This design comes from an exercise in tuning for a short achievable clock period and few clock cycles on the open sky130 flow, not from production work. At most, simulation tests tie the RTL to the original design; equivalence was not proved. Not every run is shown, and edits may drop behaviour that the tests do not exercise. Function not checked in run 4: the RTL went through the layout flow alone.

### Wire density map, run 1

The die is cut into 26 by 26 equal tiles; dark blue is low, red is high, scaled to the fullest tile. Values are wire area over tile area, all layers added.
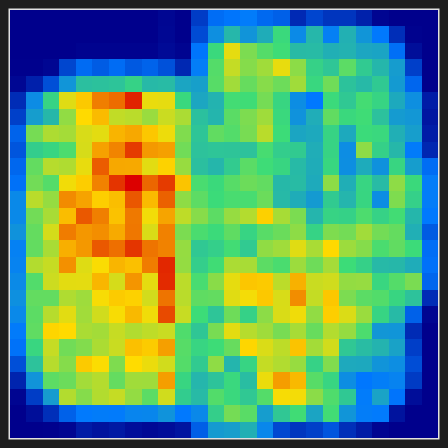
### Clock distribution, run 1

Scale: 1 px per um.
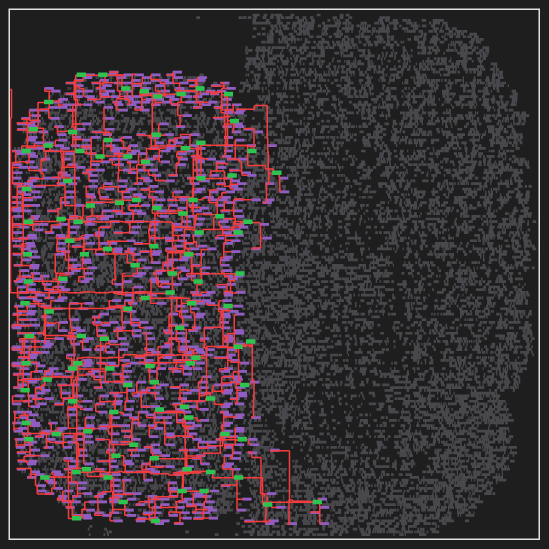
### Routing congestion, run 1

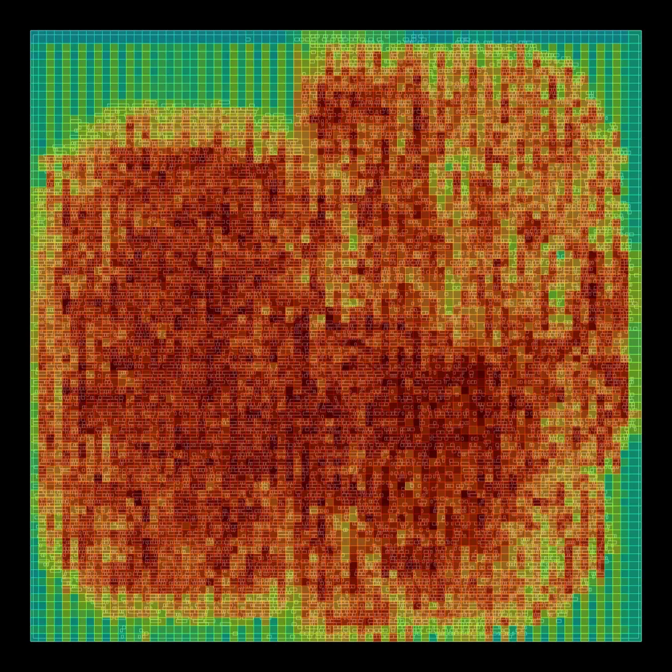
==> design/flow/design.v <==
module half_adder (
	input a,b,
	output s,c);
	assign s = a^b;
	assign c=a&b;
endmodule 
module full_adder (
    input a, b, c_in,
    output s, c_out
);
    wire c1, s1, c2;
    half_adder ha1(a, b, s1, c1);
    half_adder ha2(c_in, s1, s, c2);
    assign c_out = c1 | c2;
endmodule
module n_adder
#(parameter n=4)(
	input [(n-1):0] x,y,
	input c_in,
	output [(n-1):0] s,
	output c_out
);
	wire [n:0]c;
	assign c[0]=c_in;
	assign c_out = c[n];
	generate
		genvar k;
		for (k = 0;k < n;k=k+1) begin:stage
			full_adder FA(
				.a(x[k]),
				.b(y[k]),
				.c_in(c[k]),
				.s(s[k]),
				.c_out(c[k+1])
			);
		end
	endgenerate
endmodule
module adder_subber
#(parameter n=4)(
	input [(n-1):0] x,y_,
	input m,
	output [(n-1):0] s,
	output ovf
);
    wire [(n-1):0] y=y_^{n{m}} ;
    wire c; 
	assign ovf = x[n-1] & y[n-1] & ~c | ~x[n-1] & ~y[n-1] & c; 
    n_adder #(.n(n)) NA(
        .x(x),
        .y(y),
        .c_in(m),
        .s(s),
        .c_out(c)
    );
endmodule
module multiplier #(parameter n=4) (
    input  [(n-1):0] x, y,
    output reg [(n-1):0] r
);
    always @(*) begin
        r= x * y;
    end
endmodule
module divider #(parameter n=4) (
    input  [(n-1):0] x, y,
    output reg [(n-1):0] r, rem
);
    always @(*) begin
        r= (y == {n{1'b0}}) ? {n{1'b1}} : x / y;
        rem = (y == {n{1'b0}}) ? x : x % y;
    end
endmodule
module MUX_2x1
#(parameter n=4)(
    input [(n-1):0] w1,
    input [(n-1):0] w2,
    input s,
    output reg [(n-1):0] f
);
always @(*) begin
        case (s)
            1'b0:
                f=w1; 
            1'b1: 
                f=w2;
        endcase
end
endmodule
module MUX_3x1
#(parameter n=4)(
    input [(n-1):0] w1,
    input [(n-1):0] w2,
    input [(n-1):0] w3,
    input [1 : 0]   s,
    output reg [(n-1):0] f
);
always @(*) begin
        casex (s)
            2'b11:
                f=w1; 
            2'b10:
                f=w2; 
            2'b01: 
                f=w2;
            2'b00: 
                f=w3;
        endcase
end
endmodule
module MUX_5x1
#(parameter n=4)(
    input [(n-1):0] w1,
    input [(n-1):0] w2,
    input [(n-1):0] w3,
    input [(n-1):0] w4,
    input [(n-1):0] w5,
    input [2 : 0]   s,
    output reg [(n-1):0] f
);
always @(*) begin
        casex (s)
            3'b000:
                f=w1; 
            3'b001: 
                f=w2;
            3'b010: 
                f=w3;
            3'b011: 
                f=w4;
            3'b1xx: 
                f=w5;
        endcase
end
endmodule
module n_P_Register
#(parameter n=4 )(
    input  clk, reset,EN,
    input  [n-1:0] I,
    output [n-1:0]Q
);   
    reg [n-1:0] Q_reg;
    assign Q = Q_reg;
    always @(posedge clk or posedge reset) begin
        if(reset)
            Q_reg <= {n{1'b0}};
        else if(EN)
            Q_reg<= I;
    end
endmodule
module PC(
    input  clk, reset,PC_EN,
    input  [31:0] branch_offset, Q_next,
    output [31:0] address, next_address, imm_address
);
    wire cout1, cout2;
    n_P_Register #(.n(32)) PC_reg(
        .clk(clk),
        .reset(reset),
        .EN(PC_EN),
        .I(Q_next),
        .Q(address)
    );   
    n_adder #(.n(32)) Adder2(
        .x(address), 
        .y(32'd4),
        .c_in(1'b0),
        .s(next_address),
        .c_out(cout1)
    );
    n_adder #(.n(32)) Adder1(
        .x(address), 
        .y(branch_offset << 1),
        .c_in(1'b0),
        .s(imm_address),
        .c_out(cout2)
    );
endmodule
module Branch_unit (
    input zero , sign,ovf,
    input [1:0] BR_control,
    output reg Branch 
);
    always @(*) begin
        case (BR_control)
            2'b00: Branch <= zero;                    
            2'b01: Branch <=!zero;                    
            2'b10: Branch <= sign ^ ovf;              
            2'b11: Branch <= !(sign ^ ovf);           
            default: Branch <= 1'b0;
        endcase
    end
endmodule
module imm_gen (
    input  [31:0] instructions,
    output reg [31:0] immediate
);
    wire [6:0] OP;
    assign OP = instructions [6:0];
    always @(*) begin
        immediate = 32'b0;
        case (OP)
            7'b0010011,7'b0000011:begin  
                immediate[11:0] = instructions [31:20];
                immediate[31:12] = {20{immediate[11]}};
            end
            7'b0100011:begin  
                immediate[11:0] = {instructions [31:25],instructions [11:7]};
                immediate[31:12] = {20{immediate[11]}};
            end
            7'b1100011:begin  
                immediate[12:0] = {instructions [31],instructions [7],instructions [30:25],instructions [11:8],1'b0};
                immediate[31:13]={19{immediate[12]}};
            end
            7'b1101111,7'b1100111:begin  
                immediate[20:0] = {instructions [31],instructions [19:12],instructions [20],instructions [30:21],1'b0};
                immediate[31:12]={20{immediate[20]}};
            end
            7'b0110111:begin  
                immediate[31:12] = {instructions [31:12]};
            end
            default: immediate = 32'b0;
        endcase
    end
endmodule
module Register_file(
    input  write_EN, clk, reset,
    input  [4:0]  read_address1, read_address2, write_address, 
    input  [31:0] write_data, 
    output [31:0] read_data1, read_data2 
);
    reg [31:0] Q [31:0];
    integer k;
    assign read_data1 = Q[read_address1];
    assign read_data2 = Q[read_address2];
    always @(posedge clk or posedge reset) begin
        if (reset) begin
            for (k = 0; k < 32; k = k + 1) begin
                Q[k] <= 32'b0;
            end
        end
        else begin
            Q[0] <= 32'b0;
            if (write_EN && (write_address != 5'b0)) begin
                Q[write_address] <= write_data;
            end
        end
    end
endmodule
module ALU (
    input reset,
    input  [31:0] A_ , B_,
    input [3:0] OP,
    output reg [31:0] result, 
    output zero, sign, ovf
);
    reg [31:0] A , B , R;    
    wire [31:0] AB_a_s , AB_or , AB_and , AB_xor , AB_mul , AB_div , AB_rem , AB_shl , AB_shr;
    reg cin;
    assign AB_or  = A | B;
    assign AB_and = A & B;
    assign AB_xor = A ^ B;
    assign AB_shl = A << B[4:0]; 
    assign AB_shr = A >> B[4:0];
    assign sign = result[31];
    assign zero = ~|result;
    adder_subber #(.n(32)) ADD_SUB (
        .x(A), 
        .y_(B), 
        .m(cin), 
        .s(AB_a_s), 
        .ovf(ovf)
        );
    multiplier #(.n(32)) MUL (
        .x(A), 
        .y(B), 
        .r(AB_mul)
        );
    divider #(.n(32)) DIV (
        .x(A), 
        .y(B), 
        .r(AB_div), 
        .rem(AB_rem)
        );
    always @(*) begin
        if (reset) begin
            A=0;
            B=0;
            result = 0;
        end
        else begin
            A =A_;
            B =B_;
            result = R;
        end
    end
    always @(*) begin
        R = 32'b0;
        cin = 1'b1;
        case (OP)
            4'b0000:begin  
                cin = 1'b0; R= AB_a_s; 
            end
            4'b0001:begin  
                cin = 1'b1; R= AB_a_s; 
            end
            4'b0010:  
                R= AB_mul; 
            4'b0011:  
                R= AB_div; 
            4'b0100:  
                R= AB_rem; 
            4'b0101:  
                R= AB_or ; 
            4'b0110:  
                R= AB_xor; 
            4'b0111:  
                R= AB_and; 
            4'b1000:  
                R= AB_shl; 
            4'b1001:  
                R= AB_shr; 
            4'b1010:begin  
                cin = 1'b1; R =  ($signed(A) < $signed(B)) ? 32'b1 : 32'b0; 
            end
            default: 
                R =32'b0;
        endcase
    end
endmodule
module ALU_control (
    input  [6:0] funct7,
    input  [2:0] funct3,
    input  [1:0] ALU_OP,
    output reg [3:0] OP,
    output reg [1:0] BR,data_type
);
    always @(*) begin
        OP= 4'b0000; 
        BR= 2'b00; 
        data_type=2'b00;
        case (ALU_OP)
            2'b00: begin                                               
                casex (funct3)
                    3'b000: 
                        if(funct7 == 7'b0000001)
                            OP=4'b0010;                              
                        else if(funct7 == 7'b0100000)
                            OP=4'b0001;                              
                            else
                                OP=4'b0000;                          
                    3'b100: 
                        if(funct7 == 7'b0000001)
                            OP=4'b0011;                              
                            else
                            OP=4'b0110;                              
                    3'b110: 
                        if(funct7 == 7'b0000001)
                            OP=4'b0100;                              
                            else
                            OP=4'b0101;                              
                    3'b111: 
                        OP=4'b0111;                                 
                    3'b001: 
                        OP=4'b1000;                                
                    3'b101: 
                        OP=4'b1001;                                
                    3'b010: 
                        OP=4'b1010;                               
                    default:OP=4'b0000;
                endcase
                end
            2'b01: begin                                            
                OP=4'b0000;                          
                case (funct3)
                    3'b010: data_type=2'b00;
                    3'b001: data_type=2'b01;
                    3'b000: data_type=2'b10;
                    default: data_type=2'b00;
                endcase
                end
            2'b10: begin                                            
                OP=4'b0001;                              
                case (funct3)
                    3'b000:
                        BR= 2'b00; 
                    3'b001:
                        BR= 2'b01; 
                    3'b100:
                        BR= 2'b10; 
                    3'b101:
                        BR= 2'b11; 
                endcase
                end
            2'b11: begin                                            
                OP=4'b0000;                          
                end
        endcase
    end
endmodule
module CU(
    input clk, reset,
    input [6:0] opcode,
    output reg [1:0] ALU_OP,
    output reg [2:0] mem_to_reg,
    output reg ALU_src, mem_read, mem_write, reg_write,PC_EN,
    output reg [1:0] branch
);
    reg [2:0] state, next_state;
    always @(posedge clk or posedge reset) begin
        if(reset) state <= 3'b000;  
        else state <= next_state;
    end
    always @(*) begin
        next_state = 3'b000;
        case(state)
            3'b000: 
                next_state = 3'b001;  
            3'b001: begin   
                case(opcode)
                    7'b0110011: 
                        next_state = 3'b010;  
                    7'b0010011: 
                        next_state = 3'b010;  
                    7'b0000011: 
                        next_state = 3'b010;  
                    7'b0100011: 
                        next_state = 3'b010;  
                    7'b1100011: 
                        next_state = 3'b010;  
                    7'b1101111, 7'b1100111: 
                        next_state = 3'b010;  
                    7'b0110111, 7'b0010111: 
                        next_state = 3'b010;  
                    default: next_state = 3'b000;
                endcase
                end
            3'b010: begin   
                case(opcode)
                    7'b0110011, 7'b0010011, 7'b0110111, 7'b0010111: 
                        next_state = 3'b000;  
                    7'b0100011:  
                        next_state = 3'b000;  
                    7'b0000011:  
                        next_state = 3'b011;  
                    7'b1100011: 
                        next_state = 3'b000;  
                    7'b1101111, 7'b1100111: 
                        next_state = 3'b000;  
                    default: next_state = 3'b000;
                endcase
                end
            3'b011:         
                next_state = 3'b000;  
                endcase
            end
    always @(*) begin
        ALU_OP     = 2'b00;
        ALU_src    = 0;
        mem_read   = 0;
        mem_write  = 0;
        reg_write  = 0;
        mem_to_reg = 3'b000;
        branch     = 2'b00;
        PC_EN = 1'b0;
        case(state)
            3'b000: begin  
            case(opcode)
                7'b1100011: begin
                    ALU_OP = 2'b10; 
                    branch = 2'b01; 
                    end
                7'b1100111:  begin   
                    ALU_OP = 2'b11; 
                    branch = 2'b11; 
                    reg_write  = 1'b1;
                    mem_to_reg = 3'b010;  
                    end
                7'b1101111:  begin   
                    branch = 2'b10; 
                    reg_write  = 1'b1;
                    mem_to_reg = 3'b010;  
                    end
            endcase
                PC_EN = 1'b1;   
                end
            3'b010: begin  
                case(opcode)
                    7'b0110011: begin 
                        ALU_OP = 2'b00;  
                        reg_write  = 1'b1;
                        mem_to_reg = 3'b000;  
                    end
                    7'b0010011: begin 
                            ALU_OP = 2'b00; 
                            ALU_src = 1'b1; 
                            reg_write  = 1'b1;
                            mem_to_reg = 3'b000;  
                            end
                    7'b0000011: begin 
                            ALU_OP = 2'b01; 
                            ALU_src = 1'b1; 
                            mem_read = 1'b1;   
                            mem_to_reg = 3'b001;  
                            end
                    7'b0100011: begin 
                            ALU_OP = 2'b01; 
                            ALU_src = 1'b1; 
                            mem_write = 1'b1;  
                            end
                    7'b1100011: begin
                        ALU_OP = 2'b10; 
                        branch = 2'b01; 
                        end
                    7'b1100111:  begin   
                        ALU_OP = 2'b11; 
                        branch = 2'b11; 
                        reg_write  = 1'b1;
                        mem_to_reg = 3'b010;  
                    end
                    7'b1101111:  begin   
                        branch = 2'b10; 
                        reg_write  = 1'b1;
                        mem_to_reg = 3'b010;  
                        end
                    7'b0110111: begin 
                            ALU_OP = 2'b11; 
                            reg_write  = 1'b1;
                            mem_to_reg = 3'b011;  
                            end
                    7'b0010111: begin 
                            ALU_OP = 2'b11; 
                            reg_write  = 1'b1;
                            mem_to_reg = 3'b100;  
                            end
                endcase
                end
            3'b011: begin  
                    ALU_OP = 2'b01;
                    ALU_src = 1'b1; 
                    reg_write  = 1'b1;
                    mem_to_reg = 3'b001;  
                end
        endcase
    end
endmodule
module RISC_V (
    input  clk,
    input  reset,
    input  [31:0] instructions,
    input  [31:0] ram_data_in,
    output [31:0] PC_current,
    output RAM_write,RAM_read,
    output [1:0]  data_type,
    output [31:0] ram_address,
    output [31:0] ram_data_out
);
    wire [31:0] PC_next, next_address, imm_address;
    wire PC_EN;
    wire [6:0] opcode = instructions[6:0];
    wire [6:0] funct7 = instructions[31:25];
    wire [2:0] funct3 = instructions[14:12];
    wire [4:0] read_address1 = instructions[19:15];
    wire [4:0] read_address2 = instructions[24:20];
    wire [4:0] write_address = instructions[11:7];
    wire [31:0] immediate;
    wire [31:0] read_data1, read_data2;
    wire [31:0] reg_data;
    wire [2:0] reg_sel;
    wire reg_write;
    wire [31:0] ALU_result;
    wire ALU_zero, ALU_sign, ALU_ovf;
    wire [31:0] ALU_src_data;
    wire [3:0] OP;
    wire [1:0] ALU_OP;
    wire [31:0] ram_data;
    wire [1:0] CU_branch;
    wire BU_branch;
    wire [1:0] branch_op;
    PC PC_unit (
        .clk(clk),
        .PC_EN(PC_EN),
        .reset(reset),
        .branch_offset(immediate),
        .Q_next(PC_next),
        .address(PC_current),
        .next_address(next_address),
        .imm_address(imm_address)
    );
    Branch_unit Branch_Unit (
        .zero(ALU_zero), 
        .sign(ALU_sign),
        .ovf(ALU_ovf),
        .BR_control(branch_op),
        .Branch(BU_branch)
    );
    MUX_3x1 #(.n(32)) PC_MUX (
        .w1(ALU_result),
        .w2(imm_address),
        .w3(next_address),
        .s({CU_branch[1], CU_branch[0] & BU_branch}),
        .f(PC_next)
    );
    imm_gen immediate_generator (
        .instructions(instructions),
        .immediate(immediate)
    );
    Register_file Register_File (
        .clk(clk),
        .reset(reset),
        .write_EN(reg_write),
        .read_address1(read_address1),
        .read_address2(read_address2),
        .write_address(write_address),
        .write_data(reg_data),
        .read_data1(read_data1),
        .read_data2(read_data2)
    );
    MUX_5x1 #(.n(32)) Mux5 (
        .w1(ALU_result),
        .w2(ram_data),
        .w3(next_address),
        .w4(immediate),
        .w5(imm_address),
        .s(reg_sel),
        .f(reg_data)
    );
    MUX_2x1 #(.n(32)) ALU_Src (
        .w1(read_data2),
        .w2(immediate),
        .s(ALU_src),
        .f(ALU_src_data)
    );
    ALU ALU_unit (
        .reset(reset),
        .A_(read_data1),
        .B_(ALU_src_data),
        .OP(OP),
        .result(ALU_result),
        .zero(ALU_zero),
        .sign(ALU_sign),
        .ovf(ALU_ovf)
    );
    ALU_control ALU_Control (
        .funct7(funct7),
        .funct3(funct3),
        .ALU_OP(ALU_OP),
        .OP(OP),
        .BR(branch_op),
        .data_type(data_type)
    );
    CU CU_unit (
        .clk(clk),
        .reset(reset),
        .opcode(opcode),
        .PC_EN(PC_EN),
        .ALU_OP(ALU_OP),
        .mem_to_reg(reg_sel),
        .ALU_src(ALU_src),
        .mem_read(RAM_read),
        .mem_write(RAM_write),
        .reg_write(reg_write),
        .branch(CU_branch)
    );
     assign ram_data= ram_data_in;
     assign ram_data_out = read_data2;
     assign ram_address = ALU_result;
endmodule
==> design/flow/run.sh <==
#!/bin/bash
# synth_recipe.tcl (not shown) runs the flow's synth.tcl, then flattens the netlist and writes it again
# the make line also repeats each setting of config.mk as NAME=value (left out here)
make -C /OpenROAD-flow-scripts/flow DESIGN_CONFIG=/design/flow/config.mk WORK_HOME=/design/flow/orfs CLKGATE_MAP_FILE= SYNTH_SCRIPT=/design/flow/synth_recipe.tcl finish
==> design/flow/config.mk <==
export PLATFORM = sky130hd
export DESIGN_NAME = RISC_V
export DESIGN_NICKNAME = RISC_V
export VERILOG_FILES = /design/flow/design.v
export SDC_FILE = /design/flow/constraint.sdc
export NUM_CORES = 8
export LEC_CHECK = 0
export CAP_MARGIN = 20
export CORE_MARGIN = 2
export CORE_UTILIZATION = 40
export SLEW_MARGIN = 20
==> design/flow/constraint.sdc <==
create_clock -name core_clock -period 260.0 [get_ports {clk}]
set_input_delay 52.0000 -clock core_clock [delete_from_list [all_inputs] [get_ports {clk}]]
set_output_delay 52.0000 -clock core_clock [all_outputs]
set_load 0.01 [all_outputs]
==> summary.txt, run 1 <==
status=complete, no violations; clock sinks=1058; Final Skew=0.0465 ns; Placed Instances=17410; die area=approximately 280000 um^2; Post-Layout Cell Count=17666; Setup crit end=ram_address[0]; post-synthesis mux area share=0.0218; post-synthesis sequential area ratio=0.241; total global-route track usage=0.474; gr ovfl total=0; Worst Tran Pin Value=approximately 1.4 ns; asr flop ratio synth=1.00; largest family of logic cells by synthesized area=simple AND/OR/NAND/NOR gates; clock tree buffer depth=3; crit path launch=instructions[23]; initial core utilization=0.402; YS warnings=14; post-CTS resize count=0; Final WS setup=48.38 ns; Final Instance Area=between 100000 and 150000 um^2; Highest Clock Rate=~4.7 MHz; Tcrit/Tclk final=0.814; Skew-Pair Late Insertion Delay=0.78 ns; initial antenna violation count=80; Synth Area per Inst=7.77 um^2; Setup Crit Path Kind=primary input to output pin; hold slack=between 0.5 and 0.6 ns; Post-DP HPWL=~480000 um; GP Congestion=1.09; cts bufs inserted=107; postcts setup bufs=0; 1st-iter DRT viols=20844; Adder-Cell Fraction of Synth Area=0.174; hold buffer count at cts=0; xor/xnor share of the synthesized area=0.0407; Post-synth top cells=2108 x nand2_1, 1389 x o21ai_0, 1058 x dfrtp_1, 956 x nor2_1, 883 x nand3_1; routed via count=between 100k and 150k; CP Max Fanout=43; CP endpoint kind=output pin; FF-to-FF path depth=378; WP data arrival=159.62 ns; most frequent cells in the layout=2080 x nand2_1, 1355 x o21ai_0, 1058 x dfrtp_1, 912 x nor2_1, 875 x nand3_1; max-cap viol count=0
Testbench counts for the RTL of run 1, summed over its fixed seeds: cycles 137,038.
About 'Wire density map':
- tiles over half the peak: 49%
- nearly empty tiles: 9.5%
- mean over tiles: 0.46
- fullest tile: 1.0
- densest ninth of the die: left middle

About 'Clock distribution':
- purple: flip-flops (count 1058)
- green: clock-net drivers (count 107)
- red: clock wires (length 14900 um)
- routed clock nets: 108

About 'Routing congestion':
fin util: 0.443
grt met2 use: 0.654
grt peak-use layer: met2
Routed WL per cell: 38.6 um

run 1: worst max-delay path, delay by kind of cell:
| kind | cells | cell delay, ns |
|---|---|---|
| muxes | 4 | 1.58 |
| and+or+nand+nor | 130 | 35.97 |
| adders and majority gates | 31 | 9.81 |
| AOI/OAI and AO/OA | 171 | 51.22 |
| buffers and inverters | 34 | 8.58 |
run 1: final cells by class:
| type | count | area [um^2] |
|---|---|---|
| inverter | 758 | 2860 |
| sequential | 1058 | 26500 |
| clock buffer | 146 | 3080 |
| multi-input combinational | 11328 | 78100 |
| antenna | 59 | 148 |
| tap | 3589 | 4490 |
| fill | 27905 | 152000 |
| timing repair buffer | 682 | 5640 |
| clock inverter | 46 | 518 |
run 1: per-layer routing:
layer,GRT usage,up-vias,share of wire
met5,0.0145,-,0.0012
met4,0.437,50,0.12
li1,-,50166,-
met1,0.551,58611,0.35
met3,0.198,3709,0.14
met2,0.654,10849,0.39
==> run 2: changes to the inputs <==
--- a/design/flow/design.v
+++ b/design/flow/design.v
@@ -665,4 +665,4 @@
      assign ram_data= ram_data_in;
      assign ram_data_out = read_data2;
-     assign ram_address = ALU_result;
+     assign ram_address = read_data1 + immediate;
 endmodule
### Wire density map, run 2

The die is cut into 27 by 27 equal tiles; dark blue is low, red is high, scaled to the fullest tile. Values are wire area over tile area, all layers added.
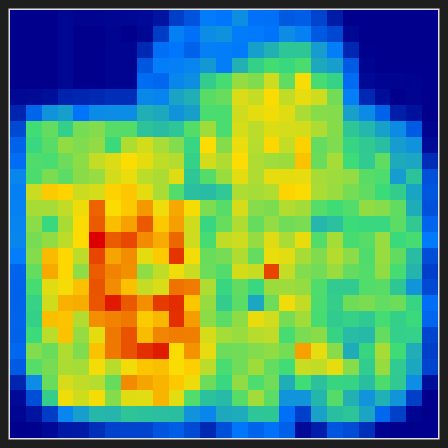
- mean over tiles: 0.43
- nearly empty tiles: 12%
- tiles over half the peak: 53%
- emptiest ninth of the die: top left

### Routing congestion, run 2

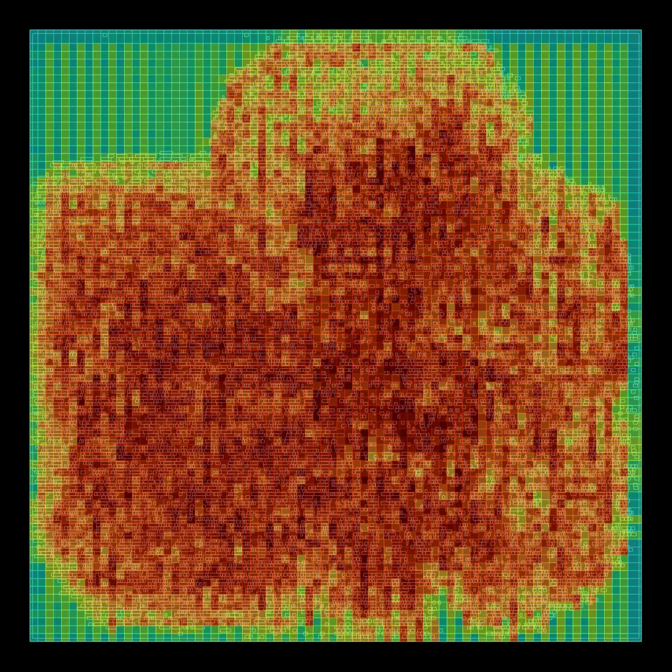
fin util: 0.441
grt met3 use: 0.164

==> summary.txt, run 2 <==
status=complete, no violations; postcts setup bufs=0; Routed WL per cell=~37 um; Antenna Cells=83; Seq Cell Count=1058; post-synthesis sequential area ratio=0.234; gr ovfl total=0; total global-route track usage=0.452; Post-Layout Cell Count=18201; Placed Instances=17901; top cell family by delay on the critical path=compound AO/OA/AOI/OAI gates; Skew-Pair Late Insertion Delay=0.84 ns; xor/xnor share of the synthesized area=0.0383; hold slack=0.495 ns; max-cap viol count=0; clock buffer count=159; Highest Clock Rate=6.29 MHz; register area=26500 um^2; die area=287000 um^2; WP data arrival=roughly 160 ns; inverters=770; Tcrit/Tclk final=0.611; Setup Crit Path Kind=primary input to flip-flop; Final Skew=0.0698 ns; Non-clock buffer share=0.0443; Final WS setup=101.02 ns
Testbench counts for the RTL of run 2, summed over its fixed seeds: cycles 137,038.
run 2: kinds of logic (layout without fill, tap and decap cells):
group                    Yosys count  after routing
AO/OA/AOI/OAI                   3697           3697
flip-flops                      1058           1058
adder cells (fa/ha/maj)         1286           1286
other                              1            115
multiplexers                     317            317
AND/OR/NAND/NOR                 5836           5836
XOR/XNOR                         496            496
buffers and inverters           1855           1653
run 2: per-layer routing:
metal / global-route usage / up-vias / wire length (um)
li1: - / 51580 / -
met1: 0.532 / 60768 / 234000
met2: 0.640 / 10749 / 268000
met3: 0.164 / 3568 / 90300
met4: 0.410 / 34 / 76700
met5: 0.00300 / - / 221
run 2: final timing paths:
path	start	end	slack, ns	cells past startpoint
setup / recovery	instructions[20]	PC_unit.PC_reg.Q_reg[26]	101.02	380
hold / removal	Register_File.Q[9][4]	Register_File.Q[9][4]	0.50	2
setup reg to reg	Register_File.Q[30][22]	PC_unit.PC_reg.Q_reg[26]	153.35	376
hold reg to reg	Register_File.Q[9][4]	Register_File.Q[9][4]	0.50	2
max in group asynchronous	reset	Register_File.Q[23][26]	205.19	6
min in group asynchronous	reset	CU_unit.state[1]	51.31	2
==> run 3: a larger rewrite; changed files in full <==
==> design/flow/design.v <==
module div_rows #(parameter HI = 31, parameter LO = 0) (
    input  [31:0] x,
    input  [31:0] y,
    input  [31:0] rin,       
    output [31:0] rout,      
    output [HI:LO] q
);
    wire [31:0] r [LO:HI+1];
    assign r[HI+1] = rin;
    genvar k;
    generate
        for (k = HI; k >= LO; k = k - 1) begin : row
            localparam W = 32 - k;
            wire [W-1:0] t;
            if (W == 1) begin : t1
                assign t = x[k];
            end else begin : tn
                assign t = {r[k+1][W-2:0], x[k]};
            end
            wire big;
            if (W == 32) begin : b0
                assign big = 1'b0;
            end else begin : bn
                assign big = |y[31:W];
            end
            wire [W:0] d = {1'b0, t} - {1'b0, y[W-1:0]};
            assign q[k] = ~big & ~d[W];
            if (W == 32) begin : o32
                assign r[k] = q[k] ? d[W-1:0] : t;
            end else begin : on
                assign r[k] = {{(32-W){1'b0}}, (q[k] ? d[W-1:0] : t)};
            end
        end
    endgenerate
    assign rout = r[LO];
endmodule
module div_pipe (
    input             clk,
    input             clr,
    input             load,       
    input             go,         
    input  [31:0]     x,
    input  [31:0]     y,
    input  [4:0]      rd,
    input             rem,
    input  [31:0]     kill,       
    output [31:0]     pend,       
    output            we,
    output [4:0]      wrd,
    output [31:0]     wval
);
    localparam NS = 5;
    function integer hi_of(input integer i);
        case (i) 0: hi_of = 31; 1: hi_of = 24; 2: hi_of = 17; 3: hi_of = 11; default: hi_of = 5; endcase
    endfunction
    function integer lo_of(input integer i);
        case (i) 0: lo_of = 25; 1: lo_of = 18; 2: lo_of = 12; 3: lo_of = 6; default: lo_of = 0; endcase
    endfunction
    genvar i;
    generate
        for (i = 0; i < NS; i = i + 1) begin : st
            localparam HI = hi_of(i);
            localparam LO = lo_of(i);
            reg         v;
            reg  [4:0]  r_rd;
            reg         r_rem;
            reg  [31:0] r_x, r_y, r_r;
            reg  [31:0] r_q;             
            wire [31:0] rout;
            wire [HI:LO] q;
            div_rows #(.HI(HI), .LO(LO)) rows (.x(r_x), .y(r_y), .rin(r_r), .rout(rout), .q(q));
            wire [31:0] qn;              
            if (LO == 0) begin : ql
                assign qn = {r_q[31:HI+1], q};
            end else if (HI == 31) begin : qh
                assign qn = {q, {LO{1'b0}}};
            end else begin : qm
                assign qn = {r_q[31:HI+1], q, {LO{1'b0}}};
            end
            if (i == 0) begin : s0
                always @(posedge clk) begin
                    if (clr) v <= 1'b0;
                    else v <= go;
                    if (load) begin
                        r_rd <= rd; r_rem <= rem; r_x <= x; r_y <= y;
                        r_r <= 32'd0; r_q <= 32'd0;
                    end
                end
            end else begin : sn
                always @(posedge clk) begin
                    if (clr) v <= 1'b0;
                    else v <= st[i-1].v & ~kill[st[i-1].r_rd];
                    r_rd <= st[i-1].r_rd; r_rem <= st[i-1].r_rem;
                    r_x <= st[i-1].r_x; r_y <= st[i-1].r_y;
                    r_r <= st[i-1].rout; r_q <= st[i-1].qn;
                end
            end
        end
    endgenerate
    reg [31:0] pm;
    integer k;
    always @(*) begin
        pm = 32'd0;
        for (k = 0; k < 32; k = k + 1) begin
            if (st[0].v & st[0].r_rd == k) pm[k] = 1'b1;
            if (st[1].v & st[1].r_rd == k) pm[k] = 1'b1;
            if (st[2].v & st[2].r_rd == k) pm[k] = 1'b1;
            if (st[3].v & st[3].r_rd == k) pm[k] = 1'b1;
            if (st[4].v & st[4].r_rd == k) pm[k] = 1'b1;
        end
    end
    assign pend = pm;
    assign we   = st[NS-1].v;
    assign wrd  = st[NS-1].r_rd;
    assign wval = st[NS-1].r_rem ? st[NS-1].rout : st[NS-1].qn;
endmodule
module RISC_V (
    input  clk,
    input  reset,
    input  [31:0] instructions,
    input  [31:0] ram_data_in,
    output [31:0] PC_current,
    output RAM_write, RAM_read,
    output [1:0]  data_type,
    output [31:0] ram_address,
    output [31:0] ram_data_out
);
    localparam OP_R    = 7'b0110011;
    localparam OP_I    = 7'b0010011;
    localparam OP_LD   = 7'b0000011;
    localparam OP_ST   = 7'b0100011;
    localparam OP_BR   = 7'b1100011;
    localparam OP_JAL  = 7'b1101111;
    localparam OP_JALR = 7'b1100111;
    localparam OP_LUI  = 7'b0110111;
    localparam OP_AUI  = 7'b0010111;
    reg  [9:0]  pcw;             
    reg  [31:0] ir;
    reg  [9:0]  ir_pc;
    reg         ir_v;
    reg         ir_first;        
    reg         first_pend;
    reg  [31:0] rf [1:31];
    reg         m_rd_en, m_wr_en;
    reg  [31:0] m_addr, m_wdata;
    reg  [1:0]  m_dt;
    reg         m_wb, w_wb, q_wb;    
    reg  [4:0]  m_rd, w_rd, q_rd;
    reg  [31:0] q_data;
    wire [31:0] dv_pend;         
    wire        dv_we;
    wire [4:0]  dv_wrd;
    wire [31:0] dv_val;
    reg         run;             
    wire        clr = ~run;
    assign PC_current   = {20'b0, pcw, 2'b00};
    assign RAM_read     = m_rd_en;
    assign RAM_write    = m_wr_en;
    assign ram_address  = m_addr;
    assign data_type    = m_dt;
    assign ram_data_out = m_wdata;
    wire [6:0] op  = ir[6:0];
    wire [4:0] rd  = ir[11:7];
    wire [2:0] f3  = ir[14:12];
    wire [4:0] rs1 = ir[19:15];
    wire [4:0] rs2 = ir[24:20];
    wire [6:0] f7  = ir[31:25];
    wire is_r    = op == OP_R;
    wire is_i    = op == OP_I;
    wire is_alu  = is_r | is_i;
    wire is_ld   = op == OP_LD;
    wire is_st   = op == OP_ST;
    wire is_br   = op == OP_BR;
    wire is_jal  = op == OP_JAL;
    wire is_jalr = op == OP_JALR;
    wire is_lui  = op == OP_LUI;
    wire is_aui  = op == OP_AUI;
    wire m7      = f7 == 7'b0000001;
    wire is_div  = is_alu & m7 & (f3 == 3'b100 | f3 == 3'b110);
    wire effects = ~ir_first | is_jal | is_jalr | is_br;
    wire use1 = is_alu | is_ld | is_st | is_br | is_jalr;
    wire use2 = is_r | is_st | is_br | is_jalr;
    wire rd_nz = rd != 5'd0;
    wire wr_now  = (is_alu & ~is_div) | is_lui | is_aui | is_jal | is_jalr;
    wire wr_any  = wr_now | is_div | is_ld;
    function automatic busy(input [4:0] s);
        busy = (s != 5'd0) & ((m_wb & m_rd == s) | (w_wb & w_rd == s) | dv_pend[s]);
    endfunction
    reg  [23:0] cyc, oc;
    reg         mimic;
    wire known = is_alu | is_ld | is_st | is_br | is_jal | is_jalr | is_lui | is_aui;
    wire [2:0] olen = is_ld ? 3'd4 : known ? 3'd3 : 3'd2;
    wire early = mimic & (cyc < oc);
    wire stall = ir_v & ((use1 & busy(rs1)) | (use2 & busy(rs2)) | early);
    wire issue = ir_v & ~stall;
    wire act   = issue & effects;
    wire accept = ~ir_v | ~stall;
    wire [31:0] rf1 = (rs1 == 5'd0) ? 32'd0 : rf[rs1];
    wire [31:0] rf2 = (rs2 == 5'd0) ? 32'd0 : rf[rs2];
    wire [31:0] a   = (q_wb & q_rd == rs1 & rs1 != 5'd0) ? q_data : rf1;
    wire [31:0] b_r = (q_wb & q_rd == rs2 & rs2 != 5'd0) ? q_data : rf2;
    wire [31:0] imm_i = {{20{ir[31]}}, ir[31:20]};
    wire [31:0] imm_s = {{20{ir[31]}}, ir[31:25], ir[11:7]};
    wire [31:0] b     = is_r ? b_r : imm_i;
    wire [31:0] add_ab = a + b;
    wire [31:0] sub_ab = a - b;
    reg  [31:0] alu;
    always @(*) begin
        case (f3)
            3'b000: alu = m7 ? a * b : (f7 == 7'b0100000) ? sub_ab : add_ab;
            3'b001: alu = a << b[4:0];
            3'b010: alu = {31'b0, $signed(a) < $signed(b)};
            3'b011: alu = add_ab;
            3'b100: alu = a ^ b;
            3'b101: alu = a >> b[4:0];
            3'b110: alu = a | b;
            default: alu = a & b;
        endcase
    end
    wire [31:0] pc_b  = {20'b0, ir_pc, 2'b00};
    wire [31:0] pc4   = pc_b + 32'd4;
    reg  [31:0] xres;
    always @(*) begin
        if (is_lui)                xres = {ir[31:12], 12'b0};
        else if (is_aui)           xres = pc_b;
        else if (is_jal | is_jalr) xres = pc4;
        else                       xres = alu;
    end
    wire we_x = act & wr_now & rd_nz;
    wire [31:0] diff = a - b_r;
    wire zero = diff == 32'd0;
    reg taken;
    always @(*) begin
        case (f3)
            3'b001: taken = ~zero;
            3'b100: taken = diff[31];
            3'b101: taken = ~diff[31];
            default: taken = zero;
        endcase
    end
    wire pred = ir[31];            
    wire [9:0] br_tgt = ir_pc + {ir[30:25], ir[11:8]};
    wire [31:0] ja = (rd_nz & rd == rs1) ? pc4 : a;
    wire [31:0] jb = (rd_nz & rd == rs2) ? pc4 : b_r;
    wire [31:0] jalr_t = ja + jb;
    wire redir_br = act & is_br & (taken != pred);
    wire redirect = redir_br | (act & is_jalr);
    wire [9:0] x_tgt = is_jalr ? jalr_t[11:2] : (taken ? br_tgt : ir_pc + 10'd1);
    wire [31:0] ykill = (act & wr_any & rd_nz) ? (32'd1 << rd) : 32'd0;
    div_pipe dvp (
        .clk(clk), .clr(clr), .load(act & is_div), .go(act & is_div & rd_nz),
        .x(a), .y(b), .rd(rd), .rem(f3[1]), .kill(ykill),
        .pend(dv_pend), .we(dv_we), .wrd(dv_wrd), .wval(dv_val));
    wire f_jal  = instructions[6:0] == OP_JAL;
    wire f_br   = instructions[6:0] == OP_BR;
    wire f_take = f_jal | (f_br & instructions[31]);
    wire [9:0] f_tj = pcw + instructions[30:21];
    wire [9:0] f_tb = pcw + {instructions[30:25], instructions[11:8]};
    wire [9:0] f_tgt = instructions[3] ? f_tj : f_tb;
    always @(posedge clk or posedge reset) begin
        if (reset) begin
            pcw <= 10'd0;
            ir_v <= 1'b0;
            ir_first <= 1'b0;
            first_pend <= 1'b1;
            run <= 1'b0;
        end else begin
            run <= 1'b1;
            if (redirect) begin
                pcw <= x_tgt;
                ir_v <= 1'b0;
            end else if (accept) begin
                pcw <= f_take ? f_tgt : pcw + 10'd1;
                ir_v <= 1'b1;
                ir_first <= first_pend;
                first_pend <= 1'b0;
            end
        end
    end
    always @(posedge clk) begin
        if (accept) begin
            ir <= instructions;
            ir_pc <= pcw;
        end
    end
    wire [31:0] ls_addr = a + (is_st ? imm_s : imm_i);
    wire [1:0]  ls_dt = (f3 == 3'b000) ? 2'b10 : (f3 == 3'b001) ? 2'b01 : 2'b00;
    wire kill_m = act & wr_any & rd_nz & (rd == m_rd);
    wire kill_w = act & wr_any & rd_nz & (rd == w_rd);
    always @(posedge clk) begin
        if (clr) begin
            cyc <= 24'd2;
            oc <= 24'd2;
            mimic <= 1'b0;
        end else begin
            if (~&cyc) cyc <= cyc + 24'd1;
            if (issue & ~ir_first) oc <= oc + olen;
            if (act & is_st & ls_addr == 32'hFFFFFFF0) mimic <= 1'b1;
        end
    end
    always @(posedge clk) begin
        if (clr) begin
            m_rd_en <= 1'b0;
            m_wr_en <= 1'b0;
            m_wb <= 1'b0;
            w_wb <= 1'b0;
            q_wb <= 1'b0;
        end else begin
            m_rd_en <= act & is_ld;
            m_wr_en <= act & is_st;
            m_wb <= act & is_ld & rd_nz;
            w_wb <= m_wb & ~kill_m;
            q_wb <= w_wb & ~kill_w;
        end
    end
    always @(posedge clk) begin
        if (act & (is_ld | is_st)) begin
            m_addr <= ls_addr;
            m_dt <= ls_dt;
            m_wdata <= b_r;
        end
        m_rd <= rd;
        w_rd <= m_rd;
        q_rd <= w_rd;
        q_data <= ram_data_in;
    end
    integer k;
    always @(posedge clk) begin
        if (clr) begin
            for (k = 1; k < 32; k = k + 1) rf[k] <= 32'd0;
        end else begin
            for (k = 1; k < 32; k = k + 1) begin
                if (we_x & rd == k)
                    rf[k] <= xres;
                else if (dv_we & dv_wrd == k)
                    rf[k] <= dv_val;
                else if (q_wb & q_rd == k)
                    rf[k] <= q_data;
            end
        end
    end
endmodule
==> design/flow/config.mk <==
export PLATFORM = sky130hd
export DESIGN_NAME = RISC_V
export DESIGN_NICKNAME = RISC_V
export VERILOG_FILES = /design/flow/design.v
export SDC_FILE = /design/flow/constraint.sdc
export NUM_CORES = 8
export LEC_CHECK = 0
export CAP_MARGIN = 20
export CORE_MARGIN = 2
export CORE_UTILIZATION = 25
export PLACE_DENSITY = 0.35
export SLEW_MARGIN = 20
### Signal wires on met3, run 3

Scale: 1 px per um.
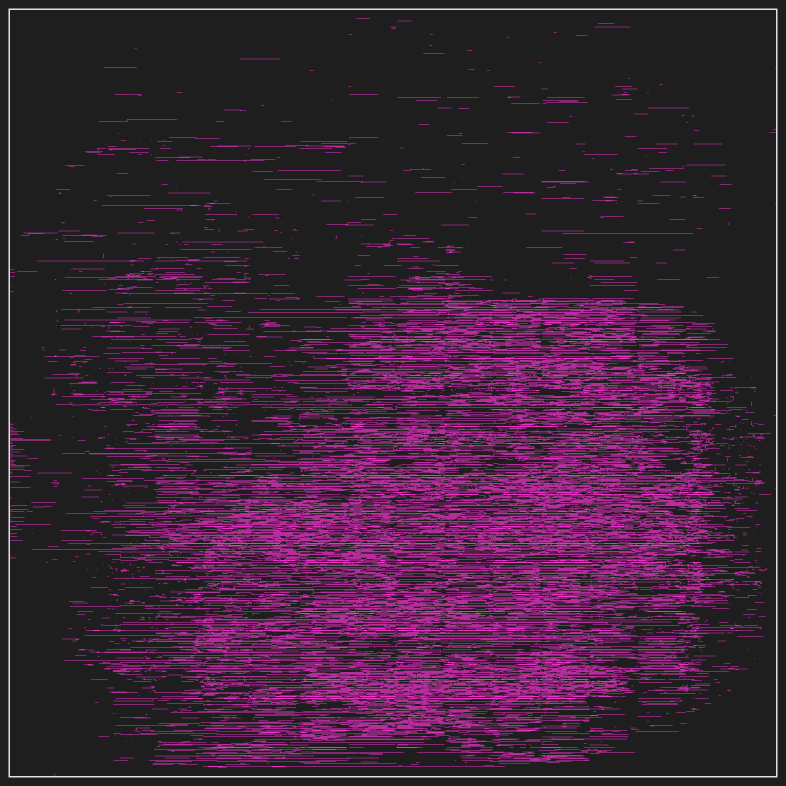
- share of all routed wire: 14%
- longest straight run: 498 um
- main direction: horizontal
- nets with wire on the layer: 2578

==> summary.txt, run 3 <==
status=finished with violations; layout check faults=antenna rules, capacitance limit, slew limit; initial core utilization=0.251; Final ANT Viol Nets=2; Post-synth top cells=2881 x nand2_1, 1445 x dfxtp_1, 1292 x a21oi_1, 1246 x nor2_1, 1228 x clkbuf_1; routed via count=182503; Slew Limit Fails=19; Highest Clock Rate=18.3 MHz; Tcrit/Tclk final=0.211; CP endpoint kind=flip-flop; GP Congestion=1.10; Setup crit end=pcw[9]; YS warnings=40; xor/xnor share of the synthesized area=0.0388; Post-DP HPWL=around 900000 um; clock sinks=1637; FF-to-FF path depth=82; Setup Crit Path Kind=primary input to flip-flop; Final Skew=0.211 ns; hold-critical path depth=0; 1st-iter DRT viols=32145; max-cap viol count=1; post-synthesis sequential area ratio=0.238; Worst R2R End=rf[6][23]; Final WS setup=205.26 ns; Routed WL per cell=46.4 um; most frequent cells in the layout=2799 x nand2_1, 1414 x dfxtp_1, 1271 x a21oi_1, 1143 x nor2_1, 1140 x o21ai_0; cts bufs inserted=227
Testbench counts for the RTL of run 3, summed over its fixed seeds: cycles 46,778.
### Wire density map, run 3

Scale: 0.5 px per um. The die is cut into 38 by 38 equal tiles; dark blue is low, red is high, scaled to the fullest tile. Values are wire area over tile area, all layers added.
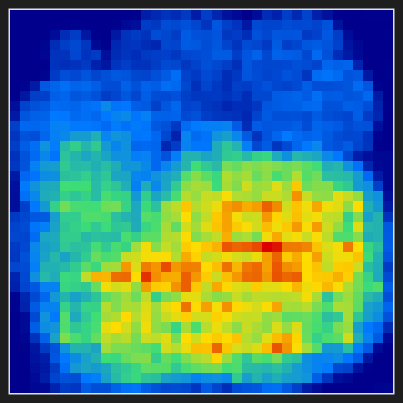
- tiles over half the peak: 32%
- fullest tile: 1.1
- densest ninth of the die: bottom middle

[run 3: cell count changes after synthesis, moves of 470 or more]
cell and change:
dfrtp_1 -1045, dfxtp_1 +1445, nand2_1 +846, a21oi_1 +655
clkbuf_1 +470, o22ai_1 +561
[run 3: per-layer routing]
layer / routed length (um) / vias to the layer above / global-route usage
met5: 3660 / - / 0.0450
met4: 114000 / 97 / 0.297
met3: 177000 / 5110 / 0.209
met2: 473000 / 17014 / 0.536
met1: 506000 / 90453 / 0.509
li1: - / 69829 / -
[run 3: stage by stage]
stage | instances | instance area (um^2) | utilization | hold WS [ns]
floorplan | 19452 | 145000 | - | 0.310
global placement | 26618 | 159000 | 0.275 | 0.310
detailed placement | 26628 | 159000 | 0.275 | 0.312
CTS | 27053 | 167000 | 0.289 | 0.286
global route | 27130 | 167000 | 0.289 | 0.308
finish | 27457 | 168000 | 0.291 | 0.280
[run 3: final cells by class]
type	count	area [um^2]	area share
Multi-Input combinational cell	15117	102000	0.609
Sequential cell	1637	34700	0.206
Tap cell	7727	9670	0.0576
Timing Repair Buffer	1020	8260	0.0492
Clock buffer	312	6440	0.0384
Inverter	1133	4260	0.0254
Clock inverter	113	1420	0.00843
Antenna cell	398	996	0.00593
## Run 4: files that changed since run 3, shown whole
==> design/flow/design.v <==
module div_rows #(parameter HI = 31, parameter LO = 0) (
    input  [31:0] x,
    input  [31:0] y,
    input  [31:0] rin,       
    output [31:0] rout,      
    output [HI:LO] q
);
    wire [31:0] r [LO:HI+1];
    assign r[HI+1] = rin;
    genvar k;
    generate
        for (k = HI; k >= LO; k = k - 1) begin : row
            localparam W = 32 - k;
            wire [W-1:0] t;
            if (W == 1) begin : t1
                assign t = x[k];
            end else begin : tn
                assign t = {r[k+1][W-2:0], x[k]};
            end
            wire big;
            if (W == 32) begin : b0
                assign big = 1'b0;
            end else begin : bn
                assign big = |y[31:W];
            end
            wire [W:0] d = {1'b0, t} - {1'b0, y[W-1:0]};
            assign q[k] = ~big & ~d[W];
            if (W == 32) begin : o32
                assign r[k] = q[k] ? d[W-1:0] : t;
            end else begin : on
                assign r[k] = {{(32-W){1'b0}}, (q[k] ? d[W-1:0] : t)};
            end
        end
    endgenerate
    assign rout = r[LO];
endmodule
module div_pipe (
    input             clk,
    input             clr,
    input             load,       
    input             go,         
    input  [31:0]     x,
    input  [31:0]     y,
    input  [4:0]      rd,
    input             rem,
    input  [31:0]     kill,       
    output [31:0]     pend,       
    output            we,
    output [4:0]      wrd,
    output [31:0]     wval
);
    localparam NS = 5;
    function integer hi_of(input integer i);
        case (i) 0: hi_of = 31; 1: hi_of = 24; 2: hi_of = 17; 3: hi_of = 11; default: hi_of = 5; endcase
    endfunction
    function integer lo_of(input integer i);
        case (i) 0: lo_of = 25; 1: lo_of = 18; 2: lo_of = 12; 3: lo_of = 6; default: lo_of = 0; endcase
    endfunction
    genvar i;
    generate
        for (i = 0; i < NS; i = i + 1) begin : st
            localparam HI = hi_of(i);
            localparam LO = lo_of(i);
            reg         v;
            reg  [4:0]  r_rd;
            reg         r_rem;
            reg  [31:0] r_x, r_y, r_r;
            reg  [31:0] r_q;             
            wire [31:0] rout;
            wire [HI:LO] q;
            div_rows #(.HI(HI), .LO(LO)) rows (.x(r_x), .y(r_y), .rin(r_r), .rout(rout), .q(q));
            wire [31:0] qn;              
            if (LO == 0) begin : ql
                assign qn = {r_q[31:HI+1], q};
            end else if (HI == 31) begin : qh
                assign qn = {q, {LO{1'b0}}};
            end else begin : qm
                assign qn = {r_q[31:HI+1], q, {LO{1'b0}}};
            end
            if (i == 0) begin : s0
                always @(posedge clk) begin
                    if (clr) v <= 1'b0;
                    else v <= go;
                    if (load) begin
                        r_rd <= rd; r_rem <= rem; r_x <= x; r_y <= y;
                        r_r <= 32'd0; r_q <= 32'd0;
                    end
                end
            end else begin : sn
                always @(posedge clk) begin
                    if (clr) v <= 1'b0;
                    else v <= st[i-1].v & ~kill[st[i-1].r_rd];
                    r_rd <= st[i-1].r_rd; r_rem <= st[i-1].r_rem;
                    r_x <= st[i-1].r_x; r_y <= st[i-1].r_y;
                    r_r <= st[i-1].rout; r_q <= st[i-1].qn;
                end
            end
        end
    endgenerate
    reg [31:0] pm;
    integer k;
    always @(*) begin
        pm = 32'd0;
        for (k = 0; k < 32; k = k + 1) begin
            if (st[0].v & st[0].r_rd == k) pm[k] = 1'b1;
            if (st[1].v & st[1].r_rd == k) pm[k] = 1'b1;
            if (st[2].v & st[2].r_rd == k) pm[k] = 1'b1;
            if (st[3].v & st[3].r_rd == k) pm[k] = 1'b1;
            if (st[4].v & st[4].r_rd == k) pm[k] = 1'b1;
        end
    end
    assign pend = pm;
    assign we   = st[NS-1].v;
    assign wrd  = st[NS-1].r_rd;
    assign wval = st[NS-1].r_rem ? st[NS-1].rout : st[NS-1].qn;
endmodule
module ibank #(parameter LG = 9) (
    input             clk,
    input             clr,
    input             we,
    input  [LG-1:0]   wa,
    input  [31:0]     wd,
    input  [LG-1:0]   ra,
    output [31:0]     rd,
    output            rv
);
    localparam N = 1 << LG;
    reg [N-1:0]  vb;
    reg [32*N-1:0] ent;
    genvar e;
    generate
        for (e = 0; e < N; e = e + 1) begin : en
            always @(posedge clk) begin
                if (we & wa == e) ent[32*e +: 32] <= wd;
            end
        end
    endgenerate
    always @(posedge clk) begin
        if (clr) vb <= {N{1'b0}};
        else if (we) vb[wa] <= 1'b1;
    end
    wire [31:0] lvl [0:2*N-2];
    generate
        for (e = 0; e < N; e = e + 1) begin : lf
            assign lvl[N-1+e] = ent[32*e +: 32];
        end
        for (e = N-2; e >= 0; e = e - 1) begin : nd
            localparam integer D = $clog2(e + 2) - 1;    
            assign lvl[e] = ra[LG-1-D] ? lvl[2*e+2] : lvl[2*e+1];
        end
    endgenerate
    assign rd = lvl[0];
    assign rv = vb[ra];
endmodule
module RISC_V (
    input  clk,
    input  reset,
    input  [31:0] instructions,
    input  [31:0] ram_data_in,
    output [31:0] PC_current,
    output RAM_write, RAM_read,
    output [1:0]  data_type,
    output [31:0] ram_address,
    output [31:0] ram_data_out
);
    localparam W = 3;            
    localparam LGB = 2;          
    localparam NB = 1 << LGB;
    localparam LGE = 10 - LGB;   
    localparam OP_R    = 7'b0110011;
    localparam OP_I    = 7'b0010011;
    localparam OP_LD   = 7'b0000011;
    localparam OP_ST   = 7'b0100011;
    localparam OP_BR   = 7'b1100011;
    localparam OP_JAL  = 7'b1101111;
    localparam OP_JALR = 7'b1100111;
    localparam OP_LUI  = 7'b0110111;
    localparam OP_AUI  = 7'b0010111;
    genvar s, b;
    reg  [9:0]  fpc;
    reg  [31:0] fl_w;
    reg  [9:0]  fl_pc;
    reg         fl_v;
    reg  [9:0]  xpc;
    reg         x_first;
    wire        resteer;
    reg         run;         
    wire        clr = ~run;
    assign PC_current = {20'b0, fpc, 2'b00};
    wire f_jal = instructions[6:0] == OP_JAL;
    wire [9:0] f_tj = fpc + instructions[30:21];
    always @(posedge clk or posedge reset) begin
        if (reset) begin
            fpc <= 10'd0;
            fl_v <= 1'b0;
            run <= 1'b0;
        end else begin
            run <= 1'b1;
            fpc <= resteer ? xpc : f_jal ? f_tj : fpc + 10'd1;
            fl_v <= 1'b1;
        end
    end
    always @(posedge clk) begin
        fl_w <= instructions;
        fl_pc <= fpc;
    end
    wire [31:0] bk_d [0:NB-1];
    wire        bk_v [0:NB-1];
    generate
        for (b = 0; b < NB; b = b + 1) begin : bank
            wire [LGB-1:0] so = b - xpc[LGB-1:0];         
            wire [9:0]     pa = xpc + so;
            ibank #(.LG(LGE)) u (
                .clk(clk), .clr(clr),
                .we(fl_v & fl_pc[LGB-1:0] == b), .wa(fl_pc[9:LGB]), .wd(fl_w),
                .ra(pa[9:LGB]), .rd(bk_d[b]), .rv(bk_v[b]));
        end
    endgenerate
    reg  [31:0] rf [1:31];
    reg         m_rd_en, m_wr_en;
    reg  [31:0] m_addr, m_wdata;
    reg  [1:0]  m_dt;
    reg         m_wb, w_wb, q_wb;    
    reg  [4:0]  m_rd, w_rd, q_rd;
    reg  [31:0] q_data;
    wire [31:0] dv_pend;         
    wire        dv_we;
    wire [4:0]  dv_wrd;
    wire [31:0] dv_val;
    reg  [23:0] cyc, oc;
    reg         mimic;
    assign RAM_read     = m_rd_en;
    assign RAM_write    = m_wr_en;
    assign ram_address  = m_addr;
    assign data_type    = m_dt;
    assign ram_data_out = m_wdata;
    function automatic busy(input [4:0] r);
        busy = (r != 5'd0) & ((m_wb & m_rd == r) | (w_wb & w_rd == r) |
                              dv_pend[r]);
    endfunction
    function automatic [31:0] rfread(input [4:0] r);
        rfread = (r == 5'd0) ? 32'd0 : (q_wb & q_rd == r) ? q_data : rf[r];
    endfunction
    wire [9:0]  spc   [0:W-1];
    wire [31:0] iw    [0:W-1];
    wire        iv    [0:W-1];
    wire [4:0]  s_rd  [0:W-1];
    wire [4:0]  s_rs1 [0:W-1];
    wire [4:0]  s_rs2 [0:W-1];
    wire        s_wrn [0:W-1];     
    wire        s_wra [0:W-1];     
    wire        s_chn [0:W-1];     
    wire        s_mem [0:W-1];
    wire        s_ld  [0:W-1];
    wire        s_st  [0:W-1];
    wire        s_ct  [0:W-1];     
    wire [9:0]  s_tgt [0:W-1];
    wire [31:0] s_res [0:W-1];
    wire [31:0] s_a   [0:W-1];
    wire [31:0] s_b   [0:W-1];     
    wire [31:0] s_br  [0:W-1];     
    wire [31:0] s_adr [0:W-1];
    wire [1:0]  s_dt  [0:W-1];
    wire [2:0]  s_len [0:W-1];
    wire        s_div [0:W-1];
    wire        s_ok  [0:W-1];     
    wire        iss   [0:W-1];
    generate
        for (s = 0; s < W; s = s + 1) begin : sl
            assign spc[s] = xpc + s;
            wire [LGB-1:0] bs = spc[s][LGB-1:0];
            wire fhit = fl_v & fl_pc == spc[s];
            assign iw[s] = fhit ? fl_w : bk_d[bs];
            assign iv[s] = fhit | bk_v[bs];
            wire [31:0] ir = iw[s];
            wire [6:0] op = ir[6:0];
            wire [4:0] rd = ir[11:7];
            wire [2:0] f3 = ir[14:12];
            wire [4:0] rs1 = ir[19:15];
            wire [4:0] rs2 = ir[24:20];
            wire [6:0] f7 = ir[31:25];
            assign s_rd[s] = rd;
            assign s_rs1[s] = rs1;
            assign s_rs2[s] = rs2;
            wire is_r    = op == OP_R;
            wire is_i    = op == OP_I;
            wire is_alu  = is_r | is_i;
            wire is_ld   = op == OP_LD;
            wire is_st   = op == OP_ST;
            wire is_br   = op == OP_BR;
            wire is_jal  = op == OP_JAL;
            wire is_jalr = op == OP_JALR;
            wire is_lui  = op == OP_LUI;
            wire is_aui  = op == OP_AUI;
            wire m7      = f7 == 7'b0000001;
            wire is_mul  = is_alu & m7 & f3 == 3'b000;
            wire is_div  = is_alu & m7 & (f3 == 3'b100 | f3 == 3'b110);
            wire known   = is_alu | is_ld | is_st | is_br | is_jal | is_jalr | is_lui | is_aui;
            wire rd_nz   = rd != 5'd0;
            wire use1    = is_alu | is_ld | is_st | is_br | is_jalr;
            wire use2    = is_r | is_st | is_br | is_jalr;
            wire effects = (s != 0) | ~x_first | is_jal | is_jalr | is_br;
            wire wrn = effects & rd_nz & ((is_alu & ~is_div) | is_lui | is_aui | is_jal | is_jalr);
            assign s_wrn[s] = wrn;
            assign s_wra[s] = effects & rd_nz & (wrn | is_div | is_ld);
            assign s_chn[s] = ~is_mul;
            assign s_ld[s]  = effects & is_ld;
            assign s_st[s]  = effects & is_st;
            assign s_mem[s] = effects & (is_ld | is_st);
            assign s_div[s] = effects & is_div;
            assign s_len[s] = is_ld ? 3'd4 : known ? 3'd3 : 3'd2;
            reg [31:0] a, br;
            reg nr;      
            integer j;
            always @(*) begin
                a = rfread(rs1);
                br = rfread(rs2);
                nr = 1'b0;
                for (j = 0; j < s; j = j + 1) begin
                    if (s_wrn[j] & s_rd[j] == rs1) a = s_res[j];
                    if (s_wrn[j] & s_rd[j] == rs2) br = s_res[j];
                    if (s_wra[j] & (~s_wrn[j] | ~s_chn[j]) & ((use1 & s_rd[j] == rs1) | (use2 & s_rd[j] == rs2)))
                        nr = 1'b1;
                end
            end
            assign s_a[s] = a;
            assign s_br[s] = br;
            wire [31:0] imm_i = {{20{ir[31]}}, ir[31:20]};
            wire [31:0] imm_s = {{20{ir[31]}}, ir[31:25], ir[11:7]};
            wire [31:0] bb = is_r ? br : imm_i;
            assign s_b[s] = bb;
            wire [31:0] add_ab = a + bb;
            wire [31:0] sub_ab = a - bb;
            reg  [31:0] alu;
            always @(*) begin
                case (f3)
                    3'b000: alu = m7 ? a * bb : (f7 == 7'b0100000) ? sub_ab : add_ab;
                    3'b001: alu = a << bb[4:0];
                    3'b010: alu = {31'b0, $signed(a) < $signed(bb)};
                    3'b011: alu = add_ab;
                    3'b100: alu = a ^ bb;
                    3'b101: alu = a >> bb[4:0];
                    3'b110: alu = a | bb;
                    default: alu = a & bb;
                endcase
            end
            wire [31:0] pc_b = {20'b0, spc[s], 2'b00};
            wire [31:0] pc4  = pc_b + 32'd4;
            assign s_res[s] = is_lui ? {ir[31:12], 12'b0} :
                              is_aui ? pc_b :
                              (is_jal | is_jalr) ? pc4 : alu;
            wire [31:0] diff = a - br;
            wire zero = diff == 32'd0;
            reg taken;
            always @(*) begin
                case (f3)
                    3'b001: taken = ~zero;
                    3'b100: taken = diff[31];
                    3'b101: taken = ~diff[31];
                    default: taken = zero;
                endcase
            end
            wire [31:0] ja = (rd_nz & rd == rs1) ? pc4 : a;
            wire [31:0] jb = (rd_nz & rd == rs2) ? pc4 : br;
            wire [31:0] jalr_t = ja + jb;
            assign s_ct[s] = is_jal | is_jalr | (is_br & taken);
            assign s_tgt[s] = is_jalr ? jalr_t[11:2] :
                              is_jal  ? spc[s] + ir[30:21] :
                                        spc[s] + {ir[30:25], ir[11:8]};
            assign s_adr[s] = a + (is_st ? imm_s : imm_i);
            assign s_dt[s] = (f3 == 3'b000) ? 2'b10 : (f3 == 3'b001) ? 2'b01 : 2'b00;
            wire srcbusy = (use1 & busy(rs1)) | (use2 & busy(rs2));
            reg  memtaken, divtaken;
            integer j2;
            always @(*) begin
                memtaken = 1'b0;
                divtaken = 1'b0;
                for (j2 = 0; j2 < s; j2 = j2 + 1) begin
                    memtaken = memtaken | s_mem[j2];
                    divtaken = divtaken | s_div[j2];
                end
            end
            if (s == 0) begin : s0
                assign s_ok[s] = iv[s] & ~srcbusy & ~(mimic & (cyc < oc));
                assign iss[s] = s_ok[s];
            end else begin : sn
                assign s_ok[s] = iv[s] & ~srcbusy & ~nr & ~(s_mem[s] & memtaken) &
                                 ~(s_div[s] & divtaken) & ~mimic & ~x_first;
                assign iss[s] = iss[s-1] & ~s_ct[s-1] & s_ok[s];
            end
        end
    endgenerate
    reg [9:0] xpc_n;
    integer k1;
    always @(*) begin
        xpc_n = xpc;
        for (k1 = 0; k1 < W; k1 = k1 + 1)
            if (iss[k1]) xpc_n = s_ct[k1] ? s_tgt[k1] : xpc + k1 + 1;
    end
    assign resteer = ~iv[0] & (fpc != xpc) & (fpc + 10'd1 != xpc);
    always @(posedge clk) begin
        if (clr) begin
            xpc <= 10'd0;
            x_first <= 1'b1;
        end else begin
            xpc <= xpc_n;
            if (iss[0]) x_first <= 1'b0;
        end
    end
    reg        mq_ld, mq_st, mq_wb;
    reg [31:0] mq_addr, mq_data;
    reg [1:0]  mq_dt;
    reg [4:0]  mq_rd;
    reg [23:0] oc_n;
    reg        kill_m, kill_w;
    integer k;
    always @(*) begin
        mq_ld = 1'b0; mq_st = 1'b0; mq_wb = 1'b0;
        mq_addr = s_adr[0]; mq_data = s_br[0]; mq_dt = s_dt[0]; mq_rd = s_rd[0];
        oc_n = oc;
        kill_m = 1'b0; kill_w = 1'b0;
        for (k = 0; k < W; k = k + 1) begin
            if (iss[k]) begin
                if (s_mem[k]) begin
                    mq_ld = s_ld[k];
                    mq_st = s_st[k];
                    mq_wb = s_ld[k] & s_wra[k];
                    mq_addr = s_adr[k];
                    mq_data = s_br[k];
                    mq_dt = s_dt[k];
                    mq_rd = s_rd[k];
                end else if (s_wra[k] & s_rd[k] == mq_rd) begin
                    mq_wb = 1'b0;
                end
                if (~(k == 0 & x_first)) oc_n = oc_n + s_len[k];
                if (s_wra[k] & s_rd[k] == m_rd) kill_m = 1'b1;
                if (s_wra[k] & s_rd[k] == w_rd) kill_w = 1'b1;
            end
        end
    end
    reg        dv_go, dv_any, dv_rem;
    reg [31:0] dv_x, dv_y;
    reg [4:0]  dv_rd;
    integer k3, k5;
    always @(*) begin
        dv_go = 1'b0; dv_any = 1'b0;
        dv_x = s_a[0]; dv_y = s_b[0]; dv_rd = s_rd[0]; dv_rem = iw[0][13];
        for (k3 = 0; k3 < W; k3 = k3 + 1) begin
            if (iss[k3]) begin
                if (s_div[k3]) begin
                    dv_any = 1'b1;
                    dv_go = s_wra[k3];
                    dv_x = s_a[k3];
                    dv_y = s_b[k3];
                    dv_rd = s_rd[k3];
                    dv_rem = iw[k3][13];
                end else if (s_wra[k3] & s_rd[k3] == dv_rd) begin
                    dv_go = 1'b0;
                end
            end
        end
    end
    reg [31:0] ykill;
    always @(*) begin
        ykill = 32'd0;
        for (k5 = 0; k5 < W; k5 = k5 + 1)
            if (iss[k5] & s_wra[k5]) ykill[s_rd[k5]] = 1'b1;
    end
    div_pipe dvp (
        .clk(clk), .clr(clr), .load(dv_any), .go(dv_go),
        .x(dv_x), .y(dv_y), .rd(dv_rd), .rem(dv_rem), .kill(ykill),
        .pend(dv_pend), .we(dv_we), .wrd(dv_wrd), .wval(dv_val));
    always @(posedge clk) begin
        if (clr) begin
            cyc <= 24'd2;
            oc <= 24'd2;
            mimic <= 1'b0;
            m_rd_en <= 1'b0;
            m_wr_en <= 1'b0;
            m_wb <= 1'b0;
            w_wb <= 1'b0;
            q_wb <= 1'b0;
        end else begin
            if (~&cyc) cyc <= cyc + 24'd1;
            oc <= oc_n;
            if (mq_st & mq_addr == 32'hFFFFFFF0) mimic <= 1'b1;
            m_rd_en <= mq_ld;
            m_wr_en <= mq_st;
            m_wb <= mq_wb;
            w_wb <= m_wb & ~kill_m;
            q_wb <= w_wb & ~kill_w;
        end
    end
    always @(posedge clk) begin
        if (mq_ld | mq_st) begin
            m_addr <= mq_addr;
            m_dt <= mq_dt;
            m_wdata <= mq_data;
        end
        m_rd <= mq_rd;
        w_rd <= m_rd;
        q_rd <= w_rd;
        q_data <= ram_data_in;
    end
    integer r4, j4;
    always @(posedge clk) begin
        if (clr) begin
            for (r4 = 1; r4 < 32; r4 = r4 + 1) rf[r4] <= 32'd0;
        end else begin
            for (r4 = 1; r4 < 32; r4 = r4 + 1) begin
                if (q_wb & q_rd == r4) rf[r4] <= q_data;
                if (dv_we & dv_wrd == r4) rf[r4] <= dv_val;
                for (j4 = 0; j4 < W; j4 = j4 + 1)
                    if (iss[j4] & s_wrn[j4] & s_rd[j4] == r4) rf[r4] <= s_res[j4];
            end
        end
    end
endmodule
==> design/flow/config.mk <==
export PLATFORM = sky130hd
export DESIGN_NAME = RISC_V
export DESIGN_NICKNAME = RISC_V
export VERILOG_FILES = /design/flow/design.v
export SDC_FILE = /design/flow/constraint.sdc
export NUM_CORES = 8
export LEC_CHECK = 0
export CAP_MARGIN = 20
export CELL_PAD_IN_SITES_DETAIL_PLACEMENT = 2
export CELL_PAD_IN_SITES_GLOBAL_PLACEMENT = 2
export CORE_MARGIN = 2
export CORE_UTILIZATION = 25
export MIN_ROUTING_LAYER = met2
export PLACE_DENSITY = 0.45
export SLEW_MARGIN = 20
export SYNTH_HIERARCHICAL = 1
==> summary.txt, run 4 <==
first-pass GRT wire length=14500000 um; gr ovfl total=74; cts bufs inserted=4628; Cell Rows=921; total global-route track usage=0.532; initial core utilization=0.250; vias in the first global route=about 1700k; maximum number of pins on one net before global-route repair=223; Log Error=[ERROR GRT-0116] Global routing finished with congestion. Check the congestion regions in the DRC Viewer.; hold buffer count at cts=0; Placed Instances=approximately 190k; clock tree buffer depth=9; Root Buffer Master=clkbuf_16; Synth Area per Inst=between 15 and 20 um^2; post-CTS resize count=0; die height=2510 um; mapped cell area=1570000 um^2; I/O Buffers=143; IO Pins=approximately 170; last step reached=5_1_grt; GP Congestion=1.29; postcts setup bufs=0; Post-DP HPWL=between 7000000 and 8000000 um; post-synthesis cell count=around 100k; YS warnings=48; Placement Setup Slack=204.42 ns; Die W=2510 um; H-tree Lvls=9; status=aborted with a tool error
## run 4: layer usage
layer / track usage / GRT overflow
met1: - / -
met2: 0.587 / 0
met3: 0.641 / 1
met4: 0.280 / 72
met5: 0.322 / 1
## run 4: how the worst min path moves through the flow
stage / slack (ns) / from / end / cells past startpoint
4_1_cts: 0.26 / dvp.st[3].r_x[1] / dvp.st[4].r_x[1] / 0
3_5_place_dp: 0.31 / dvp.st[2].r_x[3] / dvp.st[3].r_x[3] / 0
3_3_place_gp: 0.31 / dvp.st[2].r_x[7] / dvp.st[3].r_x[7] / 0
2_1_floorplan: 0.31 / dvp.st[1].r_q[25] / dvp.st[2].r_q[25] / 0
## run 4: stage by stage
| stage | cell area [um^2] | util |
|---|---|---|
| floorplan | 1570000 | - |
| global placement | 1730000 | 0.276 |
| detailed placement | 1730000 | 0.276 |
| CTS | 1870000 | 0.298 |

## Gallery

Clock nets.
Plate I
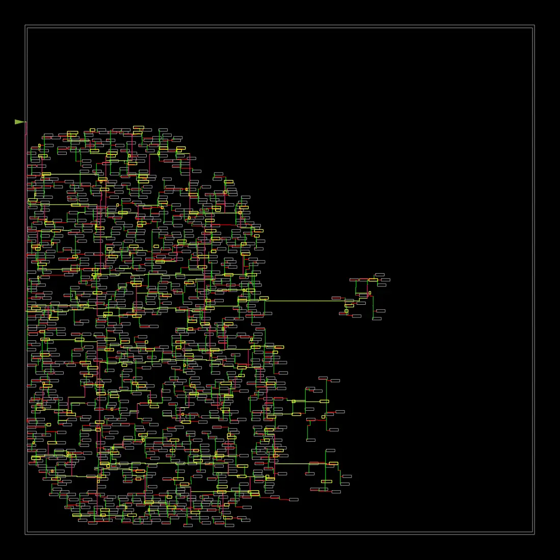
Plate II
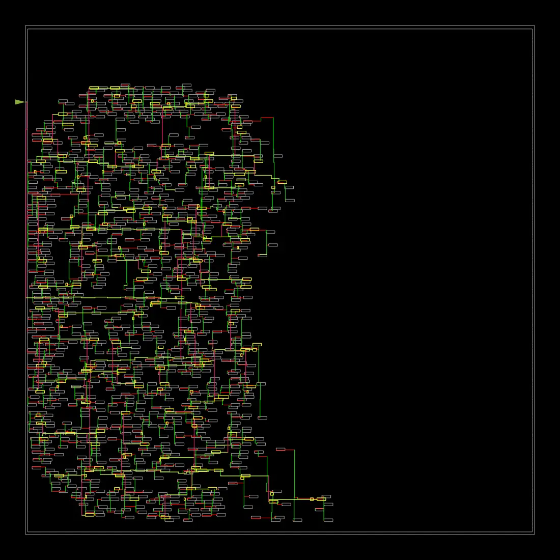
Plate III
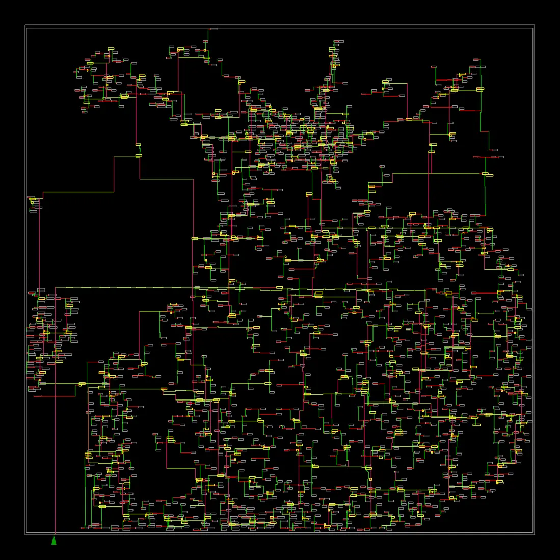
- Plate III = run 3
- Plate II = run 1
- Plate I = run 2
The one with the most sequential cells is Plate III.
The one with the most clock buffers is Plate III.

-- static timing again, ports no longer ideal --
In the flow no input, the clock included, has a driving cell. The finished layouts below were timed again as built, in two steps. Step 1 (the two cells are an assumption about what drives the block):
set clk [get_ports {clk}]
set_driving_cell -lib_cell sky130_fd_sc_hd__clkbuf_16 $clk
set_driving_cell -lib_cell sky130_fd_sc_hd__buf_2 [delete_from_list [all_inputs] $clk]
Step 2 adds t to the input delays and takes it off the output delays; t is the mean of the earliest and latest rising clock arrival at the registers after step 1. Input paths then give back, and output paths get back, about the clock's delay inside the block. Three values: ideal ports, drivers, drivers and shift; two values: the first two.
run	t, ns	slack for setup (ns)	hold slack, ns	worst setup path after step 2	clock arrival spread, ns
run 1	0.840	48.377 / 48.347 / 48.347	0.500 / 0.500 / 0.500	input to output	0.047 / 0.046
run 2	0.890	101.021 / 101.086 / 100.196	0.495 / 0.495 / 0.495	input to register	0.070 / 0.070
run 3	1.179	205.258 / 205.382 / 204.202	0.280 / 0.280 / 0.280	input to register	0.215 / 0.215
The setup slack of run 3, which loses most, moves by +0.124 ns with the drivers and by -1.056 ns with both steps.
